What follows belongs to an exercise in optimizing a design on an open flow for small area; a production flow would make more cautious choices.
Function was checked by simulation only, so behaviour that the tests miss may differ from the original.
Some runs may be left out. An edit can pass the tests and still lose a function that they never use.

==> flow/design.v <==
module Random (
	input        i_clk,
	input        i_rst,
	output [3:0] o_random_out
);
logic [15:0] counter_r;
logic counter_w;
assign o_random_out = counter_r[3:0];
always_comb begin
	counter_w = counter_r[10] ^ counter_r[12] ^ counter_r[13] ^ counter_r[15] ^ '1;
end
always_ff @(posedge i_clk) begin
	if (i_rst) begin
		counter_r <= 16'd0;
	end
	else begin
		counter_r <= {counter_r[14:0], counter_w};
	end
end
endmodule
module Random_direction (
    input i_clk,
    input i_rst,
    output logic [3:0] random_move
);
logic [3:0] o_random_out;
Random random_generator (
    .i_clk(i_clk),
    .i_rst(i_rst),
    .o_random_out(o_random_out)
);
always_comb begin
    case(o_random_out)
        4'd0: random_move = 4'd1;
        4'd1: random_move = 4'd2;
        4'd2: random_move = 4'd3;
        4'd3: random_move = 4'd1;
        4'd4: random_move = 4'd2;
        4'd5: random_move = 4'd3;
        4'd6: random_move = 4'd1;
        4'd7: random_move = 4'd2;
        4'd8: random_move = 4'd3;
        4'd9: random_move = 4'd1;
        4'd10: random_move = 4'd2;
        4'd11: random_move = 4'd3;
        4'd12: random_move = 4'd1;
        4'd13: random_move = 4'd2;
        4'd14: random_move = 4'd3;
        4'd15: random_move = 4'd1;
        default: random_move = 4'd2;
    endcase 
end
endmodule
module GhostAlgo_Blinky ( 
    input i_clk,  
    input i_rst,  
	 input i_pacman_reload,  
    input [9:0] pac_x,  
    input [9:0] pac_y,  
    input [3:0] i_mode,  
    output logic [9:0] o_x_location,  
    output logic [9:0] o_y_location,  
    output logic reach,  
	 output logic died_arrive_home,  
    output logic [1:0] next_direction,  
    output [9:0] test_distance,  
    output illegal,  
    output logic [3:0] case_num,  
    output [3:0] mode_state  
);
logic [3:0] random_move_2, random_move_3;
Random random_2_num (
	.i_clk(i_clk),
	.i_rst(i_rst),
	.o_random_out(random_move_2)
);
Random_direction random_3_num (
	.i_clk(i_clk),
	.i_rst(i_rst),
	.random_move(random_move_3)
);
parameter UP = 2'b00;
parameter DOWN = 2'b01;
parameter LEFT = 2'b10;
parameter RIGHT = 2'b11;
parameter MODE_IDLE = 4'd0;
parameter MODE_CHASE = 4'd1;
parameter MODE_SCATTER = 4'd2;
parameter MODE_FRIGHTENED = 4'd3;
parameter MODE_DIED = 4'd4;
logic right_next, left_next, up_next, down_next;
logic target1;  
logic [22:0] up_distance;  
logic [22:0] down_distance;
logic [22:0] left_distance;
logic [22:0] right_distance;
logic [22:0] up_distance2;  
logic [22:0] down_distance2;
logic [22:0] left_distance2;
logic [22:0] right_distance2;
logic [22:0] up_distance3;  
logic [22:0] down_distance3;
logic [22:0] left_distance3;
logic [22:0] right_distance3;
logic [3:0] count;
logic [3:0] state;
assign mode_state = state;
logic [3:0] tile;
parameter ROW = 6'd36;
parameter COL = 6'd28;
logic [7:0] board_rom [0:1007];
initial $readmemh("board.hex", board_rom);
function board_wall;
    input integer tx;
    input integer ty;
    begin
        if (tx < 0 || tx >= 36 || ty < 0 || ty >= 28) begin
            board_wall = 1'b1;
        end
        else begin
            board_wall = (board_rom[tx * 28 + ty] != 8'd0);
        end
    end
endfunction
assign illegal = board_wall((o_x_location + 4) >> 3, (o_y_location + 4) >> 3);
assign test_distance = distance(pac_x, pac_y, o_x_location, o_y_location);
function [11:0] distance;
	 input [9:0] pac_x;   
    input [9:0] pac_y;   
    input [9:0] o_x_location;  
    input [9:0] o_y_location;  
	 logic [5:0] pac_tile_x;
	 logic [5:0] pac_tile_y;
	 logic [5:0] ghost_tile_x;
	 logic [5:0] ghost_tile_y;
	 logic [5:0] abs_x;  
    logic [5:0] abs_y;  
	 pac_tile_x = (pac_x + 3'd4) >> 3;
	 pac_tile_y = (pac_y + 3'd4) >> 3;
	 ghost_tile_x = (o_x_location + 3'd4) >> 3;
	 ghost_tile_y = (o_y_location + 3'd4) >> 3;
	 if (pac_tile_x >= ghost_tile_x) begin
	     abs_x = pac_tile_x - ghost_tile_x;
	 end
	 else begin
		  abs_x = ghost_tile_x - pac_tile_x; 
	 end
	 if (pac_tile_y >= ghost_tile_y) begin
	     abs_y = pac_tile_y - ghost_tile_y;
	 end
	 else begin
		  abs_y = ghost_tile_y - pac_tile_y; 
	 end
	 distance = abs_x * abs_x + abs_y * abs_y;
endfunction
function [22:0] distance_pixel;
    input [9:0] pac_x;   
    input [9:0] pac_y;   
    input [9:0] o_x_location;  
    input [9:0] o_y_location;  
    logic [9:0] abs_x;  
    logic [9:0] abs_y;  
    begin
        if (o_x_location >= pac_x) begin
            abs_x = o_x_location - pac_x;
        end
	else begin
            abs_x = pac_x - o_x_location;
        end
        if (o_y_location >= pac_y) begin
            abs_y = o_y_location - pac_y;
        end
        else begin
            abs_y = pac_y - o_y_location;
        end
        distance_pixel = abs_x * abs_x + abs_y * abs_y;
    end
endfunction
function [3:0] tile_situation;
    input [9:0] o_x_location;  
    input [9:0] o_y_location;  
    input [1:0] next_direction;  
    logic [5:0] tile_x;  
    logic [5:0] tile_y;  
    logic up, down, left, right;  
    tile_x = ((o_x_location + 3'd4) >> 3);  
    tile_y = ((o_y_location + 3'd4) >> 3);
    if (tile_x - 1 >= 0) begin
        up = board_wall(tile_x - 1, tile_y);
    end
    else begin
        up = 1'b1;  
    end
    if (tile_x + 1 < ROW) begin
        down = board_wall(tile_x + 1, tile_y);  
    end
    else begin
        down = 1'b1;  
    end
    if (tile_y - 1 >= 0) begin
        left = board_wall(tile_x, tile_y - 1);  
    end
    else begin
        left = 1'b1;  
    end
    if (tile_y + 1 < COL) begin
        right = board_wall(tile_x, tile_y + 1);  
    end
    else begin
        right = 1'b1;  
    end
    tile_situation = {up, down, left, right};
endfunction
assign tile = tile_situation(o_x_location, o_y_location, next_direction);  
assign right_distance = distance(pac_x, pac_y, o_x_location, o_y_location + 4'd8);
assign left_distance = distance(pac_x, pac_y, o_x_location, o_y_location - 4'd8);
assign down_distance = distance(pac_x, pac_y, o_x_location + 4'd8, o_y_location);
assign up_distance = distance(pac_x, pac_y, o_x_location - 4'd8, o_y_location);
assign right_distance2 = distance(10'd28, 10'd204, o_x_location, o_y_location + 4'd8);
assign left_distance2 = distance(10'd28, 10'd204, o_x_location, o_y_location - 4'd8);
assign down_distance2 = distance(10'd28, 10'd204, o_x_location + 4'd8, o_y_location);
assign up_distance2 = distance(10'd28, 10'd204, o_x_location - 4'd8, o_y_location);
assign right_distance3 = distance(10'd108, 10'd100, o_x_location, o_y_location + 4'd8);
assign left_distance3 = distance(10'd108, 10'd100, o_x_location, o_y_location - 4'd8);
assign down_distance3 = distance(10'd108, 10'd100, o_x_location + 4'd8, o_y_location);
assign up_distance3 = distance(10'd108, 10'd100, o_x_location - 4'd8, o_y_location);
logic right_to_left, left_to_right;
assign right_to_left = (((o_x_location + 3'd4) >> 3) == 17 && ((o_y_location + 3'd4) >> 3) == 26 && next_direction == RIGHT)? 1'b1: 1'b0;
assign left_to_right = (((o_x_location + 3'd4) >> 3) == 17 && ((o_y_location + 3'd4) >> 3) == 1 && next_direction == LEFT)? 1'b1: 1'b0;
logic [9:0] blinky_target_x;
logic [9:0] blinky_target_y;
logic legal_test, legal_test2;
logic walk_through_home;
always_ff @(posedge i_clk) begin
    if (i_rst) begin
        o_x_location <= 9'd108;  
        o_y_location <= 9'd100;
        state <= MODE_IDLE;
        left_next <= 1'b0;
        right_next <= 1'b1;
        up_next <= 1'b0;
        down_next <= 1'b0;
        next_direction <= RIGHT;  
        reach <= 1'b0;  
        count <= 4'd0;
		  case_num <= 4'd0;
		  target1 <= 1'b0;
		  legal_test <= 1'b0;
		  legal_test2 <= 1'b0;
		  died_arrive_home <= 1'b0;
    end
	 else if (i_pacman_reload == 1'b1) begin
	     o_x_location <= 9'd108;  
        o_y_location <= 9'd100;
        state <= MODE_IDLE;
        left_next <= 1'b0;
        right_next <= 1'b1;
        up_next <= 1'b0;
        down_next <= 1'b0;
        next_direction <= RIGHT;  
        reach <= 1'b0;  
        count <= 4'd0;
		  case_num <= 4'd0;
		  target1 <= 1'b0;
		  legal_test <= 1'b0;
		  legal_test2 <= 1'b0;
		  died_arrive_home <= 1'b0;
	 end
    else begin
        case(state)
				MODE_IDLE: begin
				    o_x_location <= 9'd108;  
					 o_y_location <= 9'd100;
					 state <= MODE_IDLE;
					 left_next <= 1'b0;
					 right_next <= 1'b1;
					 up_next <= 1'b0;
					 down_next <= 1'b0;
					 next_direction <= RIGHT;  
					 reach <= 1'b0;  
					 count <= 4'd0;
					 case_num <= 4'd0;
					 target1 <= 1'b0;
					 died_arrive_home <= 1'b0;
					 if (i_mode == MODE_CHASE) begin
					     state <= MODE_CHASE;
						  left_next <= 1'b0;
						  right_next <= 1'b1;
						  up_next <= 1'b0;
						  down_next <= 1'b0;
						  count <= 4'd0;
						  next_direction <= RIGHT;  
					 end
					 else if (i_mode == MODE_SCATTER) begin
						  state <= MODE_SCATTER;
					     count <= 4'd8;
						  blinky_target_x <= 9'd28;
						  blinky_target_y <= 9'd204;
					 end
					 else if (i_mode == MODE_FRIGHTENED) begin
						  state <= MODE_FRIGHTENED;
						 count <= 4'd0;  
						 if (next_direction == LEFT) begin
							  next_direction <= RIGHT;
							  up_next <= 1'b0;
							  down_next <= 1'b0;
							  right_next <= 1'b1;
							  left_next <= 1'b0;
						 end
						 else if (next_direction == RIGHT) begin
							  next_direction <= LEFT;
							  up_next <= 1'b0;
							  down_next <= 1'b0;
							  right_next <= 1'b0;
							  left_next <= 1'b1;
						 end
						 else if (next_direction == UP) begin
							  next_direction <= DOWN;
							  up_next <= 1'b0;
							  down_next <= 1'b1;
							  right_next <= 1'b0;
							  left_next <= 1'b0;
						 end
						 else begin  
							  next_direction <= UP;
							  up_next <= 1'b1;
							  down_next <= 1'b0;
							  right_next <= 1'b0;
							  left_next <= 1'b0;
						 end
					end
				end
				MODE_DIED: begin 
						 if (count == 4'd8) begin  
							  state <= MODE_DIED;
							  if (i_mode == MODE_CHASE) begin
					            state <= MODE_CHASE;
									count <= 4'd8;
					        end
							  else if (i_mode == MODE_SCATTER) begin
								   state <= MODE_SCATTER;
								   count <= 4'd8;
								   blinky_target_x <= 9'd28;
								   blinky_target_y <= 9'd204;
							  end
							  else if (o_x_location == 9'd132 && o_y_location == 9'd100) begin  
								  died_arrive_home <= 1'b1;
								  o_x_location <= 9'd132;
								  o_y_location <= 9'd100;
								  count <= 4'd8;
							  end
							  else if (o_x_location == 9'd108 && o_y_location == 9'd100) begin 
								  count <= 4'd0;
								  next_direction <= DOWN;
								  left_next <= 1'b0;
								  right_next <= 1'b0;
								  up_next <= 1'b0;
								  down_next <= 1'b1;
							  end
							  else if (o_x_location == 9'd116 && o_y_location == 9'd100) begin 
								  count <= 4'd0;
								  next_direction <= DOWN;
								  left_next <= 1'b0;
								  right_next <= 1'b0;
								  up_next <= 1'b0;
								  down_next <= 1'b1;
							  end
							  else if (o_x_location == 9'd124 && o_y_location == 9'd100) begin 
								  count <= 4'd0;
								  next_direction <= DOWN;
								  left_next <= 1'b0;
								  right_next <= 1'b0;
								  up_next <= 1'b0;
								  down_next <= 1'b1;
							  end
							  else begin
							     count <= 4'd0;
								  case(next_direction)
									  UP: begin
											if (tile == 4'b0011) begin
												 next_direction <= UP;
												 down_next <= 1'b0;
												 up_next <= 1'b1;
												 right_next <= 1'b0;
												 left_next <= 1'b0;
												 case_num <= 4'd1;
											end
											else if (tile == 4'b1010) begin
												 next_direction <= RIGHT;
												 down_next <= 1'b0;
												 up_next <= 1'b0;
												 right_next <= 1'b1;
												 left_next <= 1'b0;
												 case_num <= 4'd2;
											end
											else if (tile == 4'b1001) begin
												 next_direction <= LEFT;
												 down_next <= 1'b0;
												 up_next <= 1'b0;
												 right_next <= 1'b0;
												 left_next <= 1'b1;
												 case_num <= 4'd3;
											end
											else if (tile == 4'b0010) begin
												 case_num <= 4'd4;
												 if (up_distance3 <= right_distance3) begin
													  next_direction <= UP;
													  down_next <= 1'b0;
													  up_next <= 1'b1;
													  right_next <= 1'b0;
													  left_next <= 1'b0;
												 end
												 else begin
													  next_direction <= RIGHT;
													  down_next <= 1'b0;
													  up_next <= 1'b0;
													  right_next <= 1'b1;
													  left_next <= 1'b0;
												 end
											end
											else if (tile == 4'b1000) begin
												 case_num <= 4'd5;
												 if (left_distance3 <= right_distance3) begin
													  next_direction <= LEFT;
													  down_next <= 1'b0;
													  up_next <= 1'b0;
													  right_next <= 1'b0;
													  left_next <= 1'b1;
												 end
												 else begin
													  next_direction <= RIGHT;
													  down_next <= 1'b0;
													  up_next <= 1'b0;
													  right_next <= 1'b1;
													  left_next <= 1'b0;
												 end
											end  
											else if (tile == 4'b0001) begin
												 case_num <= 4'd6;
												 if (up_distance3 <= left_distance3) begin
													  next_direction <= UP;
													  down_next <= 1'b0;
													  up_next <= 1'b1;
													  right_next <= 1'b0;
													  left_next <= 1'b0;
												 end
												 else begin
													  next_direction <= LEFT;
													  down_next <= 1'b0;
													  up_next <= 1'b0;
													  right_next <= 1'b0;
													  left_next <= 1'b1;
												 end
											end
											else if (tile == 4'b0000) begin
												 case_num <= 4'd7;
												 if (up_distance3 <= left_distance3 && up_distance3 <= right_distance3) begin
													  next_direction <= UP;
													  down_next <= 1'b0;
													  up_next <= 1'b1;
													  right_next <= 1'b0;
													  left_next <= 1'b0;
												 end
												 else if (left_distance3 <= up_distance3 && left_distance3 <= right_distance3) begin
													  next_direction <= LEFT;
													  down_next <= 1'b0;
													  up_next <= 1'b0;
													  right_next <= 1'b0;
													  left_next <= 1'b1;
												 end
												 else begin
													  next_direction <= RIGHT;
													  down_next <= 1'b0;
													  up_next <= 1'b0;
													  right_next <= 1'b1;
													  left_next <= 1'b0;
												 end
											end
											else if (tile == 4'b1011) begin
												 case_num <= 4'd8;
												 next_direction <= DOWN;
												 down_next <= 1'b1;
												 up_next <= 1'b0;
												 right_next <= 1'b0;
												 left_next <= 1'b0;
											end
										end  
									  LEFT: begin
											if (tile == 4'b1100) begin
												 next_direction <= LEFT;
												 down_next <= 1'b0;
												 up_next <= 1'b0;
												 right_next <= 1'b0;
												 left_next <= 1'b1;
												 case_num <= 4'd1;
											end
											else if (tile == 4'b0000) begin
												 case_num <= 4'd2;
												 if (up_distance3 <= down_distance3 && up_distance3 <= left_distance3) begin
													  next_direction <= UP;
													  down_next <= 1'b0;
													  up_next <= 1'b1;
													  right_next <= 1'b0;
													  left_next <= 1'b0;
												 end
												 else if (left_distance3 <= up_distance3 && left_distance3 <= down_distance3) begin
													  next_direction <= LEFT;
													  down_next <= 1'b0;
													  up_next <= 1'b0;
													  right_next <= 1'b0;
													  left_next <= 1'b1;
												 end
												 else begin
													  next_direction <= DOWN;
													  down_next <= 1'b1;
													  up_next <= 1'b0;
													  right_next <= 1'b0;
													  left_next <= 1'b0;
												 end
											end
											else if (tile == 4'b0010) begin
												 case_num <= 4'd3;
												 if (up_distance3 <= down_distance3) begin
													  next_direction <= UP;
													  down_next <= 1'b0;
													  up_next <= 1'b1;
													  right_next <= 1'b0;
													  left_next <= 1'b0;
												 end
												 else begin
													  next_direction <= DOWN;
													  down_next <= 1'b1;
													  up_next <= 1'b0;
													  right_next <= 1'b0;
													  left_next <= 1'b0;
												 end
											end
											else if (tile == 4'b0100) begin
												 case_num <= 4'd6;
												 if (up_distance3 <= left_distance3) begin
													  next_direction <= UP;
													  down_next <= 1'b0;
													  up_next <= 1'b1;
													  right_next <= 1'b0;
													  left_next <= 1'b0;
												 end
												 else begin
													  next_direction <= LEFT;
													  down_next <= 1'b0;
													  up_next <= 1'b0;
													  right_next <= 1'b0;
													  left_next <= 1'b1;
												 end
											end
											else if (tile == 4'b0000) begin
												 case_num <= 4'd7;
												 if (left_distance3 <= down_distance3) begin
													  next_direction <= LEFT;
													  down_next <= 1'b0;
													  up_next <= 1'b0;
													  right_next <= 1'b0;
													  left_next <= 1'b1;
												 end
												 else begin
													  next_direction <= DOWN;
													  down_next <= 1'b1;
													  up_next <= 1'b0;
													  right_next <= 1'b0;
													  left_next <= 1'b0;
												 end
											end
											else if (tile == 4'b1010) begin
												 case_num <= 4'd5;
												 next_direction <= DOWN;
												 down_next <= 1'b1;
												 up_next <= 1'b0;
												 right_next <= 1'b0;
												 left_next <= 1'b0;
											end
											else if (tile == 4'b0110) begin
												 case_num <= 4'd4;
												 next_direction <= UP;
												 down_next <= 1'b0;
												 up_next <= 1'b1;
												 right_next <= 1'b0;
												 left_next <= 1'b0;
											end
											else if (tile == 4'b1110) begin
												 next_direction <= RIGHT;
												 down_next <= 1'b0;
												 up_next <= 1'b0;
												 right_next <= 1'b1;
												 left_next <= 1'b0;
												 case_num <= 4'd8;
											end
									  end  
									  DOWN: begin
											if (tile == 4'b0011) begin
												 case_num <= 4'd1;
												 next_direction <= DOWN;
												 down_next <= 1'b1;
												 up_next <= 1'b0;
												 right_next <= 1'b0;
												 left_next <= 1'b0;
											end
											else if (tile == 4'b0110) begin
												 next_direction <= RIGHT;
												 down_next <= 1'b0;
												 up_next <= 1'b0;
												 right_next <= 1'b1;
												 left_next <= 1'b0;
												 case_num <= 4'd2;
											end
											else if (tile == 4'b0101) begin
												 next_direction <= LEFT;
												 down_next <= 1'b0;
												 up_next <= 1'b0;
												 right_next <= 1'b0;
												 left_next <= 1'b1;
												 case_num <= 4'd3;
											end
											else if (tile == 4'b0010) begin
												 case_num <= 4'd4;
												 if (down_distance3 <= right_distance3) begin
													  next_direction <= DOWN;
													  down_next <= 1'b1;
													  up_next <= 1'b0;
													  right_next <= 1'b0;
													  left_next <= 1'b0;
												 end
												 else begin
													  next_direction <= RIGHT;
													  down_next <= 1'b0;
													  up_next <= 1'b0;
													  right_next <= 1'b1;
													  left_next <= 1'b0;
												 end
											end
											else if (tile == 4'b0100) begin
												 case_num <= 4'd5;
												 if (left_distance3 <= right_distance3) begin
													  next_direction <= LEFT;
													  down_next <= 1'b0;
													  up_next <= 1'b0;
													  right_next <= 1'b0;
													  left_next <= 1'b1;
												 end
												 else begin
													  next_direction <= RIGHT;
													  down_next <= 1'b0;
													  up_next <= 1'b0;
													  right_next <= 1'b1;
													  left_next <= 1'b0;
												 end
											end
											else if (tile == 4'b0001) begin
												 case_num <= 4'd6;
												 if (left_distance3 <= down_distance3) begin
													  next_direction <= LEFT;
													  down_next <= 1'b0;
													  up_next <= 1'b0;
													  right_next <= 1'b0;
													  left_next <= 1'b1;
												 end
												 else begin
													  next_direction <= DOWN;
													  down_next <= 1'b1;
													  up_next <= 1'b0;
													  right_next <= 1'b0;
													  left_next <= 1'b0;
												 end
											end
											else if (tile == 4'b0000) begin
												 case_num <= 4'd7;
												 if (left_distance3 <= right_distance3 && left_distance3 <= down_distance3) begin
													  next_direction <= LEFT;
													  down_next <= 1'b0;
													  up_next <= 1'b0;
													  right_next <= 1'b0;
													  left_next <= 1'b1;
												 end
												 else if (down_distance3 <= left_distance3 && down_distance3 <= right_distance3) begin
													  next_direction <= DOWN;
													  down_next <= 1'b1;
													  up_next <= 1'b0;
													  right_next <= 1'b0;
													  left_next <= 1'b0;
												 end
												 else begin
													  next_direction <= RIGHT;
													  down_next <= 1'b0;
													  up_next <= 1'b0;
													  right_next <= 1'b1;
													  left_next <= 1'b0;
												 end
											end
											else if (tile == 4'b0111) begin
												 case_num <= 4'd8;
												 next_direction <= UP;
												 down_next <= 1'b0;
												 up_next <= 1'b1;
												 right_next <= 1'b0;
												 left_next <= 1'b0;
											end
									  end  
									  RIGHT: begin
											if (tile == 4'b1100) begin
													  next_direction <= RIGHT;
													  down_next <= 1'b0;
													  up_next <= 1'b0;
													  right_next <= 1'b1;
													  left_next <= 1'b0;
													  case_num <= 4'd1;
											end
											else if (tile == 4'b1001) begin
													  next_direction <= DOWN;
													  down_next <= 1'b1;
													  up_next <= 1'b0;
													  right_next <= 1'b0;
													  left_next <= 1'b0;
													  case_num <= 4'd2;
											end
											else if (tile == 4'b0101) begin
												 next_direction <= UP;
												 down_next <= 1'b0;
												 up_next <= 1'b1;
												 right_next <= 1'b0;
												 left_next <= 1'b0;
												 case_num <= 4'd3;
											end
											else if (tile == 4'b1000) begin
												 case_num <= 4'd4;
												 if (down_distance3 <= right_distance3) begin
													  next_direction <= DOWN;
													  down_next <= 1'b1;
													  up_next <= 1'b0;
													  right_next <= 1'b0;
													  left_next <= 1'b0;
												 end
												 else begin
													  next_direction <= RIGHT;
													  down_next <= 1'b0;
													  up_next <= 1'b0;
													  right_next <= 1'b1;
													  left_next <= 1'b0;
												 end
											end
											else if (tile == 4'b0001) begin
												 case_num <= 4'd5;
												 if (up_distance3 <= down_distance3) begin
													  next_direction <= UP;
													  down_next <= 1'b0;
													  up_next <= 1'b1;
													  right_next <= 1'b0;
													  left_next <= 1'b0;
												 end
												 else begin
													  next_direction <= DOWN;
													  down_next <= 1'b1;
													  up_next <= 1'b0;
													  right_next <= 1'b0;
													  left_next <= 1'b0;
												 end
											end
											else if (tile == 4'b0100) begin
												 case_num <= 4'd6;
												 if (up_distance3 <= right_distance3) begin
													  next_direction <= UP;
													  down_next <= 1'b0;
													  up_next <= 1'b1;
													  right_next <= 1'b0;
													  left_next <= 1'b0;
												 end
												 else begin
													  next_direction <= RIGHT;
													  down_next <= 1'b0;
													  up_next <= 1'b0;
													  right_next <= 1'b1;
													  left_next <= 1'b0;
												 end
											end
											else if (tile == 4'b0000) begin
												 case_num <= 4'd7;
												 if (up_distance3 <= right_distance3 && up_distance3 <= down_distance3) begin
													  next_direction <= UP;
													  down_next <= 1'b0;
													  up_next <= 1'b1;
													  right_next <= 1'b0;
													  left_next <= 1'b0;
												 end
												 else if (down_distance3 <= up_distance3 && down_distance3 <= right_distance3) begin
													  next_direction <= DOWN;
													  down_next <= 1'b1;
													  up_next <= 1'b0;
													  right_next <= 1'b0;
													  left_next <= 1'b0;
												 end
												 else begin
													  next_direction <= RIGHT;
													  down_next <= 1'b0;
													  up_next <= 1'b0;
													  right_next <= 1'b1;
													  left_next <= 1'b0;
												 end
											end
											else if (tile == 4'b1101) begin
												 case_num <= 4'd8;
												 next_direction <= LEFT;
												 down_next <= 1'b0;
												 up_next <= 1'b0;
												 right_next <= 1'b0;
												 left_next <= 1'b1;
											end
									  end  
								  endcase
						     end
						 end 
						  else begin
								  reach <= 1'b0;
								  o_x_location <= o_x_location + down_next - up_next;
								  o_y_location <= o_y_location + right_next - left_next;
								  count <= count + 1'b1;
							end
				end
            MODE_CHASE: begin
                if (o_x_location == pac_x && o_y_location == pac_y) begin  
                    reach <= 1'b1;
                    count <= 4'd0;
                end
                else begin
                    if (count == 4'd8) begin  
                        if (i_mode == MODE_SCATTER) begin
                            state <= MODE_SCATTER;
									 count <= 4'd8;
									 blinky_target_x <= 9'd28;
									 blinky_target_y <= 9'd204;
                        end
								else if (i_mode == MODE_IDLE) begin
									state <= MODE_IDLE;
								end
                        else if (i_mode == MODE_FRIGHTENED) begin
                            state <= MODE_FRIGHTENED;
									 count <= 4'd0;  
									 if (next_direction == LEFT) begin
									     next_direction <= RIGHT;
										  up_next <= 1'b0;
										  down_next <= 1'b0;
										  right_next <= 1'b1;
										  left_next <= 1'b0;
									 end
									 else if (next_direction == RIGHT) begin
									     next_direction <= LEFT;
										  up_next <= 1'b0;
										  down_next <= 1'b0;
										  right_next <= 1'b0;
										  left_next <= 1'b1;
									 end
									 else if (next_direction == UP) begin
									     next_direction <= DOWN;
										  up_next <= 1'b0;
										  down_next <= 1'b1;
										  right_next <= 1'b0;
										  left_next <= 1'b0;
									 end
									 else begin  
									     next_direction <= UP;
										  up_next <= 1'b1;
										  down_next <= 1'b0;
										  right_next <= 1'b0;
										  left_next <= 1'b0;
									 end
                        end
								else if (right_to_left == 1'b1) begin
								    o_x_location <= 10'd132; 
									 o_y_location <= 10'd4;
									 next_direction <= RIGHT;
									 up_next <= 1'b0;
									 down_next <= 1'b0;
									 right_next <= 1'b1;
									 left_next <= 1'b0;
								end
								else if (left_to_right == 1'b1) begin
									o_x_location <= 10'd132; 
									o_y_location <= 10'd212;
									next_direction <= LEFT;
									up_next <= 1'b0;
									down_next <= 1'b0;
									right_next <= 1'b0;
									left_next <= 1'b1;
								end
								else if (o_x_location == 9'd124 && o_y_location == 9'd100) begin
									  next_direction <= UP;
									  left_next <= 1'b0;
									  right_next <= 1'b0;
									  up_next <= 1'b1;
									  down_next <= 1'b0;
									  count <= 4'd0;
							   end
								else if (o_x_location == 9'd116 && o_y_location == 9'd100) begin
									  next_direction <= UP;
									  left_next <= 1'b0;
									  right_next <= 1'b0;
									  up_next <= 1'b1;
									  down_next <= 1'b0;
									  count <= 4'd0;
								end 
								else if (o_x_location == 9'd132 && o_y_location == 9'd100) begin
									  legal_test <= 1'b1;
									  next_direction <= UP;
									  left_next <= 1'b0;
									  right_next <= 1'b0;
									  up_next <= 1'b1;
									  down_next <= 1'b0;
									  count <= 4'd0;
								end
								else if (o_x_location == 9'd108 && o_y_location == 9'd100 && legal_test == 1'b1) begin
									  legal_test <= 1'b0;
									  if (left_distance <= right_distance) begin
										  next_direction <= LEFT;
										  left_next <= 1'b1;
										  right_next <= 1'b0;
										  up_next <= 1'b0;
										  down_next <= 1'b0;
										  count <= 4'd0;
									  end
									  else begin
									     next_direction <= RIGHT;
										  left_next <= 1'b0;
										  right_next <= 1'b1;
										  up_next <= 1'b0;
										  down_next <= 1'b0;
										  count <= 4'd0;
									  end
								end
                        else begin  
                            state <= MODE_CHASE;
                            count <= 4'd0;
                            case(next_direction)
                                UP: begin
                                    if (tile == 4'b0011) begin
                                        next_direction <= UP;
                                        down_next <= 1'b0;
                                        up_next <= 1'b1;
                                        right_next <= 1'b0;
                                        left_next <= 1'b0;
                                        case_num <= 4'd1;
                                    end
                                    else if (tile == 4'b1010) begin
                                        next_direction <= RIGHT;
                                        down_next <= 1'b0;
                                        up_next <= 1'b0;
                                        right_next <= 1'b1;
                                        left_next <= 1'b0;
                                        case_num <= 4'd2;
                                    end
                                    else if (tile == 4'b1001) begin
                                        next_direction <= LEFT;
                                        down_next <= 1'b0;
                                        up_next <= 1'b0;
                                        right_next <= 1'b0;
                                        left_next <= 1'b1;
                                        case_num <= 4'd3;
                                    end
                                    else if (tile == 4'b0010) begin
                                        case_num <= 4'd4;
                                        if (up_distance <= right_distance) begin
                                            next_direction <= UP;
                                            down_next <= 1'b0;
                                            up_next <= 1'b1;
                                            right_next <= 1'b0;
                                            left_next <= 1'b0;
                                        end
                                        else begin
                                            next_direction <= RIGHT;
                                            down_next <= 1'b0;
                                            up_next <= 1'b0;
                                            right_next <= 1'b1;
                                            left_next <= 1'b0;
                                        end
                                    end
                                    else if (tile == 4'b1000) begin
                                        case_num <= 4'd5;
                                        if (left_distance <= right_distance) begin
                                            next_direction <= LEFT;
                                            down_next <= 1'b0;
                                            up_next <= 1'b0;
                                            right_next <= 1'b0;
                                            left_next <= 1'b1;
                                        end
                                        else begin
                                            next_direction <= RIGHT;
                                            down_next <= 1'b0;
                                            up_next <= 1'b0;
                                            right_next <= 1'b1;
                                            left_next <= 1'b0;
                                        end
                                    end  
                                    else if (tile == 4'b0001) begin
                                        case_num <= 4'd6;
                                        if (up_distance <= left_distance) begin
                                            next_direction <= UP;
                                            down_next <= 1'b0;
                                            up_next <= 1'b1;
                                            right_next <= 1'b0;
                                            left_next <= 1'b0;
                                        end
                                        else begin
                                            next_direction <= LEFT;
                                            down_next <= 1'b0;
                                            up_next <= 1'b0;
                                            right_next <= 1'b0;
                                            left_next <= 1'b1;
                                        end
                                    end
                                    else if (tile == 4'b0000) begin
                                        case_num <= 4'd7;
                                        if (up_distance <= left_distance && up_distance <= right_distance) begin
                                            next_direction <= UP;
                                            down_next <= 1'b0;
                                            up_next <= 1'b1;
                                            right_next <= 1'b0;
                                            left_next <= 1'b0;
                                        end
                                        else if (left_distance <= up_distance && left_distance <= right_distance) begin
                                            next_direction <= LEFT;
                                            down_next <= 1'b0;
                                            up_next <= 1'b0;
                                            right_next <= 1'b0;
                                            left_next <= 1'b1;
                                        end
                                        else begin
                                            next_direction <= RIGHT;
                                            down_next <= 1'b0;
                                            up_next <= 1'b0;
                                            right_next <= 1'b1;
                                            left_next <= 1'b0;
                                        end
                                    end
                                    else if (tile == 4'b1011) begin
                                                case_num <= 4'd8;
                                        next_direction <= DOWN;
                                        down_next <= 1'b1;
                                        up_next <= 1'b0;
                                        right_next <= 1'b0;
                                        left_next <= 1'b0;
                                    end
                                end  
                                LEFT: begin
                                    if (tile == 4'b1100) begin
                                        next_direction <= LEFT;
                                        down_next <= 1'b0;
                                        up_next <= 1'b0;
                                        right_next <= 1'b0;
                                        left_next <= 1'b1;
                                        case_num <= 4'd1;
                                    end
                                    else if (tile == 4'b0000) begin
                                        case_num <= 4'd2;
                                        if (up_distance <= down_distance && up_distance <= left_distance) begin
                                            next_direction <= UP;
                                            down_next <= 1'b0;
                                            up_next <= 1'b1;
                                            right_next <= 1'b0;
                                            left_next <= 1'b0;
                                        end
                                        else if (left_distance <= up_distance && left_distance <= down_distance) begin
                                            next_direction <= LEFT;
                                            down_next <= 1'b0;
                                            up_next <= 1'b0;
                                            right_next <= 1'b0;
                                            left_next <= 1'b1;
                                        end
                                        else begin
                                            next_direction <= DOWN;
                                            down_next <= 1'b1;
                                            up_next <= 1'b0;
                                            right_next <= 1'b0;
                                            left_next <= 1'b0;
                                        end
                                    end
                                    else if (tile == 4'b0010) begin
                                        case_num <= 4'd3;
                                        if (up_distance <= down_distance) begin
                                            next_direction <= UP;
                                            down_next <= 1'b0;
                                            up_next <= 1'b1;
                                            right_next <= 1'b0;
                                            left_next <= 1'b0;
                                        end
                                        else begin
                                            next_direction <= DOWN;
                                            down_next <= 1'b1;
                                            up_next <= 1'b0;
                                            right_next <= 1'b0;
                                            left_next <= 1'b0;
                                        end
                                    end
                                    else if (tile == 4'b0100) begin
                                        case_num <= 4'd6;
                                        if (up_distance <= left_distance) begin
                                            next_direction <= UP;
                                            down_next <= 1'b0;
                                            up_next <= 1'b1;
                                            right_next <= 1'b0;
                                            left_next <= 1'b0;
                                        end
                                        else begin
                                            next_direction <= LEFT;
                                            down_next <= 1'b0;
                                            up_next <= 1'b0;
                                            right_next <= 1'b0;
                                            left_next <= 1'b1;
                                        end
                                    end
                                    else if (tile == 4'b0000) begin
                                        case_num <= 4'd7;
                                        if (left_distance <= down_distance) begin
                                            next_direction <= LEFT;
                                            down_next <= 1'b0;
                                            up_next <= 1'b0;
                                            right_next <= 1'b0;
                                            left_next <= 1'b1;
                                        end
                                        else begin
                                            next_direction <= DOWN;
                                            down_next <= 1'b1;
                                            up_next <= 1'b0;
                                            right_next <= 1'b0;
                                            left_next <= 1'b0;
                                        end
                                    end
                                    else if (tile == 4'b1010) begin
                                        case_num <= 4'd5;
                                        next_direction <= DOWN;
                                        down_next <= 1'b1;
                                        up_next <= 1'b0;
                                        right_next <= 1'b0;
                                        left_next <= 1'b0;
                                    end
                                    else if (tile == 4'b0110) begin
                                        case_num <= 4'd4;
                                        next_direction <= UP;
                                        down_next <= 1'b0;
                                        up_next <= 1'b1;
                                        right_next <= 1'b0;
                                        left_next <= 1'b0;
                                    end
                                    else if (tile == 4'b1110) begin
                                        next_direction <= RIGHT;
                                        down_next <= 1'b0;
                                        up_next <= 1'b0;
                                        right_next <= 1'b1;
                                        left_next <= 1'b0;
                                        case_num <= 4'd8;
                                    end
                                end  
                                DOWN: begin
                                    if (tile == 4'b0011) begin
                                        case_num <= 4'd1;
                                        next_direction <= DOWN;
                                        down_next <= 1'b1;
                                        up_next <= 1'b0;
                                        right_next <= 1'b0;
                                        left_next <= 1'b0;
                                    end
                                    else if (tile == 4'b0110) begin
                                        next_direction <= RIGHT;
                                        down_next <= 1'b0;
                                        up_next <= 1'b0;
                                        right_next <= 1'b1;
                                        left_next <= 1'b0;
                                        case_num <= 4'd2;
                                    end
                                    else if (tile == 4'b0101) begin
                                        next_direction <= LEFT;
                                        down_next <= 1'b0;
                                        up_next <= 1'b0;
                                        right_next <= 1'b0;
                                        left_next <= 1'b1;
                                        case_num <= 4'd3;
                                    end
                                    else if (tile == 4'b0010) begin
                                        case_num <= 4'd4;
                                        if (down_distance <= right_distance) begin
                                            next_direction <= DOWN;
                                            down_next <= 1'b1;
                                            up_next <= 1'b0;
                                            right_next <= 1'b0;
                                            left_next <= 1'b0;
                                        end
                                        else begin
                                            next_direction <= RIGHT;
                                            down_next <= 1'b0;
                                            up_next <= 1'b0;
                                            right_next <= 1'b1;
                                            left_next <= 1'b0;
                                        end
                                    end
                                    else if (tile == 4'b0100) begin
                                        case_num <= 4'd5;
                                        if (left_distance <= right_distance) begin
                                            next_direction <= LEFT;
                                            down_next <= 1'b0;
                                            up_next <= 1'b0;
                                            right_next <= 1'b0;
                                            left_next <= 1'b1;
                                        end
                                        else begin
                                            next_direction <= RIGHT;
                                            down_next <= 1'b0;
                                            up_next <= 1'b0;
                                            right_next <= 1'b1;
                                            left_next <= 1'b0;
                                        end
                                    end
                                    else if (tile == 4'b0001) begin
                                        case_num <= 4'd6;
                                        if (left_distance <= down_distance) begin
                                            next_direction <= LEFT;
                                            down_next <= 1'b0;
                                            up_next <= 1'b0;
                                            right_next <= 1'b0;
                                            left_next <= 1'b1;
                                        end
                                        else begin
                                            next_direction <= DOWN;
                                            down_next <= 1'b1;
                                            up_next <= 1'b0;
                                            right_next <= 1'b0;
                                            left_next <= 1'b0;
                                        end
                                    end
                                    else if (tile == 4'b0000) begin
                                        case_num <= 4'd7;
                                        if (left_distance <= right_distance && left_distance <= down_distance) begin
                                            next_direction <= LEFT;
                                            down_next <= 1'b0;
                                            up_next <= 1'b0;
                                            right_next <= 1'b0;
                                            left_next <= 1'b1;
                                        end
                                        else if (down_distance <= left_distance && down_distance <= right_distance) begin
                                            next_direction <= DOWN;
                                            down_next <= 1'b1;
                                            up_next <= 1'b0;
                                            right_next <= 1'b0;
                                            left_next <= 1'b0;
                                        end
                                        else begin
                                            next_direction <= RIGHT;
                                            down_next <= 1'b0;
                                            up_next <= 1'b0;
                                            right_next <= 1'b1;
                                            left_next <= 1'b0;
                                        end
                                    end
                                    else if (tile == 4'b0111) begin
                                        case_num <= 4'd8;
                                        next_direction <= UP;
                                        down_next <= 1'b0;
                                        up_next <= 1'b1;
                                        right_next <= 1'b0;
                                        left_next <= 1'b0;
                                    end
                                end  
                                RIGHT: begin
                                    if (tile == 4'b1100) begin
                                            next_direction <= RIGHT;
                                            down_next <= 1'b0;
                                            up_next <= 1'b0;
                                            right_next <= 1'b1;
                                            left_next <= 1'b0;
                                            case_num <= 4'd1;
                                    end
                                    else if (tile == 4'b1001) begin
                                            next_direction <= DOWN;
                                            down_next <= 1'b1;
                                            up_next <= 1'b0;
                                            right_next <= 1'b0;
                                            left_next <= 1'b0;
                                            case_num <= 4'd2;
                                    end
                                    else if (tile == 4'b0101) begin
                                        next_direction <= UP;
                                        down_next <= 1'b0;
                                        up_next <= 1'b1;
                                        right_next <= 1'b0;
                                        left_next <= 1'b0;
                                        case_num <= 4'd3;
                                    end
                                    else if (tile == 4'b1000) begin
                                        case_num <= 4'd4;
                                        if (down_distance <= right_distance) begin
                                            next_direction <= DOWN;
                                            down_next <= 1'b1;
                                            up_next <= 1'b0;
                                            right_next <= 1'b0;
                                            left_next <= 1'b0;
                                        end
                                        else begin
                                            next_direction <= RIGHT;
                                            down_next <= 1'b0;
                                            up_next <= 1'b0;
                                            right_next <= 1'b1;
                                            left_next <= 1'b0;
                                        end
                                    end
                                    else if (tile == 4'b0001) begin
                                        case_num <= 4'd5;
                                        if (up_distance <= down_distance) begin
                                            next_direction <= UP;
                                            down_next <= 1'b0;
                                            up_next <= 1'b1;
                                            right_next <= 1'b0;
                                            left_next <= 1'b0;
                                        end
                                        else begin
                                            next_direction <= DOWN;
                                            down_next <= 1'b1;
                                            up_next <= 1'b0;
                                            right_next <= 1'b0;
                                            left_next <= 1'b0;
                                        end
                                    end
                                    else if (tile == 4'b0100) begin
                                        case_num <= 4'd6;
                                        if (up_distance <= right_distance) begin
                                            next_direction <= UP;
                                            down_next <= 1'b0;
                                            up_next <= 1'b1;
                                            right_next <= 1'b0;
                                            left_next <= 1'b0;
                                        end
                                        else begin
                                            next_direction <= RIGHT;
                                            down_next <= 1'b0;
                                            up_next <= 1'b0;
                                            right_next <= 1'b1;
                                            left_next <= 1'b0;
                                        end
                                    end
                                    else if (tile == 4'b0000) begin
                                        case_num <= 4'd7;
                                        if (up_distance <= right_distance && up_distance <= down_distance) begin
                                            next_direction <= UP;
                                            down_next <= 1'b0;
                                            up_next <= 1'b1;
                                            right_next <= 1'b0;
                                            left_next <= 1'b0;
                                        end
                                        else if (down_distance <= up_distance && down_distance <= right_distance) begin
                                            next_direction <= DOWN;
                                            down_next <= 1'b1;
                                            up_next <= 1'b0;
                                            right_next <= 1'b0;
                                            left_next <= 1'b0;
                                        end
                                        else begin
                                            next_direction <= RIGHT;
                                            down_next <= 1'b0;
                                            up_next <= 1'b0;
                                            right_next <= 1'b1;
                                            left_next <= 1'b0;
                                        end
                                    end
                                    else if (tile == 4'b1101) begin
                                        case_num <= 4'd8;
                                        next_direction <= LEFT;
                                        down_next <= 1'b0;
                                        up_next <= 1'b0;
                                        right_next <= 1'b0;
                                        left_next <= 1'b1;
                                    end
                                end  
                            endcase
                        end 
                    end
                    else begin
                          reach <= 1'b0;
                          o_x_location <= o_x_location + down_next - up_next;
                          o_y_location <= o_y_location + right_next - left_next;
                          count <= count + 1'b1;
                     end
                end
            end  
            MODE_SCATTER: begin
                if (o_x_location == pac_x && o_y_location == pac_y) begin  
                    reach <= 1'b1;
                    count <= 4'd0;
                end
                if (count == 4'd8) begin
							if (i_mode == MODE_CHASE) begin
								state <= MODE_CHASE;
								count <= 4'd8;
							end
							else if (i_mode == MODE_IDLE) begin
							    state <= MODE_IDLE;
							end
							else if (i_mode == MODE_FRIGHTENED) begin
								state <= MODE_FRIGHTENED;
								count <= 4'd0;  
								if (next_direction == LEFT) begin
									 next_direction <= RIGHT;
									 up_next <= 1'b0;
									 down_next <= 1'b0;
									 right_next <= 1'b1;
									 left_next <= 1'b0;
								end
								else if (next_direction == RIGHT) begin
									 next_direction <= LEFT;
									 up_next <= 1'b0;
									 down_next <= 1'b0;
									 right_next <= 1'b0;
									 left_next <= 1'b1;
								end
								else if (next_direction == UP) begin
									 next_direction <= DOWN;
									 up_next <= 1'b0;
									 down_next <= 1'b1;
									 right_next <= 1'b0;
									 left_next <= 1'b0;
								end
								else begin  
									 next_direction <= UP;
									 up_next <= 1'b1;
									 down_next <= 1'b0;
									 right_next <= 1'b0;
									 left_next <= 1'b0;
								end
							end
							else if (o_x_location == 9'd28 && o_y_location == 9'd204) begin
								target1 <= 1'b1;
								count <= 4'd0;
								if (next_direction == RIGHT) begin
									next_direction <= DOWN;
									down_next <= 1'b1;
                           up_next <= 1'b0;
                           right_next <= 1'b0;
                           left_next <= 1'b0;
								end
								else begin  
									next_direction <= LEFT;
									down_next <= 1'b0;
                           up_next <= 1'b0;
                           right_next <= 1'b0;
                           left_next <= 1'b1;
								end
							end
							else if (o_x_location == 9'd28 && o_y_location == 9'd164 && target1 == 1'b1) begin
								count <= 4'd0;
								if (next_direction == LEFT) begin
									next_direction <= DOWN;
									down_next <= 1'b1;
                           up_next <= 1'b0;
                           right_next <= 1'b0;
                           left_next <= 1'b0;
								end
								else begin  
									next_direction <= RIGHT;
									down_next <= 1'b0;
                           up_next <= 1'b0;
                           right_next <= 1'b1;
                           left_next <= 1'b0;
								end
							end
							else if (o_x_location == 9'd60 && o_y_location == 9'd164 && target1 == 1'b1) begin
								count <= 4'd0;
								if (next_direction == RIGHT) begin
									next_direction <= UP;
									down_next <= 1'b0;
                           up_next <= 1'b1;
                           right_next <= 1'b0;
                           left_next <= 1'b0;
								end
								else begin  
									next_direction <= RIGHT;
									down_next <= 1'b0;
                           up_next <= 1'b0;
                           right_next <= 1'b1;
                           left_next <= 1'b0;
								end
							end
							else if (o_x_location == 9'd60 && o_y_location == 9'd204 && target1 == 1'b1) begin
								count <= 4'd0;
								if (next_direction == RIGHT) begin
									next_direction <= UP;
									down_next <= 1'b0;
                           up_next <= 1'b1;
                           right_next <= 1'b0;
                           left_next <= 1'b0;
								end
								else begin  
									next_direction <= LEFT;
									down_next <= 1'b0;
                           up_next <= 1'b0;
                           right_next <= 1'b0;
                           left_next <= 1'b1;
								end
							end
							else if (o_x_location == 9'd124 && o_y_location == 9'd100) begin
								  next_direction <= UP;
								  left_next <= 1'b0;
								  right_next <= 1'b0;
								  up_next <= 1'b1;
								  down_next <= 1'b0;
								  count <= 4'd0;
							end
							else if (o_x_location == 9'd132 && o_y_location == 9'd100) begin
									  legal_test2 <= 1'b1;
									  next_direction <= UP;
									  left_next <= 1'b0;
									  right_next <= 1'b0;
									  up_next <= 1'b1;
									  down_next <= 1'b0;
									  count <= 4'd0;
								end
							else if (o_x_location == 9'd116 && o_y_location == 9'd100) begin
								  next_direction <= UP;
								  left_next <= 1'b0;
								  right_next <= 1'b0;
								  up_next <= 1'b1;
								  down_next <= 1'b0;
								  count <= 4'd0;
							end
							else if (o_x_location == 9'd108 && o_y_location == 9'd100 && legal_test2 == 1'b1) begin
									  legal_test2 <= 1'b0;
									  if (left_distance <= right_distance) begin
										  next_direction <= LEFT;
										  left_next <= 1'b1;
										  right_next <= 1'b0;
										  up_next <= 1'b0;
										  down_next <= 1'b0;
										  count <= 4'd0;
									  end
									  else begin
									     next_direction <= RIGHT;
										  left_next <= 1'b0;
										  right_next <= 1'b1;
										  up_next <= 1'b0;
										  down_next <= 1'b0;
										  count <= 4'd0;
									  end
								end 
							else begin 
								state <= MODE_SCATTER;
								count <= 4'd0;
								case(next_direction)
                                UP: begin
                                    if (tile == 4'b0011) begin
                                        next_direction <= UP;
                                        down_next <= 1'b0;
                                        up_next <= 1'b1;
                                        right_next <= 1'b0;
                                        left_next <= 1'b0;
                                        case_num <= 4'd1;
                                    end
                                    else if (tile == 4'b1010) begin
                                        next_direction <= RIGHT;
                                        down_next <= 1'b0;
                                        up_next <= 1'b0;
                                        right_next <= 1'b1;
                                        left_next <= 1'b0;
                                        case_num <= 4'd2;
                                    end
                                    else if (tile == 4'b1001) begin
                                        next_direction <= LEFT;
                                        down_next <= 1'b0;
                                        up_next <= 1'b0;
                                        right_next <= 1'b0;
                                        left_next <= 1'b1;
                                        case_num <= 4'd3;
                                    end
                                    else if (tile == 4'b0010) begin
                                        case_num <= 4'd4;
                                        if (up_distance2 <= right_distance2) begin
                                            next_direction <= UP;
                                            down_next <= 1'b0;
                                            up_next <= 1'b1;
                                            right_next <= 1'b0;
                                            left_next <= 1'b0;
                                        end
                                        else begin
                                            next_direction <= RIGHT;
                                            down_next <= 1'b0;
                                            up_next <= 1'b0;
                                            right_next <= 1'b1;
                                            left_next <= 1'b0;
                                        end
                                    end
                                    else if (tile == 4'b1000) begin
                                        case_num <= 4'd5;
                                        if (left_distance2 <= right_distance2) begin
                                            next_direction <= LEFT;
                                            down_next <= 1'b0;
                                            up_next <= 1'b0;
                                            right_next <= 1'b0;
                                            left_next <= 1'b1;
                                        end
                                        else begin
                                            next_direction <= RIGHT;
                                            down_next <= 1'b0;
                                            up_next <= 1'b0;
                                            right_next <= 1'b1;
                                            left_next <= 1'b0;
                                        end
                                    end  
                                    else if (tile == 4'b0001) begin
                                        case_num <= 4'd6;
                                        if (up_distance2 <= left_distance2) begin
                                            next_direction <= UP;
                                            down_next <= 1'b0;
                                            up_next <= 1'b1;
                                            right_next <= 1'b0;
                                            left_next <= 1'b0;
                                        end
                                        else begin
                                            next_direction <= LEFT;
                                            down_next <= 1'b0;
                                            up_next <= 1'b0;
                                            right_next <= 1'b0;
                                            left_next <= 1'b1;
                                        end
                                    end
                                    else if (tile == 4'b0000) begin
                                        case_num <= 4'd7;
                                        if (up_distance2 <= left_distance2 && up_distance2 <= right_distance2) begin
                                            next_direction <= UP;
                                            down_next <= 1'b0;
                                            up_next <= 1'b1;
                                            right_next <= 1'b0;
                                            left_next <= 1'b0;
                                        end
                                        else if (left_distance2 <= up_distance2 && left_distance2 <= right_distance2) begin
                                            next_direction <= LEFT;
                                            down_next <= 1'b0;
                                            up_next <= 1'b0;
                                            right_next <= 1'b0;
                                            left_next <= 1'b1;
                                        end
                                        else begin
                                            next_direction <= RIGHT;
                                            down_next <= 1'b0;
                                            up_next <= 1'b0;
                                            right_next <= 1'b1;
                                            left_next <= 1'b0;
                                        end
                                    end
                                    else if (tile == 4'b1011) begin
                                        case_num <= 4'd8;
                                        next_direction <= DOWN;
                                        down_next <= 1'b1;
                                        up_next <= 1'b0;
                                        right_next <= 1'b0;
                                        left_next <= 1'b0;
                                    end
                                end  
                                LEFT: begin
                                    if (tile == 4'b1100) begin
                                        next_direction <= LEFT;
                                        down_next <= 1'b0;
                                        up_next <= 1'b0;
                                        right_next <= 1'b0;
                                        left_next <= 1'b1;
                                        case_num <= 4'd1;
                                    end
                                    else if (tile == 4'b0000) begin
                                        case_num <= 4'd2;
                                        if (up_distance2 <= down_distance2 && up_distance2 <= left_distance2) begin
                                            next_direction <= UP;
                                            down_next <= 1'b0;
                                            up_next <= 1'b1;
                                            right_next <= 1'b0;
                                            left_next <= 1'b0;
                                        end
                                        else if (left_distance2 <= up_distance2 && left_distance2 <= down_distance2) begin
                                            next_direction <= LEFT;
                                            down_next <= 1'b0;
                                            up_next <= 1'b0;
                                            right_next <= 1'b0;
                                            left_next <= 1'b1;
                                        end
                                        else begin
                                            next_direction <= DOWN;
                                            down_next <= 1'b1;
                                            up_next <= 1'b0;
                                            right_next <= 1'b0;
                                            left_next <= 1'b0;
                                        end
                                    end
                                    else if (tile == 4'b0010) begin
                                        case_num <= 4'd3;
                                        if (up_distance2 <= down_distance2) begin
                                            next_direction <= UP;
                                            down_next <= 1'b0;
                                            up_next <= 1'b1;
                                            right_next <= 1'b0;
                                            left_next <= 1'b0;
                                        end
                                        else begin
                                            next_direction <= DOWN;
                                            down_next <= 1'b1;
                                            up_next <= 1'b0;
                                            right_next <= 1'b0;
                                            left_next <= 1'b0;
                                        end
                                    end
                                    else if (tile == 4'b0100) begin
                                        case_num <= 4'd6;
                                        if (up_distance2 <= left_distance2) begin
                                            next_direction <= UP;
                                            down_next <= 1'b0;
                                            up_next <= 1'b1;
                                            right_next <= 1'b0;
                                            left_next <= 1'b0;
                                        end
                                        else begin
                                            next_direction <= LEFT;
                                            down_next <= 1'b0;
                                            up_next <= 1'b0;
                                            right_next <= 1'b0;
                                            left_next <= 1'b1;
                                        end
                                    end
                                    else if (tile == 4'b0000) begin
                                        case_num <= 4'd7;
                                        if (left_distance2 <= down_distance2) begin
                                            next_direction <= LEFT;
                                            down_next <= 1'b0;
                                            up_next <= 1'b0;
                                            right_next <= 1'b0;
                                            left_next <= 1'b1;
                                        end
                                        else begin
                                            next_direction <= DOWN;
                                            down_next <= 1'b1;
                                            up_next <= 1'b0;
                                            right_next <= 1'b0;
                                            left_next <= 1'b0;
                                        end
                                    end
                                    else if (tile == 4'b1010) begin
                                        case_num <= 4'd5;
                                        next_direction <= DOWN;
                                        down_next <= 1'b1;
                                        up_next <= 1'b0;
                                        right_next <= 1'b0;
                                        left_next <= 1'b0;
                                    end
                                    else if (tile == 4'b0110) begin
                                        case_num <= 4'd4;
                                        next_direction <= UP;
                                        down_next <= 1'b0;
                                        up_next <= 1'b1;
                                        right_next <= 1'b0;
                                        left_next <= 1'b0;
                                    end
                                    else if (tile == 4'b1110) begin
                                        next_direction <= RIGHT;
                                        down_next <= 1'b0;
                                        up_next <= 1'b0;
                                        right_next <= 1'b1;
                                        left_next <= 1'b0;
                                        case_num <= 4'd8;
                                    end
                                end  
                                DOWN: begin
                                    if (tile == 4'b0011) begin
                                        case_num <= 4'd1;
                                        next_direction <= DOWN;
                                        down_next <= 1'b1;
                                        up_next <= 1'b0;
                                        right_next <= 1'b0;
                                        left_next <= 1'b0;
                                    end
                                    else if (tile == 4'b0110) begin
                                        next_direction <= RIGHT;
                                        down_next <= 1'b0;
                                        up_next <= 1'b0;
                                        right_next <= 1'b1;
                                        left_next <= 1'b0;
                                        case_num <= 4'd2;
                                    end
                                    else if (tile == 4'b0101) begin
                                        next_direction <= LEFT;
                                        down_next <= 1'b0;
                                        up_next <= 1'b0;
                                        right_next <= 1'b0;
                                        left_next <= 1'b1;
                                        case_num <= 4'd3;
                                    end
                                    else if (tile == 4'b0010) begin
                                        case_num <= 4'd4;
                                        if (down_distance2 <= right_distance2) begin
                                            next_direction <= DOWN;
                                            down_next <= 1'b1;
                                            up_next <= 1'b0;
                                            right_next <= 1'b0;
                                            left_next <= 1'b0;
                                        end
                                        else begin
                                            next_direction <= RIGHT;
                                            down_next <= 1'b0;
                                            up_next <= 1'b0;
                                            right_next <= 1'b1;
                                            left_next <= 1'b0;
                                        end
                                    end
                                    else if (tile == 4'b0100) begin
                                        case_num <= 4'd5;
                                        if (left_distance2 <= right_distance2) begin
                                            next_direction <= LEFT;
                                            down_next <= 1'b0;
                                            up_next <= 1'b0;
                                            right_next <= 1'b0;
                                            left_next <= 1'b1;
                                        end
                                        else begin
                                            next_direction <= RIGHT;
                                            down_next <= 1'b0;
                                            up_next <= 1'b0;
                                            right_next <= 1'b1;
                                            left_next <= 1'b0;
                                        end
                                    end
                                    else if (tile == 4'b0001) begin
                                        case_num <= 4'd6;
                                        if (left_distance2 <= down_distance2) begin
                                            next_direction <= LEFT;
                                            down_next <= 1'b0;
                                            up_next <= 1'b0;
                                            right_next <= 1'b0;
                                            left_next <= 1'b1;
                                        end
                                        else begin
                                            next_direction <= DOWN;
                                            down_next <= 1'b1;
                                            up_next <= 1'b0;
                                            right_next <= 1'b0;
                                            left_next <= 1'b0;
                                        end
                                    end
                                    else if (tile == 4'b0000) begin
                                        case_num <= 4'd7;
                                        if (left_distance2 <= right_distance2 && left_distance2 <= down_distance2) begin
                                            next_direction <= LEFT;
                                            down_next <= 1'b0;
                                            up_next <= 1'b0;
                                            right_next <= 1'b0;
                                            left_next <= 1'b1;
                                        end
                                        else if (down_distance2 <= left_distance2 && down_distance2 <= right_distance2) begin
                                            next_direction <= DOWN;
                                            down_next <= 1'b1;
                                            up_next <= 1'b0;
                                            right_next <= 1'b0;
                                            left_next <= 1'b0;
                                        end
                                        else begin
                                            next_direction <= RIGHT;
                                            down_next <= 1'b0;
                                            up_next <= 1'b0;
                                            right_next <= 1'b1;
                                            left_next <= 1'b0;
                                        end
                                    end
                                    else if (tile == 4'b0111) begin
                                        case_num <= 4'd8;
                                        next_direction <= UP;
                                        down_next <= 1'b0;
                                        up_next <= 1'b1;
                                        right_next <= 1'b0;
                                        left_next <= 1'b0;
                                    end
                                end  
                                RIGHT: begin
                                    if (tile == 4'b1100) begin
                                            next_direction <= RIGHT;
                                            down_next <= 1'b0;
                                            up_next <= 1'b0;
                                            right_next <= 1'b1;
                                            left_next <= 1'b0;
                                            case_num <= 4'd1;
                                    end
                                    else if (tile == 4'b1001) begin
                                            next_direction <= DOWN;
                                            down_next <= 1'b1;
                                            up_next <= 1'b0;
                                            right_next <= 1'b0;
                                            left_next <= 1'b0;
                                            case_num <= 4'd2;
                                    end
                                    else if (tile == 4'b0101) begin
                                        next_direction <= UP;
                                        down_next <= 1'b0;
                                        up_next <= 1'b1;
                                        right_next <= 1'b0;
                                        left_next <= 1'b0;
                                        case_num <= 4'd3;
                                    end
                                    else if (tile == 4'b1000) begin
                                        case_num <= 4'd4;
                                        if (down_distance2 <= right_distance2) begin
                                            next_direction <= DOWN;
                                            down_next <= 1'b1;
                                            up_next <= 1'b0;
                                            right_next <= 1'b0;
                                            left_next <= 1'b0;
                                        end
                                        else begin
                                            next_direction <= RIGHT;
                                            down_next <= 1'b0;
                                            up_next <= 1'b0;
                                            right_next <= 1'b1;
                                            left_next <= 1'b0;
                                        end
                                    end
                                    else if (tile == 4'b0001) begin
                                        case_num <= 4'd5;
                                        if (up_distance2 <= down_distance2) begin
                                            next_direction <= UP;
                                            down_next <= 1'b0;
                                            up_next <= 1'b1;
                                            right_next <= 1'b0;
                                            left_next <= 1'b0;
                                        end
                                        else begin
                                            next_direction <= DOWN;
                                            down_next <= 1'b1;
                                            up_next <= 1'b0;
                                            right_next <= 1'b0;
                                            left_next <= 1'b0;
                                        end
                                    end
                                    else if (tile == 4'b0100) begin
                                        case_num <= 4'd6;
                                        if (up_distance2 <= right_distance2) begin
                                            next_direction <= UP;
                                            down_next <= 1'b0;
                                            up_next <= 1'b1;
                                            right_next <= 1'b0;
                                            left_next <= 1'b0;
                                        end
                                        else begin
                                            next_direction <= RIGHT;
                                            down_next <= 1'b0;
                                            up_next <= 1'b0;
                                            right_next <= 1'b1;
                                            left_next <= 1'b0;
                                        end
                                    end
                                    else if (tile == 4'b0000) begin
                                        case_num <= 4'd7;
                                        if (up_distance2 <= right_distance2 && up_distance2 <= down_distance2) begin
                                            next_direction <= UP;
                                            down_next <= 1'b0;
                                            up_next <= 1'b1;
                                            right_next <= 1'b0;
                                            left_next <= 1'b0;
                                        end
                                        else if (down_distance2 <= up_distance2 && down_distance2 <= right_distance2) begin
                                            next_direction <= DOWN;
                                            down_next <= 1'b1;
                                            up_next <= 1'b0;
                                            right_next <= 1'b0;
                                            left_next <= 1'b0;
                                        end
                                        else begin
                                            next_direction <= RIGHT;
                                            down_next <= 1'b0;
                                            up_next <= 1'b0;
                                            right_next <= 1'b1;
                                            left_next <= 1'b0;
                                        end
                                    end
                                    else if (tile == 4'b1101) begin
                                        case_num <= 4'd8;
                                        next_direction <= LEFT;
                                        down_next <= 1'b0;
                                        up_next <= 1'b0;
                                        right_next <= 1'b0;
                                        left_next <= 1'b1;
                                    end
                                end  
                            endcase
							end
					 end
					 else begin
							o_x_location <= o_x_location + down_next - up_next;
							o_y_location <= o_y_location + right_next - left_next;
							count <= count + 1'b1;
					 end
            end
            MODE_FRIGHTENED: begin
					if (count == 4'd8) begin
						if (i_mode == MODE_CHASE) begin
							state <= MODE_CHASE;
							count <= 4'd8;
						end
						else if (i_mode == MODE_IDLE) begin
							state <= MODE_IDLE;
						end
						else if (i_mode == MODE_DIED) begin
							state <= MODE_DIED;
							count <= 4'd8;  
							 if (next_direction == LEFT) begin
								  next_direction <= RIGHT;
								  up_next <= 1'b0;
								  down_next <= 1'b0;
								  right_next <= 1'b1;
								  left_next <= 1'b0;
							 end
							 else if (next_direction == RIGHT) begin
								  next_direction <= LEFT;
								  up_next <= 1'b0;
								  down_next <= 1'b0;
								  right_next <= 1'b0;
								  left_next <= 1'b1;
							 end
							 else if (next_direction == UP) begin
								  next_direction <= DOWN;
								  up_next <= 1'b0;
								  down_next <= 1'b1;
								  right_next <= 1'b0;
								  left_next <= 1'b0;
							 end
							 else begin  
								  next_direction <= UP;
								  up_next <= 1'b1;
								  down_next <= 1'b0;
								  right_next <= 1'b0;
								  left_next <= 1'b0;
							 end
						end
						else if (i_mode == MODE_SCATTER) begin
							state <= MODE_SCATTER;
							count <= 4'd8;
							blinky_target_x <= 9'd28;
							blinky_target_y <= 9'd204;
						end
						else if (right_to_left == 1'b1) begin
							o_x_location <= 10'd132; 
							o_y_location <= 10'd4;
							next_direction <= RIGHT;
							up_next <= 1'b0;
							down_next <= 1'b0;
							right_next <= 1'b1;
							left_next <= 1'b0;
						end
						else if (left_to_right == 1'b1) begin
							o_x_location <= 10'd132; 
							o_y_location <= 10'd212;
							next_direction <= LEFT;
							up_next <= 1'b0;
							down_next <= 1'b0;
							right_next <= 1'b0;
							left_next <= 1'b1;
						end
						else begin  
							count <= 4'd0;
							state <= MODE_FRIGHTENED;
							case(next_direction)
								UP: begin
									if (tile == 4'b0011) begin
										 next_direction <= UP;
										 down_next <= 1'b0;
										 up_next <= 1'b1;
										 right_next <= 1'b0;
										 left_next <= 1'b0;
										 case_num <= 4'd1;
									end
									else if (tile == 4'b1010) begin
										 next_direction <= RIGHT;
										 down_next <= 1'b0;
										 up_next <= 1'b0;
										 right_next <= 1'b1;
										 left_next <= 1'b0;
										 case_num <= 4'd2;
									end
									else if (tile == 4'b1001) begin
										 next_direction <= LEFT;
										 down_next <= 1'b0;
										 up_next <= 1'b0;
										 right_next <= 1'b0;
										 left_next <= 1'b1;
										 case_num <= 4'd3;
									end
									else if (tile == 4'b0010) begin
										 case_num <= 4'd4;
										 if (random_move_2 % 2 == 0) begin
											  next_direction <= UP;
											  down_next <= 1'b0;
											  up_next <= 1'b1;
											  right_next <= 1'b0;
											  left_next <= 1'b0;
										 end
										 else begin
											  next_direction <= RIGHT;
											  down_next <= 1'b0;
											  up_next <= 1'b0;
											  right_next <= 1'b1;
											  left_next <= 1'b0;
										 end
									end
									else if (tile == 4'b1000) begin
										 case_num <= 4'd5;
										 if (random_move_2 % 2 == 0) begin
											  next_direction <= LEFT;
											  down_next <= 1'b0;
											  up_next <= 1'b0;
											  right_next <= 1'b0;
											  left_next <= 1'b1;
										 end
										 else begin
											  next_direction <= RIGHT;
											  down_next <= 1'b0;
											  up_next <= 1'b0;
											  right_next <= 1'b1;
											  left_next <= 1'b0;
										 end
									end  
									else if (tile == 4'b0001) begin
										 case_num <= 4'd6;
										 if (random_move_2 % 2 == 0) begin
											  next_direction <= UP;
											  down_next <= 1'b0;
											  up_next <= 1'b1;
											  right_next <= 1'b0;
											  left_next <= 1'b0;
										 end
										 else begin
											  next_direction <= LEFT;
											  down_next <= 1'b0;
											  up_next <= 1'b0;
											  right_next <= 1'b0;
											  left_next <= 1'b1;
										 end
									end
									else if (tile == 4'b0000) begin
										 case_num <= 4'd7;
										 if (random_move_3 == 4'd1) begin
											  next_direction <= UP;
											  down_next <= 1'b0;
											  up_next <= 1'b1;
											  right_next <= 1'b0;
											  left_next <= 1'b0;
										 end
										 else if (random_move_3 == 4'd2) begin
											  next_direction <= LEFT;
											  down_next <= 1'b0;
											  up_next <= 1'b0;
											  right_next <= 1'b0;
											  left_next <= 1'b1;
										 end
										 else begin
											  next_direction <= RIGHT;
											  down_next <= 1'b0;
											  up_next <= 1'b0;
											  right_next <= 1'b1;
											  left_next <= 1'b0;
										 end
									end
									else if (tile == 4'b1011) begin
										 case_num <= 4'd8;
										 next_direction <= DOWN;
										 down_next <= 1'b1;
										 up_next <= 1'b0;
										 right_next <= 1'b0;
										 left_next <= 1'b0;
									end
							  end  
								LEFT: begin
									if (tile == 4'b1100) begin
										 next_direction <= LEFT;
										 down_next <= 1'b0;
										 up_next <= 1'b0;
										 right_next <= 1'b0;
										 left_next <= 1'b1;
										 case_num <= 4'd1;
									end
									else if (tile == 4'b0000) begin
										 case_num <= 4'd2;
										 if (random_move_3 == 4'd1) begin
											  next_direction <= UP;
											  down_next <= 1'b0;
											  up_next <= 1'b1;
											  right_next <= 1'b0;
											  left_next <= 1'b0;
										 end
										 else if (random_move_3 == 4'd2) begin
											  next_direction <= LEFT;
											  down_next <= 1'b0;
											  up_next <= 1'b0;
											  right_next <= 1'b0;
											  left_next <= 1'b1;
										 end
										 else begin
											  next_direction <= DOWN;
											  down_next <= 1'b1;
											  up_next <= 1'b0;
											  right_next <= 1'b0;
											  left_next <= 1'b0;
										 end
									end
									else if (tile == 4'b0010) begin
										 case_num <= 4'd3;
										 if (random_move_2 % 2 == 0) begin
											  next_direction <= UP;
											  down_next <= 1'b0;
											  up_next <= 1'b1;
											  right_next <= 1'b0;
											  left_next <= 1'b0;
										 end
										 else begin
											  next_direction <= DOWN;
											  down_next <= 1'b1;
											  up_next <= 1'b0;
											  right_next <= 1'b0;
											  left_next <= 1'b0;
										 end
									end
									else if (tile == 4'b0100) begin
										 case_num <= 4'd6;
										 if (random_move_2 % 2 == 0) begin
											  next_direction <= UP;
											  down_next <= 1'b0;
											  up_next <= 1'b1;
											  right_next <= 1'b0;
											  left_next <= 1'b0;
										 end
										 else begin
											  next_direction <= LEFT;
											  down_next <= 1'b0;
											  up_next <= 1'b0;
											  right_next <= 1'b0;
											  left_next <= 1'b1;
										 end
									end
									else if (tile == 4'b0000) begin
										 case_num <= 4'd7;
										 if (random_move_2 % 2 == 0) begin
											  next_direction <= LEFT;
											  down_next <= 1'b0;
											  up_next <= 1'b0;
											  right_next <= 1'b0;
											  left_next <= 1'b1;
										 end
										 else begin
											  next_direction <= DOWN;
											  down_next <= 1'b1;
											  up_next <= 1'b0;
											  right_next <= 1'b0;
											  left_next <= 1'b0;
										 end
									end
									else if (tile == 4'b1010) begin
										 case_num <= 4'd5;
										 next_direction <= DOWN;
										 down_next <= 1'b1;
										 up_next <= 1'b0;
										 right_next <= 1'b0;
										 left_next <= 1'b0;
									end
									else if (tile == 4'b0110) begin
										 case_num <= 4'd4;
										 next_direction <= UP;
										 down_next <= 1'b0;
										 up_next <= 1'b1;
										 right_next <= 1'b0;
										 left_next <= 1'b0;
									end
									else if (tile == 4'b1110) begin
										 next_direction <= RIGHT;
										 down_next <= 1'b0;
										 up_next <= 1'b0;
										 right_next <= 1'b1;
										 left_next <= 1'b0;
										 case_num <= 4'd8;
									end
							  end  
							   DOWN: begin
									if (tile == 4'b0011) begin
										 case_num <= 4'd1;
										 next_direction <= DOWN;
										 down_next <= 1'b1;
										 up_next <= 1'b0;
										 right_next <= 1'b0;
										 left_next <= 1'b0;
									end
									else if (tile == 4'b0110) begin
										 next_direction <= RIGHT;
										 down_next <= 1'b0;
										 up_next <= 1'b0;
										 right_next <= 1'b1;
										 left_next <= 1'b0;
										 case_num <= 4'd2;
									end
									else if (tile == 4'b0101) begin
										 next_direction <= LEFT;
										 down_next <= 1'b0;
										 up_next <= 1'b0;
										 right_next <= 1'b0;
										 left_next <= 1'b1;
										 case_num <= 4'd3;
									end
									else if (tile == 4'b0010) begin
										 case_num <= 4'd4;
										 if (random_move_2 % 2 == 0) begin
											  next_direction <= DOWN;
											  down_next <= 1'b1;
											  up_next <= 1'b0;
											  right_next <= 1'b0;
											  left_next <= 1'b0;
										 end
										 else begin
											  next_direction <= RIGHT;
											  down_next <= 1'b0;
											  up_next <= 1'b0;
											  right_next <= 1'b1;
											  left_next <= 1'b0;
										 end
									end
									else if (tile == 4'b0100) begin
										 case_num <= 4'd5;
										 if (random_move_2 % 2 == 0) begin
											  next_direction <= LEFT;
											  down_next <= 1'b0;
											  up_next <= 1'b0;
											  right_next <= 1'b0;
											  left_next <= 1'b1;
										 end
										 else begin
											  next_direction <= RIGHT;
											  down_next <= 1'b0;
											  up_next <= 1'b0;
											  right_next <= 1'b1;
											  left_next <= 1'b0;
										 end
									end
									else if (tile == 4'b0001) begin
										 case_num <= 4'd6;
										 if (random_move_2 % 2 == 0) begin
											  next_direction <= LEFT;
											  down_next <= 1'b0;
											  up_next <= 1'b0;
											  right_next <= 1'b0;
											  left_next <= 1'b1;
										 end
										 else begin
											  next_direction <= DOWN;
											  down_next <= 1'b1;
											  up_next <= 1'b0;
											  right_next <= 1'b0;
											  left_next <= 1'b0;
										 end
									end
									else if (tile == 4'b0000) begin
										 case_num <= 4'd7;
										 if (random_move_3 == 4'd1) begin
											  next_direction <= LEFT;
											  down_next <= 1'b0;
											  up_next <= 1'b0;
											  right_next <= 1'b0;
											  left_next <= 1'b1;
										 end
										 else if (random_move_3 == 4'd2) begin
											  next_direction <= DOWN;
											  down_next <= 1'b1;
											  up_next <= 1'b0;
											  right_next <= 1'b0;
											  left_next <= 1'b0;
										 end
										 else begin
											  next_direction <= RIGHT;
											  down_next <= 1'b0;
											  up_next <= 1'b0;
											  right_next <= 1'b1;
											  left_next <= 1'b0;
										 end
									end
									else if (tile == 4'b0111) begin
										 case_num <= 4'd8;
										 next_direction <= UP;
										 down_next <= 1'b0;
										 up_next <= 1'b1;
										 right_next <= 1'b0;
										 left_next <= 1'b0;
									end
							  end  
								RIGHT: begin
									if (tile == 4'b1100) begin
											  next_direction <= RIGHT;
											  down_next <= 1'b0;
											  up_next <= 1'b0;
											  right_next <= 1'b1;
											  left_next <= 1'b0;
											  case_num <= 4'd1;
									end
									else if (tile == 4'b1001) begin
											  next_direction <= DOWN;
											  down_next <= 1'b1;
											  up_next <= 1'b0;
											  right_next <= 1'b0;
											  left_next <= 1'b0;
											  case_num <= 4'd2;
									end
									else if (tile == 4'b0101) begin
										 next_direction <= UP;
										 down_next <= 1'b0;
										 up_next <= 1'b1;
										 right_next <= 1'b0;
										 left_next <= 1'b0;
										 case_num <= 4'd3;
									end
									else if (tile == 4'b1000) begin
										 case_num <= 4'd4;
										 if (random_move_2 % 2 == 0) begin
											  next_direction <= DOWN;
											  down_next <= 1'b1;
											  up_next <= 1'b0;
											  right_next <= 1'b0;
											  left_next <= 1'b0;
										 end
										 else begin
											  next_direction <= RIGHT;
											  down_next <= 1'b0;
											  up_next <= 1'b0;
											  right_next <= 1'b1;
											  left_next <= 1'b0;
										 end
									end
									else if (tile == 4'b0001) begin
										 case_num <= 4'd5;
										 if (random_move_2 % 2 == 0) begin
											  next_direction <= UP;
											  down_next <= 1'b0;
											  up_next <= 1'b1;
											  right_next <= 1'b0;
											  left_next <= 1'b0;
										 end
										 else begin
											  next_direction <= DOWN;
											  down_next <= 1'b1;
											  up_next <= 1'b0;
											  right_next <= 1'b0;
											  left_next <= 1'b0;
										 end
									end
									else if (tile == 4'b0100) begin
										 case_num <= 4'd6;
										 if (random_move_2 % 2 == 0) begin
											  next_direction <= UP;
											  down_next <= 1'b0;
											  up_next <= 1'b1;
											  right_next <= 1'b0;
											  left_next <= 1'b0;
										 end
										 else begin
											  next_direction <= RIGHT;
											  down_next <= 1'b0;
											  up_next <= 1'b0;
											  right_next <= 1'b1;
											  left_next <= 1'b0;
										 end
									end
									else if (tile == 4'b0000) begin
										 case_num <= 4'd7;
										 if (random_move_3 == 4'd1) begin
											  next_direction <= UP;
											  down_next <= 1'b0;
											  up_next <= 1'b1;
											  right_next <= 1'b0;
											  left_next <= 1'b0;
										 end
										 else if (random_move_3 == 4'd2) begin
											  next_direction <= DOWN;
											  down_next <= 1'b1;
											  up_next <= 1'b0;
											  right_next <= 1'b0;
											  left_next <= 1'b0;
										 end
										 else begin
											  next_direction <= RIGHT;
											  down_next <= 1'b0;
											  up_next <= 1'b0;
											  right_next <= 1'b1;
											  left_next <= 1'b0;
										 end
									end
									else if (tile == 4'b1101) begin
										 case_num <= 4'd8;
										 next_direction <= LEFT;
										 down_next <= 1'b0;
										 up_next <= 1'b0;
										 right_next <= 1'b0;
										 left_next <= 1'b1;
									end
							  end  
                     endcase
						end
					end
					else begin
						o_x_location <= o_x_location + down_next - up_next;
                  o_y_location <= o_y_location + right_next - left_next;
                  count <= count + 1'b1;
					end
				end
        endcase                      
    end
end
endmodule
==> flow/board.hex <==
00
00
00
00
00
00
00
00
00
00
00
00
00
00
00
00
00
00
00
00
00
00
00
00
00
00
00
00
00
00
00
00
00
00
00
00
00
00
00
00
00
00
00
00
00
00
00
00
00
00
00
00
00
00
00
00
00
00
00
00
00
00
00
00
00
00
00
00
00
00
00
00
00
00
00
00
00
00
00
00
00
00
00
00
01
01
01
01
01
01
01
01
01
01
01
01
01
01
01
01
01
01
01
01
01
01
01
01
01
01
01
01
01
00
00
00
00
00
00
00
00
00
00
00
00
01
01
00
00
00
00
00
00
00
00
00
00
00
00
01
01
00
01
01
01
01
00
01
01
01
01
01
00
01
01
00
01
01
01
01
01
00
01
01
01
01
00
01
01
00
01
00
00
01
00
01
00
00
00
01
00
01
01
00
01
00
00
00
01
00
01
00
00
01
00
01
01
00
01
01
01
01
00
01
01
01
01
01
00
01
01
00
01
01
01
01
01
00
01
01
01
01
00
01
01
00
00
00
00
00
00
00
00
00
00
00
00
00
00
00
00
00
00
00
00
00
00
00
00
00
00
01
01
00
01
01
01
01
00
01
01
00
01
01
01
01
01
01
01
01
00
01
01
00
01
01
01
01
00
01
01
00
01
01
01
01
00
01
01
00
01
01
01
01
01
01
01
01
00
01
01
00
01
01
01
01
00
01
01
00
00
00
00
00
00
01
01
00
00
00
00
01
01
00
00
00
00
01
01
00
00
00
00
00
00
01
01
01
01
01
01
01
00
01
01
01
01
01
00
01
01
00
01
01
01
01
01
00
01
01
01
01
01
01
00
00
00
00
00
01
00
01
01
01
01
01
00
01
01
00
01
01
01
01
01
00
01
00
00
00
00
00
00
00
00
00
00
01
00
01
01
00
00
00
00
00
00
00
00
00
00
01
01
00
01
00
00
00
00
00
00
00
00
00
00
01
00
01
01
00
01
01
01
01
01
01
01
01
00
01
01
00
01
00
00
00
00
00
01
01
01
01
01
01
00
01
01
00
01
00
00
00
00
00
00
01
00
01
01
00
01
01
01
01
01
01
00
00
00
00
00
00
00
00
00
00
01
00
00
00
00
00
00
01
00
00
00
00
00
00
00
00
00
00
01
01
01
01
01
01
00
01
01
00
01
00
00
00
00
00
00
01
00
01
01
00
01
01
01
01
01
01
00
00
00
00
00
01
00
01
01
00
01
01
01
01
01
01
01
01
00
01
01
00
01
00
00
00
00
00
00
00
00
00
00
01
00
01
01
00
00
00
00
00
00
00
00
00
00
01
01
00
01
00
00
00
00
00
00
00
00
00
00
01
00
01
01
00
01
01
01
01
01
01
01
01
00
01
01
00
01
00
00
00
00
00
01
01
01
01
01
01
00
01
01
00
01
01
01
01
01
01
01
01
00
01
01
00
01
01
01
01
01
01
01
00
00
00
00
00
00
00
00
00
00
00
00
01
01
00
00
00
00
00
00
00
00
00
00
00
00
01
01
00
01
01
01
01
00
01
01
01
01
01
00
01
01
00
01
01
01
01
01
00
01
01
01
01
00
01
01
00
01
01
01
01
00
01
01
01
01
01
00
01
01
00
01
01
01
01
01
00
01
01
01
01
00
01
01
00
00
00
01
01
00
00
00
00
00
00
00
00
00
00
00
00
00
00
00
00
01
01
00
00
00
01
01
01
01
00
01
01
00
01
01
00
01
01
01
01
01
01
01
01
00
01
01
00
01
01
00
01
01
01
01
01
01
00
01
01
00
01
01
00
01
01
01
01
01
01
01
01
00
01
01
00
01
01
00
01
01
01
01
00
00
00
00
00
00
01
01
00
00
00
00
01
01
00
00
00
00
01
01
00
00
00
00
00
00
01
01
00
01
01
01
01
01
01
01
01
01
01
00
01
01
00
01
01
01
01
01
01
01
01
01
01
00
01
01
00
01
01
01
01
01
01
01
01
01
01
00
01
01
00
01
01
01
01
01
01
01
01
01
01
00
01
01
00
00
00
00
00
00
00
00
00
00
00
00
00
00
00
00
00
00
00
00
00
00
00
00
00
00
01
01
01
01
01
01
01
01
01
01
01
01
01
01
01
01
01
01
01
01
01
01
01
01
01
01
01
01
01
00
00
00
00
00
00
00
00
00
00
00
00
00
00
00
00
00
00
00
00
00
00
00
00
00
00
00
00
00
00
00
00
00
00
00
00
00
00
00
00
00
00
00
00
00
00
00
00
00
00
00
00
00
00
00
00
==> flow/run.sh <==
#!/bin/bash
# synth_recipe.tcl (not shown) runs the flow's synth.tcl, then flattens the netlist and writes it again
# the make line also repeats each setting of config.mk as NAME=value (left out here)
make -C /OpenROAD-flow-scripts/flow DESIGN_CONFIG=/design/flow/config.mk WORK_HOME=/design/flow/orfs CLKGATE_MAP_FILE= SYNTH_SCRIPT=/design/flow/synth_recipe.tcl finish
==> flow/config.mk <==
export PLATFORM = sky130hd
export DESIGN_NAME = GhostAlgo_Blinky
export DESIGN_NICKNAME = GhostAlgo_Blinky
export VERILOG_FILES = /design/flow/design.v
export SDC_FILE = /design/flow/constraint.sdc
export NUM_CORES = 4
export LEC_CHECK = 0
export CAP_MARGIN = 20
export CORE_MARGIN = 2
export CORE_UTILIZATION = 40
export SLEW_MARGIN = 20
==> flow/constraint.sdc <==
create_clock -name core_clock -period 20.0 [get_ports {i_clk}]
set_input_delay 4.0000 -clock core_clock [delete_from_list [all_inputs] [get_ports {i_clk}]]
set_output_delay 4.0000 -clock core_clock [all_outputs]
set_load 0.01 [all_outputs]
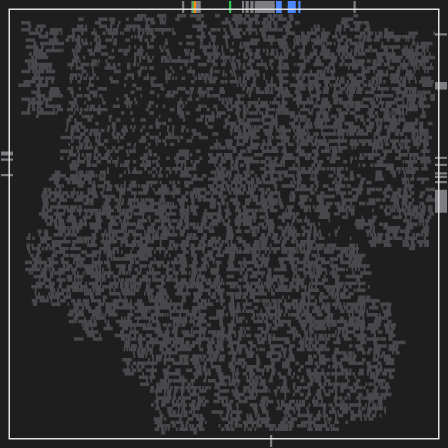
Figure 1: run 1, I/O pins on the die edge.
Pins as bars across the die edge, other pins in grey.
- `next_direction`: green (pins 2; direction output; edge north)
- `i_clk`: orange (pins 1; direction input; edge north)
- `o_y_location`: blue (pins 10; direction output; edge north)
Die W: 335 um
I/O Buffers: 68
Die H: 335 um

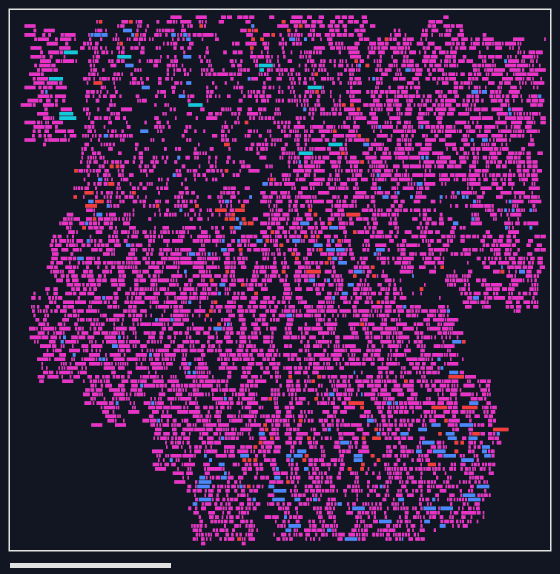
Figure 2: run 1, cells by drive strength.
The bar under the picture is 100 um long.
- x1 and smaller: magenta (cells 5424; share 94%)
- x2: blue (cells 208; share 3.6%)
- x6 and larger: cyan (cells 11; share 0.19%)
- x3 and x4: red (cells 133; share 2.3%)
Non-clk bufs: 179
Area Overhead vs Synth: 6.01%

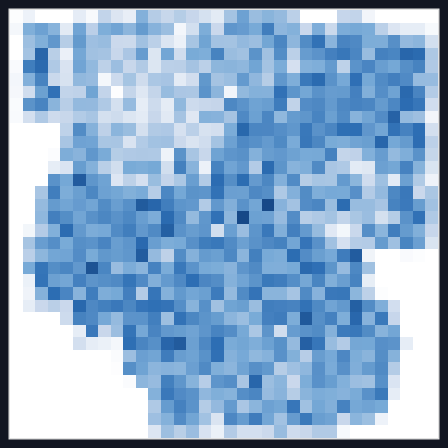
Figure 3: run 1, local utilization.
34 x 34 tiles, from white (low) to dark blue (high), 0 to 100% covered.
- densest ninth of the die: centre
- fullest tile: 90%
- nearly empty tiles: 16%
- emptiest ninth of the die: south-west
- tiles over 75% full: 3.5%
Core Util, Final: 42.7%
Initial Utilization: 40.3%
CORE AREA: 0.109 mm2

==> run summary, run 1 <==
num rows=121; fmax=62.9 MHz; Slew @ Worst Pin=1410 ps; initial antenna violation count=2; reg2reg end=next_direction[0]$_SDFFE_PP1P_; CTS tree=done; status=complete, no violations; layout cell share with drive strength beyond 1=roughly 6.1%; layout filler cell count=11100; number of global-route vias before repair=41900; Synth top area share=21.0%; critical path arrival=11900 ps; Worst Hold Class=register to register; Placed Area=0.0461 mm2; largest family of logic cells by synthesized area=adder cells; met2 usage=45.8%; clock tree cell share of total cell area=less than 1%; Clock Sinks=76; met1 GRT Util=roughly 40%; Total Routed Length=166000 um; EDFF count, synth=0; Max-Cap Viols=0; crit-path max cell delay=around 690 ps; Final Hold Vio Count=0; largest net degree at the start of global routing=just under 60; worst setup path endpoint=test_distance[9]; DRT Pass-1 Iters=6; DR iter-0 viols=4446; Non-Filler Instances=7190; met2 WL post-DR=72700 um; mux cell area share after synthesis=about 3.3%; Final setup viols=0; cts bufs inserted=9; n_taps=1414; Max Root-Sink Buffers=2; Met3 Wirelength=14100 um; most frequent cells in the layout=735 x ha_1, 675 x inv_1, 527 x nor2_1; syn_area_per_cell=7.53 um2; Synth Area in Adders=34.0%; postcts setup bufs=0; Worst setup startpoint=pac_x[3]; crit path kind=input port to output pin; multi-input combinational area share=83.4%; Net Count, Synth=6858; Worst Skew=14.4 ps; I/O Pins=70; most frequent cell after synthesis=ha_1; Cells after Synth=5823; post-synthesis async set-or-reset flop share=0%; H-tree Lvls=3; yosys warns=3; Final WS setup=4100 ps; worst flop-to-flop path startpoint=o_x_location[2]$_SDFFE_PP1P_; grt ovf=0; first-pass GRT wire length=253000 um; Min-Delay Path Depth=1; routed length per instance=23.1 um; critical path depth=29; Regs by FF count=random_2_num.counter_r (16), random_3_num.random_generator.counter_r (16); synthesized-area fraction occupied by and/or/nand/nor cells=17.6%; Sequential Area=0.00152 mm2; CP endpoint kind=output pin; Final min period=15900 ps; Seq/Total Area, Yosys=3.47%; post-placement setup slack=4100 ps; Non-clock buffers, area share=3.26%; final worst-path cycle share=79.5%; Area contributors post-synth=ha_1 21%, fa_1 12%, inv_1 5.8%, xnor2_1 5.8%, a21oi_1 5.2%; Mapped Area=0.0438 mm2; CTS root buffer=clkbuf_16; global router's overall resource usage=28.9%; Leading cell kind=multi-input gates; Clock Pin Slew Worst Setup and Hold Paths=70 ps; Total Neg Setup Slack=0 ps; final hold slack=roughly 430 ps; die area=0.112 mm2; top post-synthesis cells by count=737 x ha_1, 676 x inv_1, 528 x nor2_1; DP Wirelength=133000 um; antenna cell count=0; area of the multi-input gates=0.0388 mm2; M3 GR Usage=approximately 4.4%; DR vias/cell=6.04; Yosys reg bits=76; Worst slew margin=roughly 3.9%; fraction of area in registers=3.27%; Distinct cells, synth=123; Reg2Reg Depth=43; DR DRC count=0; delay-heaviest family, CP=adder cells; top sig layer=met4; CP Max Fanout=7; hold_sp=random_2_num.counter_r[14]$_SDFF_PP0_; critical path launch point type=input port
Figure 4. The worst timing path (run 1).
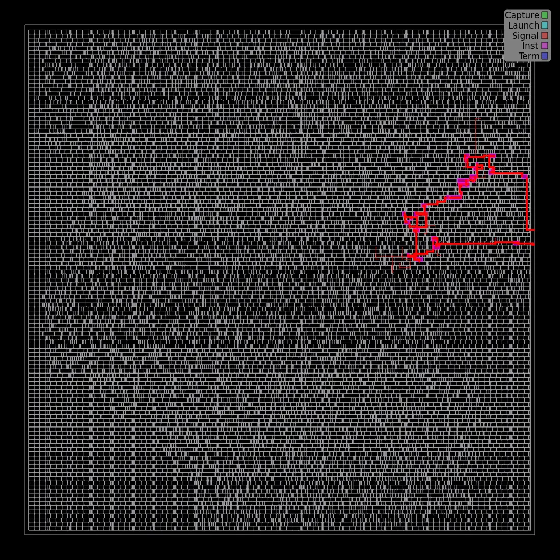

==> run 2: a larger rewrite; changed files in full <==
removed: flow/board.hex
==> flow/design.v <==
module Random (
	input        i_clk,
	input        i_rst,
	output [3:0] o_random_out
);
logic [15:0] counter_r;
assign o_random_out = counter_r[3:0];
always_ff @(posedge i_clk) begin
	if (i_rst) counter_r <= 16'd0;
	else       counter_r <= {counter_r[14:0], ~(counter_r[10] ^ counter_r[12] ^ counter_r[13] ^ counter_r[15])};
end
endmodule
module Random_direction (
    input  [3:0] o_random_out,
    output       sel1,
    output       sel2
);
assign sel1 = (o_random_out == 4'd0) | (o_random_out == 4'd3) | (o_random_out == 4'd6) |
              (o_random_out == 4'd9) | (o_random_out == 4'd12) | (o_random_out == 4'd15);
assign sel2 = (o_random_out == 4'd1) | (o_random_out == 4'd4) | (o_random_out == 4'd7) |
              (o_random_out == 4'd10) | (o_random_out == 4'd13);
endmodule
module GhostAlgo_Blinky (
    input i_clk,
    input i_rst,
    input i_pacman_reload,
    input [9:0] pac_x,
    input [9:0] pac_y,
    input [3:0] i_mode,
    output logic [9:0] o_x_location,
    output logic [9:0] o_y_location,
    output logic reach,
    output logic died_arrive_home,
    output logic [1:0] next_direction,
    output [9:0] test_distance,
    output illegal,
    output logic [3:0] case_num,
    output [3:0] mode_state
);
localparam [1:0] UP = 2'b00, DOWN = 2'b01, LEFT = 2'b10, RIGHT = 2'b11;
localparam [2:0] S_IDLE = 3'd0, S_CHASE = 3'd1, S_SCATTER = 3'd2, S_FRIGHT = 3'd3, S_DIED = 3'd4;
logic [3:0] rnd;
logic rnd3_1, rnd3_2;
Random random_gen (.i_clk(i_clk), .i_rst(i_rst), .o_random_out(rnd));
Random_direction random_dir (.o_random_out(rnd), .sel1(rnd3_1), .sel2(rnd3_2));
function [27:0] wall_row;
    input [5:0] r;
    begin
        case (r)
        6'd0: wall_row = 28'b0000000000000000000000000000;
        6'd1: wall_row = 28'b0000000000000000000000000000;
        6'd2: wall_row = 28'b0000000000000000000000000000;
        6'd3: wall_row = 28'b1111111111111111111111111111;
        6'd4: wall_row = 28'b1000000000000110000000000001;
        6'd5: wall_row = 28'b1011110111110110111110111101;
        6'd6: wall_row = 28'b1010010100010110100010100101;
        6'd7: wall_row = 28'b1011110111110110111110111101;
        6'd8: wall_row = 28'b1000000000000000000000000001;
        6'd9: wall_row = 28'b1011110110111111110110111101;
        6'd10: wall_row = 28'b1011110110111111110110111101;
        6'd11: wall_row = 28'b1000000110000110000110000001;
        6'd12: wall_row = 28'b1111110111110110111110111111;
        6'd13: wall_row = 28'b0000010111110110111110100000;
        6'd14: wall_row = 28'b0000010110000000000110100000;
        6'd15: wall_row = 28'b0000010110111111110110100000;
        6'd16: wall_row = 28'b1111110110100000010110111111;
        6'd17: wall_row = 28'b0000000000100000010000000000;
        6'd18: wall_row = 28'b1111110110100000010110111111;
        6'd19: wall_row = 28'b0000010110111111110110100000;
        6'd20: wall_row = 28'b0000010110000000000110100000;
        6'd21: wall_row = 28'b0000010110111111110110100000;
        6'd22: wall_row = 28'b1111110110111111110110111111;
        6'd23: wall_row = 28'b1000000000000110000000000001;
        6'd24: wall_row = 28'b1011110111110110111110111101;
        6'd25: wall_row = 28'b1011110111110110111110111101;
        6'd26: wall_row = 28'b1000110000000000000000110001;
        6'd27: wall_row = 28'b1110110110111111110110110111;
        6'd28: wall_row = 28'b1110110110111111110110110111;
        6'd29: wall_row = 28'b1000000110000110000110000001;
        6'd30: wall_row = 28'b1011111111110110111111111101;
        6'd31: wall_row = 28'b1011111111110110111111111101;
        6'd32: wall_row = 28'b1000000000000000000000000001;
        6'd33: wall_row = 28'b1111111111111111111111111111;
        6'd34: wall_row = 28'b0000000000000000000000000000;
        6'd35: wall_row = 28'b0000000000000000000000000000;
        default: wall_row = {28{1'b1}};
        endcase
    end
endfunction
function wall;
    input [6:0] a;
    input [6:0] b;
    logic [27:0] row;
    begin
        row = wall_row(a[5:0]);
        wall = (a >= 7'd36) || (b >= 7'd28) || row[b[4:0]];
    end
endfunction
logic [2:0] state;
logic [3:0] count;
logic target1, legal_test, legal_test2;
assign mode_state = {1'b0, state};
logic [9:0] gx4, gy4, px4, py4;
assign gx4 = o_x_location + 10'd4;
assign gy4 = o_y_location + 10'd4;
assign px4 = pac_x + 10'd4;
assign py4 = pac_y + 10'd4;
logic [5:0] tx, ty, ptx, pty;
assign tx  = gx4[8:3];
assign ty  = gy4[8:3];
assign ptx = px4[8:3];
assign pty = py4[8:3];
logic x_far, y_far;
assign x_far = (o_x_location >= 10'd508);
assign y_far = (o_y_location >= 10'd508);
assign illegal = x_far | y_far | wall({1'b0, tx}, {1'b0, ty});
logic w_up, w_down, w_left, w_right;
assign w_up    = (tx == 6'd0) | wall({1'b0, tx} - 7'd1, {1'b0, ty});
assign w_down  = wall({1'b0, tx} + 7'd1, {1'b0, ty});
assign w_left  = (ty == 6'd0) | wall({1'b0, tx}, {1'b0, ty} - 7'd1);
assign w_right = wall({1'b0, tx}, {1'b0, ty} + 7'd1);
logic [3:0] tile;
assign tile = {w_up, w_down, w_left, w_right};
function [5:0] absd;
    input [5:0] a;
    input [5:0] b;
    absd = (a >= b) ? a - b : b - a;
endfunction
function [11:0] sq;
    input [5:0] a;
    sq = a * a;
endfunction
logic [11:0] pdist;
assign pdist = sq(absd(ptx, tx)) + sq(absd(pty, ty));
assign test_distance = pdist[9:0];
logic at_108_100;
assign at_108_100 = (o_x_location == 10'd108) && (o_y_location == 10'd100);
logic usepac;
assign usepac = (state == S_CHASE) || (at_108_100 && legal_test2);
logic [6:0] e, f;
always_comb begin
    if (usepac) begin
        e = {1'b0, ptx} - {1'b0, tx};
        f = {1'b0, pty} - {1'b0, ty};
    end
    else if (state == S_SCATTER) begin
        e = 7'd4 - {1'b0, tx};
        f = 7'd26 - {1'b0, ty};
    end
    else begin
        e = 7'd14 - {1'b0, tx};
        f = 7'd13 - {1'b0, ty};
    end
end
function [1:0] ovf;    
    input [11:0] c;
    input [7:0] k;
    logic [13:0] s;
    begin
        s = {2'b00, c} + {{6{k[7]}}, k};
        ovf = {s[13:12] == 2'b01, s[13]};
    end
endfunction
logic [1:0] o_u, o_d, o_l, o_r;
assign o_u = usepac ? ovf(pdist, {e, 1'b1}) : 2'b00;
assign o_d = usepac ? ovf(pdist, 8'd1 - {e, 1'b0}) : 2'b00;
assign o_l = usepac ? ovf(pdist, {f, 1'b1}) : 2'b00;
assign o_r = usepac ? ovf(pdist, 8'd1 - {f, 1'b0}) : 2'b00;
function le;
    input [1:0] oa;
    input [1:0] ob;
    input kle;
    logic [1:0] va, vb;    
    begin
        va = oa[1] ? 2'd2 : oa[0] ? 2'd0 : 2'd1;
        vb = ob[1] ? 2'd2 : ob[0] ? 2'd0 : 2'd1;
        le = (va > vb) | ((va == vb) & kle);
    end
endfunction
logic [7:0] esum, ediff;
assign esum  = {e[6], e} + {f[6], f};
assign ediff = {e[6], e} - {f[6], f};
logic e_le0, f_le0, e_le_f, f_le_e, sum_le0;
assign e_le0   = e[6] | (e == 7'd0);
assign f_le0   = f[6] | (f == 7'd0);
assign e_le_f  = ediff[7] | (ediff == 8'd0);
assign f_le_e  = ~ediff[7];
assign sum_le0 = esum[7] | (esum == 8'd0);
logic fr;
assign fr = (state == S_FRIGHT);
logic c_ul, c_ur, c_ud, c_lr, c_ld, c_dr;
assign c_ul = le(o_u, o_l, e_le_f);
assign c_ur = le(o_u, o_r, sum_le0);
assign c_ud = le(o_u, o_d, e_le0);
assign c_lr = le(o_l, o_r, f_le0);
assign c_ld = le(o_l, o_d, sum_le0);
assign c_dr = le(o_d, o_r, f_le_e);
function [1:0] pick2;
    input [1:0] a;
    input [1:0] b;
    input c;
    pick2 = (fr ? ~rnd[0] : c) ? a : b;
endfunction
function [1:0] pick3;
    input [1:0] a;
    input [1:0] b;
    input [1:0] c;
    input cab;
    input cac;
    input cbc;
    begin
        if (fr) pick3 = rnd3_1 ? a : rnd3_2 ? b : c;
        else    pick3 = (cab & cac) ? a : (~cab & cbc) ? b : c;
    end
endfunction
logic hit;
logic [1:0] tdir;
logic [3:0] tcase;
always_comb begin
    hit = 1'b1;
    tdir = next_direction;
    tcase = case_num;
    case ({next_direction, tile})
        {UP, 4'b0011}:    begin tcase = 4'd1; tdir = UP; end
        {UP, 4'b1010}:    begin tcase = 4'd2; tdir = RIGHT; end
        {UP, 4'b1001}:    begin tcase = 4'd3; tdir = LEFT; end
        {UP, 4'b0010}:    begin tcase = 4'd4; tdir = pick2(UP, RIGHT, c_ur); end
        {UP, 4'b1000}:    begin tcase = 4'd5; tdir = pick2(LEFT, RIGHT, c_lr); end
        {UP, 4'b0001}:    begin tcase = 4'd6; tdir = pick2(UP, LEFT, c_ul); end
        {UP, 4'b0000}:    begin tcase = 4'd7; tdir = pick3(UP, LEFT, RIGHT, c_ul, c_ur, c_lr); end
        {UP, 4'b1011}:    begin tcase = 4'd8; tdir = DOWN; end
        {LEFT, 4'b1100}:  begin tcase = 4'd1; tdir = LEFT; end
        {LEFT, 4'b0000}:  begin tcase = 4'd2; tdir = pick3(UP, LEFT, DOWN, c_ul, c_ud, c_ld); end
        {LEFT, 4'b0010}:  begin tcase = 4'd3; tdir = pick2(UP, DOWN, c_ud); end
        {LEFT, 4'b0100}:  begin tcase = 4'd6; tdir = pick2(UP, LEFT, c_ul); end
        {LEFT, 4'b1010}:  begin tcase = 4'd5; tdir = DOWN; end
        {LEFT, 4'b0110}:  begin tcase = 4'd4; tdir = UP; end
        {LEFT, 4'b1110}:  begin tcase = 4'd8; tdir = RIGHT; end
        {DOWN, 4'b0011}:  begin tcase = 4'd1; tdir = DOWN; end
        {DOWN, 4'b0110}:  begin tcase = 4'd2; tdir = RIGHT; end
        {DOWN, 4'b0101}:  begin tcase = 4'd3; tdir = LEFT; end
        {DOWN, 4'b0010}:  begin tcase = 4'd4; tdir = pick2(DOWN, RIGHT, c_dr); end
        {DOWN, 4'b0100}:  begin tcase = 4'd5; tdir = pick2(LEFT, RIGHT, c_lr); end
        {DOWN, 4'b0001}:  begin tcase = 4'd6; tdir = pick2(LEFT, DOWN, c_ld); end
        {DOWN, 4'b0000}:  begin tcase = 4'd7; tdir = pick3(LEFT, DOWN, RIGHT, c_ld, c_lr, c_dr); end
        {DOWN, 4'b0111}:  begin tcase = 4'd8; tdir = UP; end
        {RIGHT, 4'b1100}: begin tcase = 4'd1; tdir = RIGHT; end
        {RIGHT, 4'b1001}: begin tcase = 4'd2; tdir = DOWN; end
        {RIGHT, 4'b0101}: begin tcase = 4'd3; tdir = UP; end
        {RIGHT, 4'b1000}: begin tcase = 4'd4; tdir = pick2(DOWN, RIGHT, c_dr); end
        {RIGHT, 4'b0001}: begin tcase = 4'd5; tdir = pick2(UP, DOWN, c_ud); end
        {RIGHT, 4'b0100}: begin tcase = 4'd6; tdir = pick2(UP, RIGHT, c_ur); end
        {RIGHT, 4'b0000}: begin tcase = 4'd7; tdir = pick3(UP, DOWN, RIGHT, c_ud, c_ur, c_dr); end
        {RIGHT, 4'b1101}: begin tcase = 4'd8; tdir = LEFT; end
        default:          hit = 1'b0;
    endcase
end
function at;
    input [9:0] x;
    input [9:0] y;
    at = (o_x_location == x) && (o_y_location == y);
endfunction
logic in_tunnel_row, right_to_left, left_to_right;
assign in_tunnel_row = (o_x_location >= 10'd132) && (o_x_location <= 10'd139);
assign right_to_left = in_tunnel_row && (o_y_location >= 10'd204) && (o_y_location <= 10'd211) && (next_direction == RIGHT);
assign left_to_right = in_tunnel_row && (o_y_location >= 10'd4) && (o_y_location <= 10'd11) && (next_direction == LEFT);
logic catch_pac;
assign catch_pac = (o_x_location == pac_x) && (o_y_location == pac_y);
logic [1:0] flip_dir;
assign flip_dir = {next_direction[1], ~next_direction[0]};
logic [9:0] x_step, y_step;
assign x_step = (next_direction == DOWN) ? 10'd1 : (next_direction == UP) ? 10'h3ff : 10'd0;
assign y_step = (next_direction == RIGHT) ? 10'd1 : (next_direction == LEFT) ? 10'h3ff : 10'd0;
logic cnt8;
assign cnt8 = (count == 4'd8);
always_ff @(posedge i_clk) begin
    if (i_rst || i_pacman_reload) begin
        o_x_location <= 10'd108;
        o_y_location <= 10'd100;
        state <= S_IDLE;
        next_direction <= RIGHT;
        reach <= 1'b0;
        count <= 4'd0;
        case_num <= 4'd0;
        target1 <= 1'b0;
        legal_test <= 1'b0;
        legal_test2 <= 1'b0;
        died_arrive_home <= 1'b0;
    end
    else begin
        case (state)
        S_IDLE: begin
            o_x_location <= 10'd108;
            o_y_location <= 10'd100;
            next_direction <= RIGHT;
            reach <= 1'b0;
            count <= 4'd0;
            case_num <= 4'd0;
            target1 <= 1'b0;
            died_arrive_home <= 1'b0;
            if (i_mode == 4'd1) state <= S_CHASE;
            else if (i_mode == 4'd2) begin
                state <= S_SCATTER;
                count <= 4'd8;
            end
            else if (i_mode == 4'd3) begin
                state <= S_FRIGHT;
                next_direction <= flip_dir;
            end
        end
        S_DIED: begin
            if (cnt8) begin
                if (i_mode == 4'd1) state <= S_CHASE;
                else if (i_mode == 4'd2) state <= S_SCATTER;
                else if (at(10'd132, 10'd100)) died_arrive_home <= 1'b1;
                else if (at(10'd108, 10'd100) || at(10'd116, 10'd100) || at(10'd124, 10'd100)) begin
                    count <= 4'd0;
                    next_direction <= DOWN;
                end
                else begin
                    count <= 4'd0;
                    next_direction <= tdir;
                    case_num <= tcase;
                end
            end
            else begin
                reach <= 1'b0;
                o_x_location <= o_x_location + x_step;
                o_y_location <= o_y_location + y_step;
                count <= count + 4'd1;
            end
        end
        S_CHASE: begin
            if (catch_pac) begin
                reach <= 1'b1;
                count <= 4'd0;
            end
            else if (cnt8) begin
                if (i_mode == 4'd2) state <= S_SCATTER;
                else if (i_mode == 4'd0) state <= S_IDLE;
                else if (i_mode == 4'd3) begin
                    state <= S_FRIGHT;
                    count <= 4'd0;
                    next_direction <= flip_dir;
                end
                else if (right_to_left) begin
                    o_x_location <= 10'd132;
                    o_y_location <= 10'd4;
                    next_direction <= RIGHT;
                end
                else if (left_to_right) begin
                    o_x_location <= 10'd132;
                    o_y_location <= 10'd212;
                    next_direction <= LEFT;
                end
                else if (at(10'd124, 10'd100) || at(10'd116, 10'd100)) begin
                    next_direction <= UP;
                    count <= 4'd0;
                end
                else if (at(10'd132, 10'd100)) begin
                    legal_test <= 1'b1;
                    next_direction <= UP;
                    count <= 4'd0;
                end
                else if (at_108_100 && legal_test) begin
                    legal_test <= 1'b0;
                    next_direction <= c_lr ? LEFT : RIGHT;
                    count <= 4'd0;
                end
                else begin
                    count <= 4'd0;
                    next_direction <= tdir;
                    case_num <= tcase;
                end
            end
            else begin
                reach <= 1'b0;
                o_x_location <= o_x_location + x_step;
                o_y_location <= o_y_location + y_step;
                count <= count + 4'd1;
            end
        end
        S_SCATTER: begin
            if (catch_pac) reach <= 1'b1;
            if (cnt8) begin
                if (i_mode == 4'd1) state <= S_CHASE;
                else if (i_mode == 4'd0) begin
                    state <= S_IDLE;
                    if (catch_pac) count <= 4'd0;
                end
                else if (i_mode == 4'd3) begin
                    state <= S_FRIGHT;
                    count <= 4'd0;
                    next_direction <= flip_dir;
                end
                else if (at(10'd28, 10'd204)) begin
                    target1 <= 1'b1;
                    count <= 4'd0;
                    next_direction <= (next_direction == RIGHT) ? DOWN : LEFT;
                end
                else if (at(10'd28, 10'd164) && target1) begin
                    count <= 4'd0;
                    next_direction <= (next_direction == LEFT) ? DOWN : RIGHT;
                end
                else if (at(10'd60, 10'd164) && target1) begin
                    count <= 4'd0;
                    next_direction <= (next_direction == RIGHT) ? UP : RIGHT;
                end
                else if (at(10'd60, 10'd204) && target1) begin
                    count <= 4'd0;
                    next_direction <= (next_direction == RIGHT) ? UP : LEFT;
                end
                else if (at(10'd124, 10'd100) || at(10'd116, 10'd100)) begin
                    next_direction <= UP;
                    count <= 4'd0;
                end
                else if (at(10'd132, 10'd100)) begin
                    legal_test2 <= 1'b1;
                    next_direction <= UP;
                    count <= 4'd0;
                end
                else if (at_108_100 && legal_test2) begin
                    legal_test2 <= 1'b0;
                    next_direction <= c_lr ? LEFT : RIGHT;
                    count <= 4'd0;
                end
                else begin
                    count <= 4'd0;
                    next_direction <= tdir;
                    case_num <= tcase;
                end
            end
            else begin
                o_x_location <= o_x_location + x_step;
                o_y_location <= o_y_location + y_step;
                count <= count + 4'd1;
            end
        end
        S_FRIGHT: begin
            if (cnt8) begin
                if (i_mode == 4'd1) state <= S_CHASE;
                else if (i_mode == 4'd0) state <= S_IDLE;
                else if (i_mode == 4'd4) begin
                    state <= S_DIED;
                    next_direction <= flip_dir;
                end
                else if (i_mode == 4'd2) state <= S_SCATTER;
                else if (right_to_left) begin
                    o_x_location <= 10'd132;
                    o_y_location <= 10'd4;
                    next_direction <= RIGHT;
                end
                else if (left_to_right) begin
                    o_x_location <= 10'd132;
                    o_y_location <= 10'd212;
                    next_direction <= LEFT;
                end
                else begin
                    count <= 4'd0;
                    next_direction <= tdir;
                    case_num <= tcase;
                end
            end
            else begin
                o_x_location <= o_x_location + x_step;
                o_y_location <= o_y_location + y_step;
                count <= count + 4'd1;
            end
        end
        default: ;
        endcase
    end
end
endmodule
==> flow/config.mk <==
export PLATFORM = sky130hd
export DESIGN_NAME = GhostAlgo_Blinky
export DESIGN_NICKNAME = GhostAlgo_Blinky
export VERILOG_FILES = /design/flow/design.v
export SDC_FILE = /design/flow/constraint.sdc
export NUM_CORES = 4
export LEC_CHECK = 0
export ABC_AREA = 1
export CAP_MARGIN = 20
export CORE_MARGIN = 2
export CORE_UTILIZATION = 40
export SLEW_MARGIN = 20
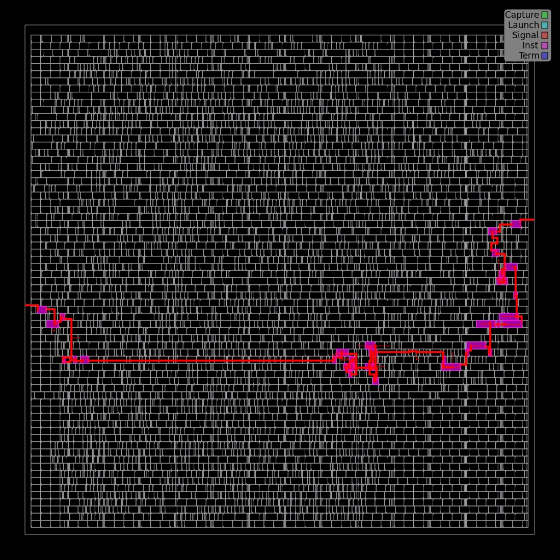
Figure 5: run 2, the worst timing path.
Final WS setup: 3890 ps
Core Util, Final: 44.0%
Final min period: 16110 ps

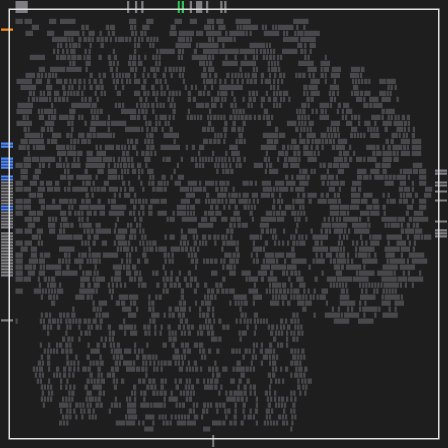
Figure 6: run 2, I/O pins on the die edge.
Pins as bars across the die edge, other pins in grey.
Die H: 194 um
Die W: 194 um

==> run 2 against run 1 <==
Final cell count fell by 59%. Design area is 66% lower. Clock skew fell by 1.2 ps.
==> run summary, run 2 <==
post-CTS resize count=0; antenna cell count=0 (unchanged); syn_area_per_cell=5.90 um2 (-22%); met2 usage=39.8% (-6.0 points); status=complete, no violations; largest family of logic cells by synthesized area=simple AND/OR/NAND/NOR gates; mux cell area share after synthesis=0.207% (-3.1 points); critical path launch point type=input port; critical path arrival=12110 ps (+210 ps); GR peak layer=met2; Max-Cap Viols=0 (unchanged); layout filler cell count=3912 (-65%); I/O Pins=70 (unchanged); Worst Skew=13.2 ps (-1.16 ps); GPL Wtd Cong=around 0.96; Post-CTS Hold Buffers=0; Net Count, Synth=2704 (-61%); n_taps=461 (-67%); Synth top area share=16.4% (-4.6 points); initial antenna violation count=0 (-2); routed length per instance=16.7 um (-28%); Reg2Reg Depth=64 (+49%); delay-heaviest family, CP=adder cells; Area contributors post-synth=nand2_1 16%, ha_1 16%, nand3_1 9.0%, inv_1 8.7%, dfxtp_1 7.5%; CP Max Fanout=8 (+1); largest net degree at the start of global routing=28 (-52%); yosys warns=2 (-1); worst flop-to-flop path startpoint=o_y_location[4]$_SDFFE_PP0P_; clock tree cell share of total cell area=1.08% (+0.45 points); I/O Buffers=68 (unchanged); Non-Filler Instances=2937 (-59%); DP Wirelength=39300 um (-70%); worst skew pair latency=roughly 310 ps; Non-clk bufs=82 (-54%); crit-path max cell delay=560 ps (-130 ps); multi-input combinational area share=74.7% (-8.7 points); cts bufs inserted=5 (-4); Leading cell kind=multi-input gates; Cells after Synth=2452 (-58%); fin. max-slew vios=0; fin area=0.0156 mm2; Max Root-Sink Buffers=2 (unchanged); fraction of area in registers=6.91% (+3.6 points); Total Neg Setup Slack=0 ps (unchanged); Worst setup startpoint=pac_x[2]; postcts setup bufs=0 (unchanged); DRT met1 WL=23000 um; Critical path buffers and inverters=8; Yosys reg bits=54 (-29%); grt ovf=0 (unchanged); DR DRC count=0 (unchanged); met2 WL post-DR=20800 um (-71%); number of global-route vias before repair=15300 (-63%); Inverters excl. clock=358; Worst Hold Class=register to register; top sig layer=met4; Total Routed Length=49100 um (-70%); CORE AREA=0.0356 mm2 (-67%); CP endpoint kind=output pin; final worst-path cycle share=80.5% (+1.0 points); Sequential Area=0.00108 mm2 (-29%); multi-input gate count=1974; first-pass GRT wire length=79300 um (-69%); synthesized-area fraction occupied by and/or/nand/nor cells=39.9% (+22 points); DR iter-0 viols=1398 (-69%); Regs by FF count=random_gen.counter_r (16), o_x_location (10), o_y_location (10); clock buffers=5; most frequent cells in the layout=634 x nand2_1, 334 x inv_1, 260 x nor2_1; Placed Area=0.0155 mm2 (-66%); critical path depth=34 (+17%); Synth Area in Adders=21.7% (-12 points); DRT Pass-1 Iters=6 (unchanged); num rows=69 (-43%); layout cell share with drive strength beyond 1=3.80% (-2.3 points); M3 GR Usage=3.30% (-1.1 points); Area Overhead vs Synth=8.06%; CTS tree=done; Clock Pin Slew Worst Setup and Hold Paths=70 ps (about the same); worst setup path endpoint=test_distance[9]; global router's overall resource usage=25.5% (-3.3 points); Clock Sinks=54 (-29%); Min-Delay Path Depth=2 (+1); crit path kind=input port to output pin; CP required=16000 ps; post-synth top area cell=nand2_1; Initial Utilization=40.7% (+0.38 points); most frequent cell after synthesis=nand2_1; Biggest register=random_gen.counter_r; die area=0.0377 mm2 (-66%); Seq Cell Count=54; most common flop cell mapped by yosys=dfxtp_1; end of the worst hold path=random_gen.counter_r[9]$_SDFF_PP0_; Slew @ Worst Pin=1040 ps (-361 ps); area of the multi-input gates=0.0117 mm2 (-70%); Nets=2727; placed cells=2929; EDFF count, synth=0 (unchanged); Met3 Wirelength=3710 um (-74%); top post-synthesis cells by count=634 x nand2_1, 334 x inv_1, 260 x nor2_1; CTS root buffer=clkbuf_16; DR vias/cell=5.49 (-9.2%); max reg flops=16; H-tree Lvls=2 (-1); Distinct cells, synth=59 (-52%); Non-clock buffers, area share=5.02% (+1.8 points); fmax=62.1 MHz (-1.3%); Worst slew margin=30.1% (+26 points); post-synthesis async set-or-reset flop share=0% (unchanged); post-placement setup slack=3960 ps (-135 ps); antenna viol nets, final=0; Final Hold Vio Count=0 (unchanged); met1 GRT Util=36.1% (-3.7 points); hold_sp=random_gen.counter_r[8]$_SDFF_PP0_; DR vias=16100; reg2reg end=next_direction[1]$_SDFFE_PP1P_; final hold slack=393 ps (-35.3 ps); Final setup viols=0 (unchanged); Compound-Gate Fraction of Synth Area=12.6%; Seq/Total Area, Yosys=7.47% (+4.0 points); Post-Synth XOR/XNOR Area=6.23%; Mapped Area=0.0145 mm2 (-67%)
Figure 7. Cells by drive strength (run 2).
The bar under the picture is 50 um long.
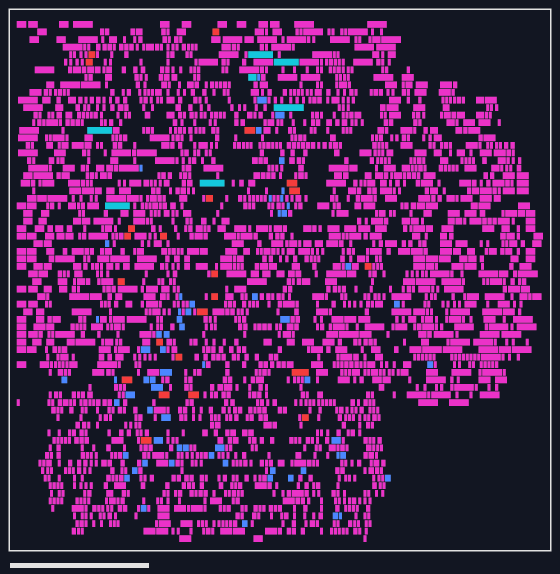

## Run 3: large edit since run 2, in outline
flow/design.v: 474 -> 13433 lines; modules unchanged: 2
  GhostAlgo_Blinky: edited, 452 -> 13411 lines
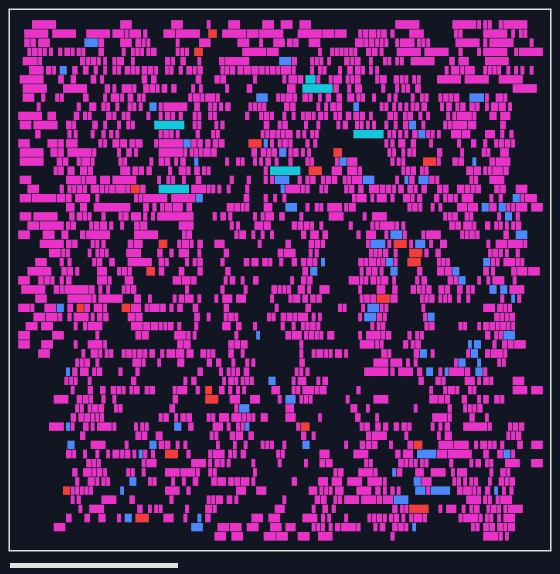
Figure 8: run 3, cells by drive strength.
The bar under the picture is 50 um long.
- x3 and x4: red (cells 23; share 1.3%)
- x6 and larger: cyan (cells 6; share 0.33%)
- x1 and smaller: magenta (cells 1719; share 94%)
- x2: blue (cells 80; share 4.4%)
fin area: 0.0109 mm2
Final WS setup: 4860 ps
Non-clk bufs: 77
Area Overhead vs Synth: 11.2%

==> run 3 against run 2 <==
Area after synthesis decreased by 32%. First-iteration DRC count up 8.7%. Wire length decreased by 10%. Via count shrank 22%. Critical path depth increased by 8.
==> run summary, run 3 <==
status=complete, no violations; post-placement setup slack=4890 ps (+932 ps); GR peak layer=met2; H-tree Lvls=2 (unchanged); Cells after Synth=1778 (-27%); routed length per instance=20.5 um (+23%); Distinct cells, synth=71 (+20%); num rows=57 (-17%); Leading cell kind=multi-input gates; Final setup viols=0 (unchanged); DR DRC count=0 (unchanged); placed cells=2144 (-27%); CORE AREA=0.0242 mm2 (-32%); Initial Utilization=40.5% (-0.18 points); n_taps=324 (-30%); hold_sp=random_gen.counter_r_reg[4]$_DFF_P_; Worst Hold Class=register to register; delay-heaviest family, CP=simple AND/OR/NAND/NOR gates; Slew @ Worst Pin=967 ps (-77.4 ps); postcts setup bufs=0 (unchanged); Max Root-Sink Buffers=2 (unchanged); final worst-path cycle share=75.7% (-4.8 points); Sequential Area=0.00110 mm2 (+1.9%); top post-synthesis cells by count=409 x nand2_1, 302 x inv_1, 213 x nor2_1; post-synth top area cell=nand2_1; CTS root buffer=clkbuf_16; fraction of area in registers=10.1% (+3.2 points); synthesized-area fraction occupied by and/or/nand/nor cells=40.7% (+0.71 points); max reg flops=12 (-4); Mapped Area=0.00982 mm2 (-32%); most frequent cell after synthesis=nand2_1; Post-CTS Hold Buffers=0 (unchanged); multi-input gate count=1362 (-31%); area of the multi-input gates=0.00729 mm2 (-38%); Final min period=15140 ps (-968 ps); Max-Cap Viols=0 (unchanged); Nets=1918 (-30%); fmax=66.1 MHz (+6.4%); Reg2Reg Depth=60 (-6.3%); I/O Pins=70 (unchanged); end of the worst hold path=random_gen.counter_r_reg[5]$_DFF_P_; Post-Synth XOR/XNOR Area=2.38% (-3.9 points); Core Util, Final=45.1% (+1.1 points); yosys warns=1 (-1); I/O Buffers=68 (unchanged); Area contributors post-synth=nand2_1 16%, inv_1 12%, dfxtp_1 11%, nor2_1 8.1%, ha_1 7.8%; Total Routed Length=44200 um (-10%); post-synthesis async set-or-reset flop share=0% (unchanged); Compound-Gate Fraction of Synth Area=22.5% (+9.9 points); layout filler cell count=2760 (-29%); Worst Skew=7.85 ps (-5.34 ps); met2 usage=54.4% (+15 points); global router's overall resource usage=33.3% (+7.8 points); Worst slew margin=35.1% (+4.9 points); Synth top area share=15.6% (-0.81 points); critical path depth=42 (+24%); most frequent cells in the layout=409 x nand2_1, 302 x inv_1, 213 x nor2_1; crit path kind=input port to output pin; Synth Area in Adders=8.48% (-13 points); CP required=16000 ps (about the same); syn_area_per_cell=5.53 um2 (-6.4%); critical path arrival=11140 ps (-970 ps); crit-path max cell delay=530 ps (-30 ps); met1 GRT Util=43.3% (+7.2 points); DRT Pass-1 Iters=9 (+3); GPL Wtd Cong=1.09 (+14%); Clock Sinks=54 (unchanged); Min-Delay Path Depth=2 (unchanged); Placed Area=0.0108 mm2 (-30%); grt ovf=0 (unchanged); top sig layer=met4; multi-input combinational area share=66.7% (-8.0 points); reg2reg end=next_direction[0]$_DFF_P_; CTS tree=done; first-pass GRT wire length=67800 um (-14%); Seq Cell Count=54 (unchanged); Critical path buffers and inverters=10 (+2); cts bufs inserted=5 (unchanged); M3 GR Usage=4.13% (+0.83 points); largest family of logic cells by synthesized area=simple AND/OR/NAND/NOR gates; most common flop cell mapped by yosys=dfxtp_1; DR vias=12600 (-22%); Met3 Wirelength=3570 um (-3.8%); largest net degree at the start of global routing=23 (-18%); clock tree cell share of total cell area=1.31% (+0.23 points); CP Max Fanout=7 (-1); Non-clock buffers, area share=6.85% (+1.8 points); initial antenna violation count=1 (+1); Worst setup startpoint=pac_y[2]
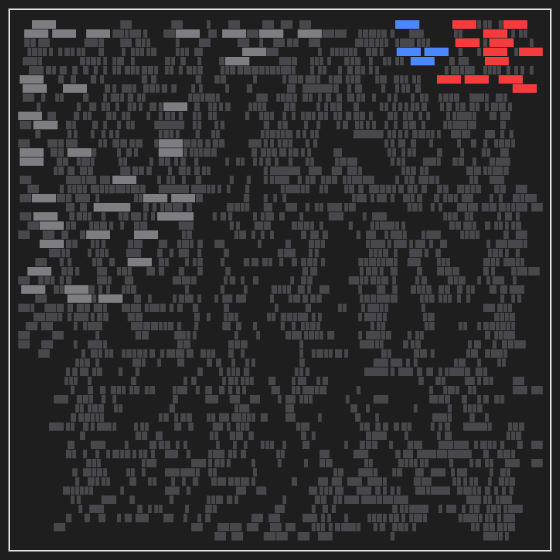
Figure 9: run 3, sequential cells coloured by instance or generate block.
- `random_dir`: blue (flops 4; where north-east)
- `random_gen`: red (flops 12; where north-east)
- not coloured: 38
die area: 0.0258 mm2
Non-Filler Instances: 2153

-- re-timing with driven ports --
In the flow no input, the clock included, has a driving cell. The finished layouts below were timed again as built, in two steps. Step 1: set_driving_cell puts a clkbuf_16 on i_clk and a buf_2 on each other input, an assumption about the parent block. Step 2 moves the port delays by t, midway between the first and last clock arrival at a register: inputs arrive t later, outputs are due t later. That takes back most of the time a late clock gives input paths. a / b / c = ideal / step 1 / step 2; a / b = the first two.
| run | t (ns) | setup slack, ns | hold WS [ns] | worst data-port slew with drivers (ns) | cell pins on the clock port's net |
|---|---|---|---|---|---|
| run 1 | 0.406 | 4.095 / 4.061 / 3.990 | 0.429 / 0.429 / 0.429 | 0.07 | 1 |
| run 2 | 0.350 | 3.894 / 3.870 / 3.870 | 0.393 / 0.393 / 0.393 | 0.04 | 1 |
| run 3 | 0.333 | 4.862 / 4.836 / 4.836 | 0.403 / 0.403 / 0.403 | 0.06 | 1 |
After both steps every run listed still meets setup and hold. The setup slack of run 1, which loses most, moves by -0.034 ns with the drivers and by -0.105 ns with both steps.
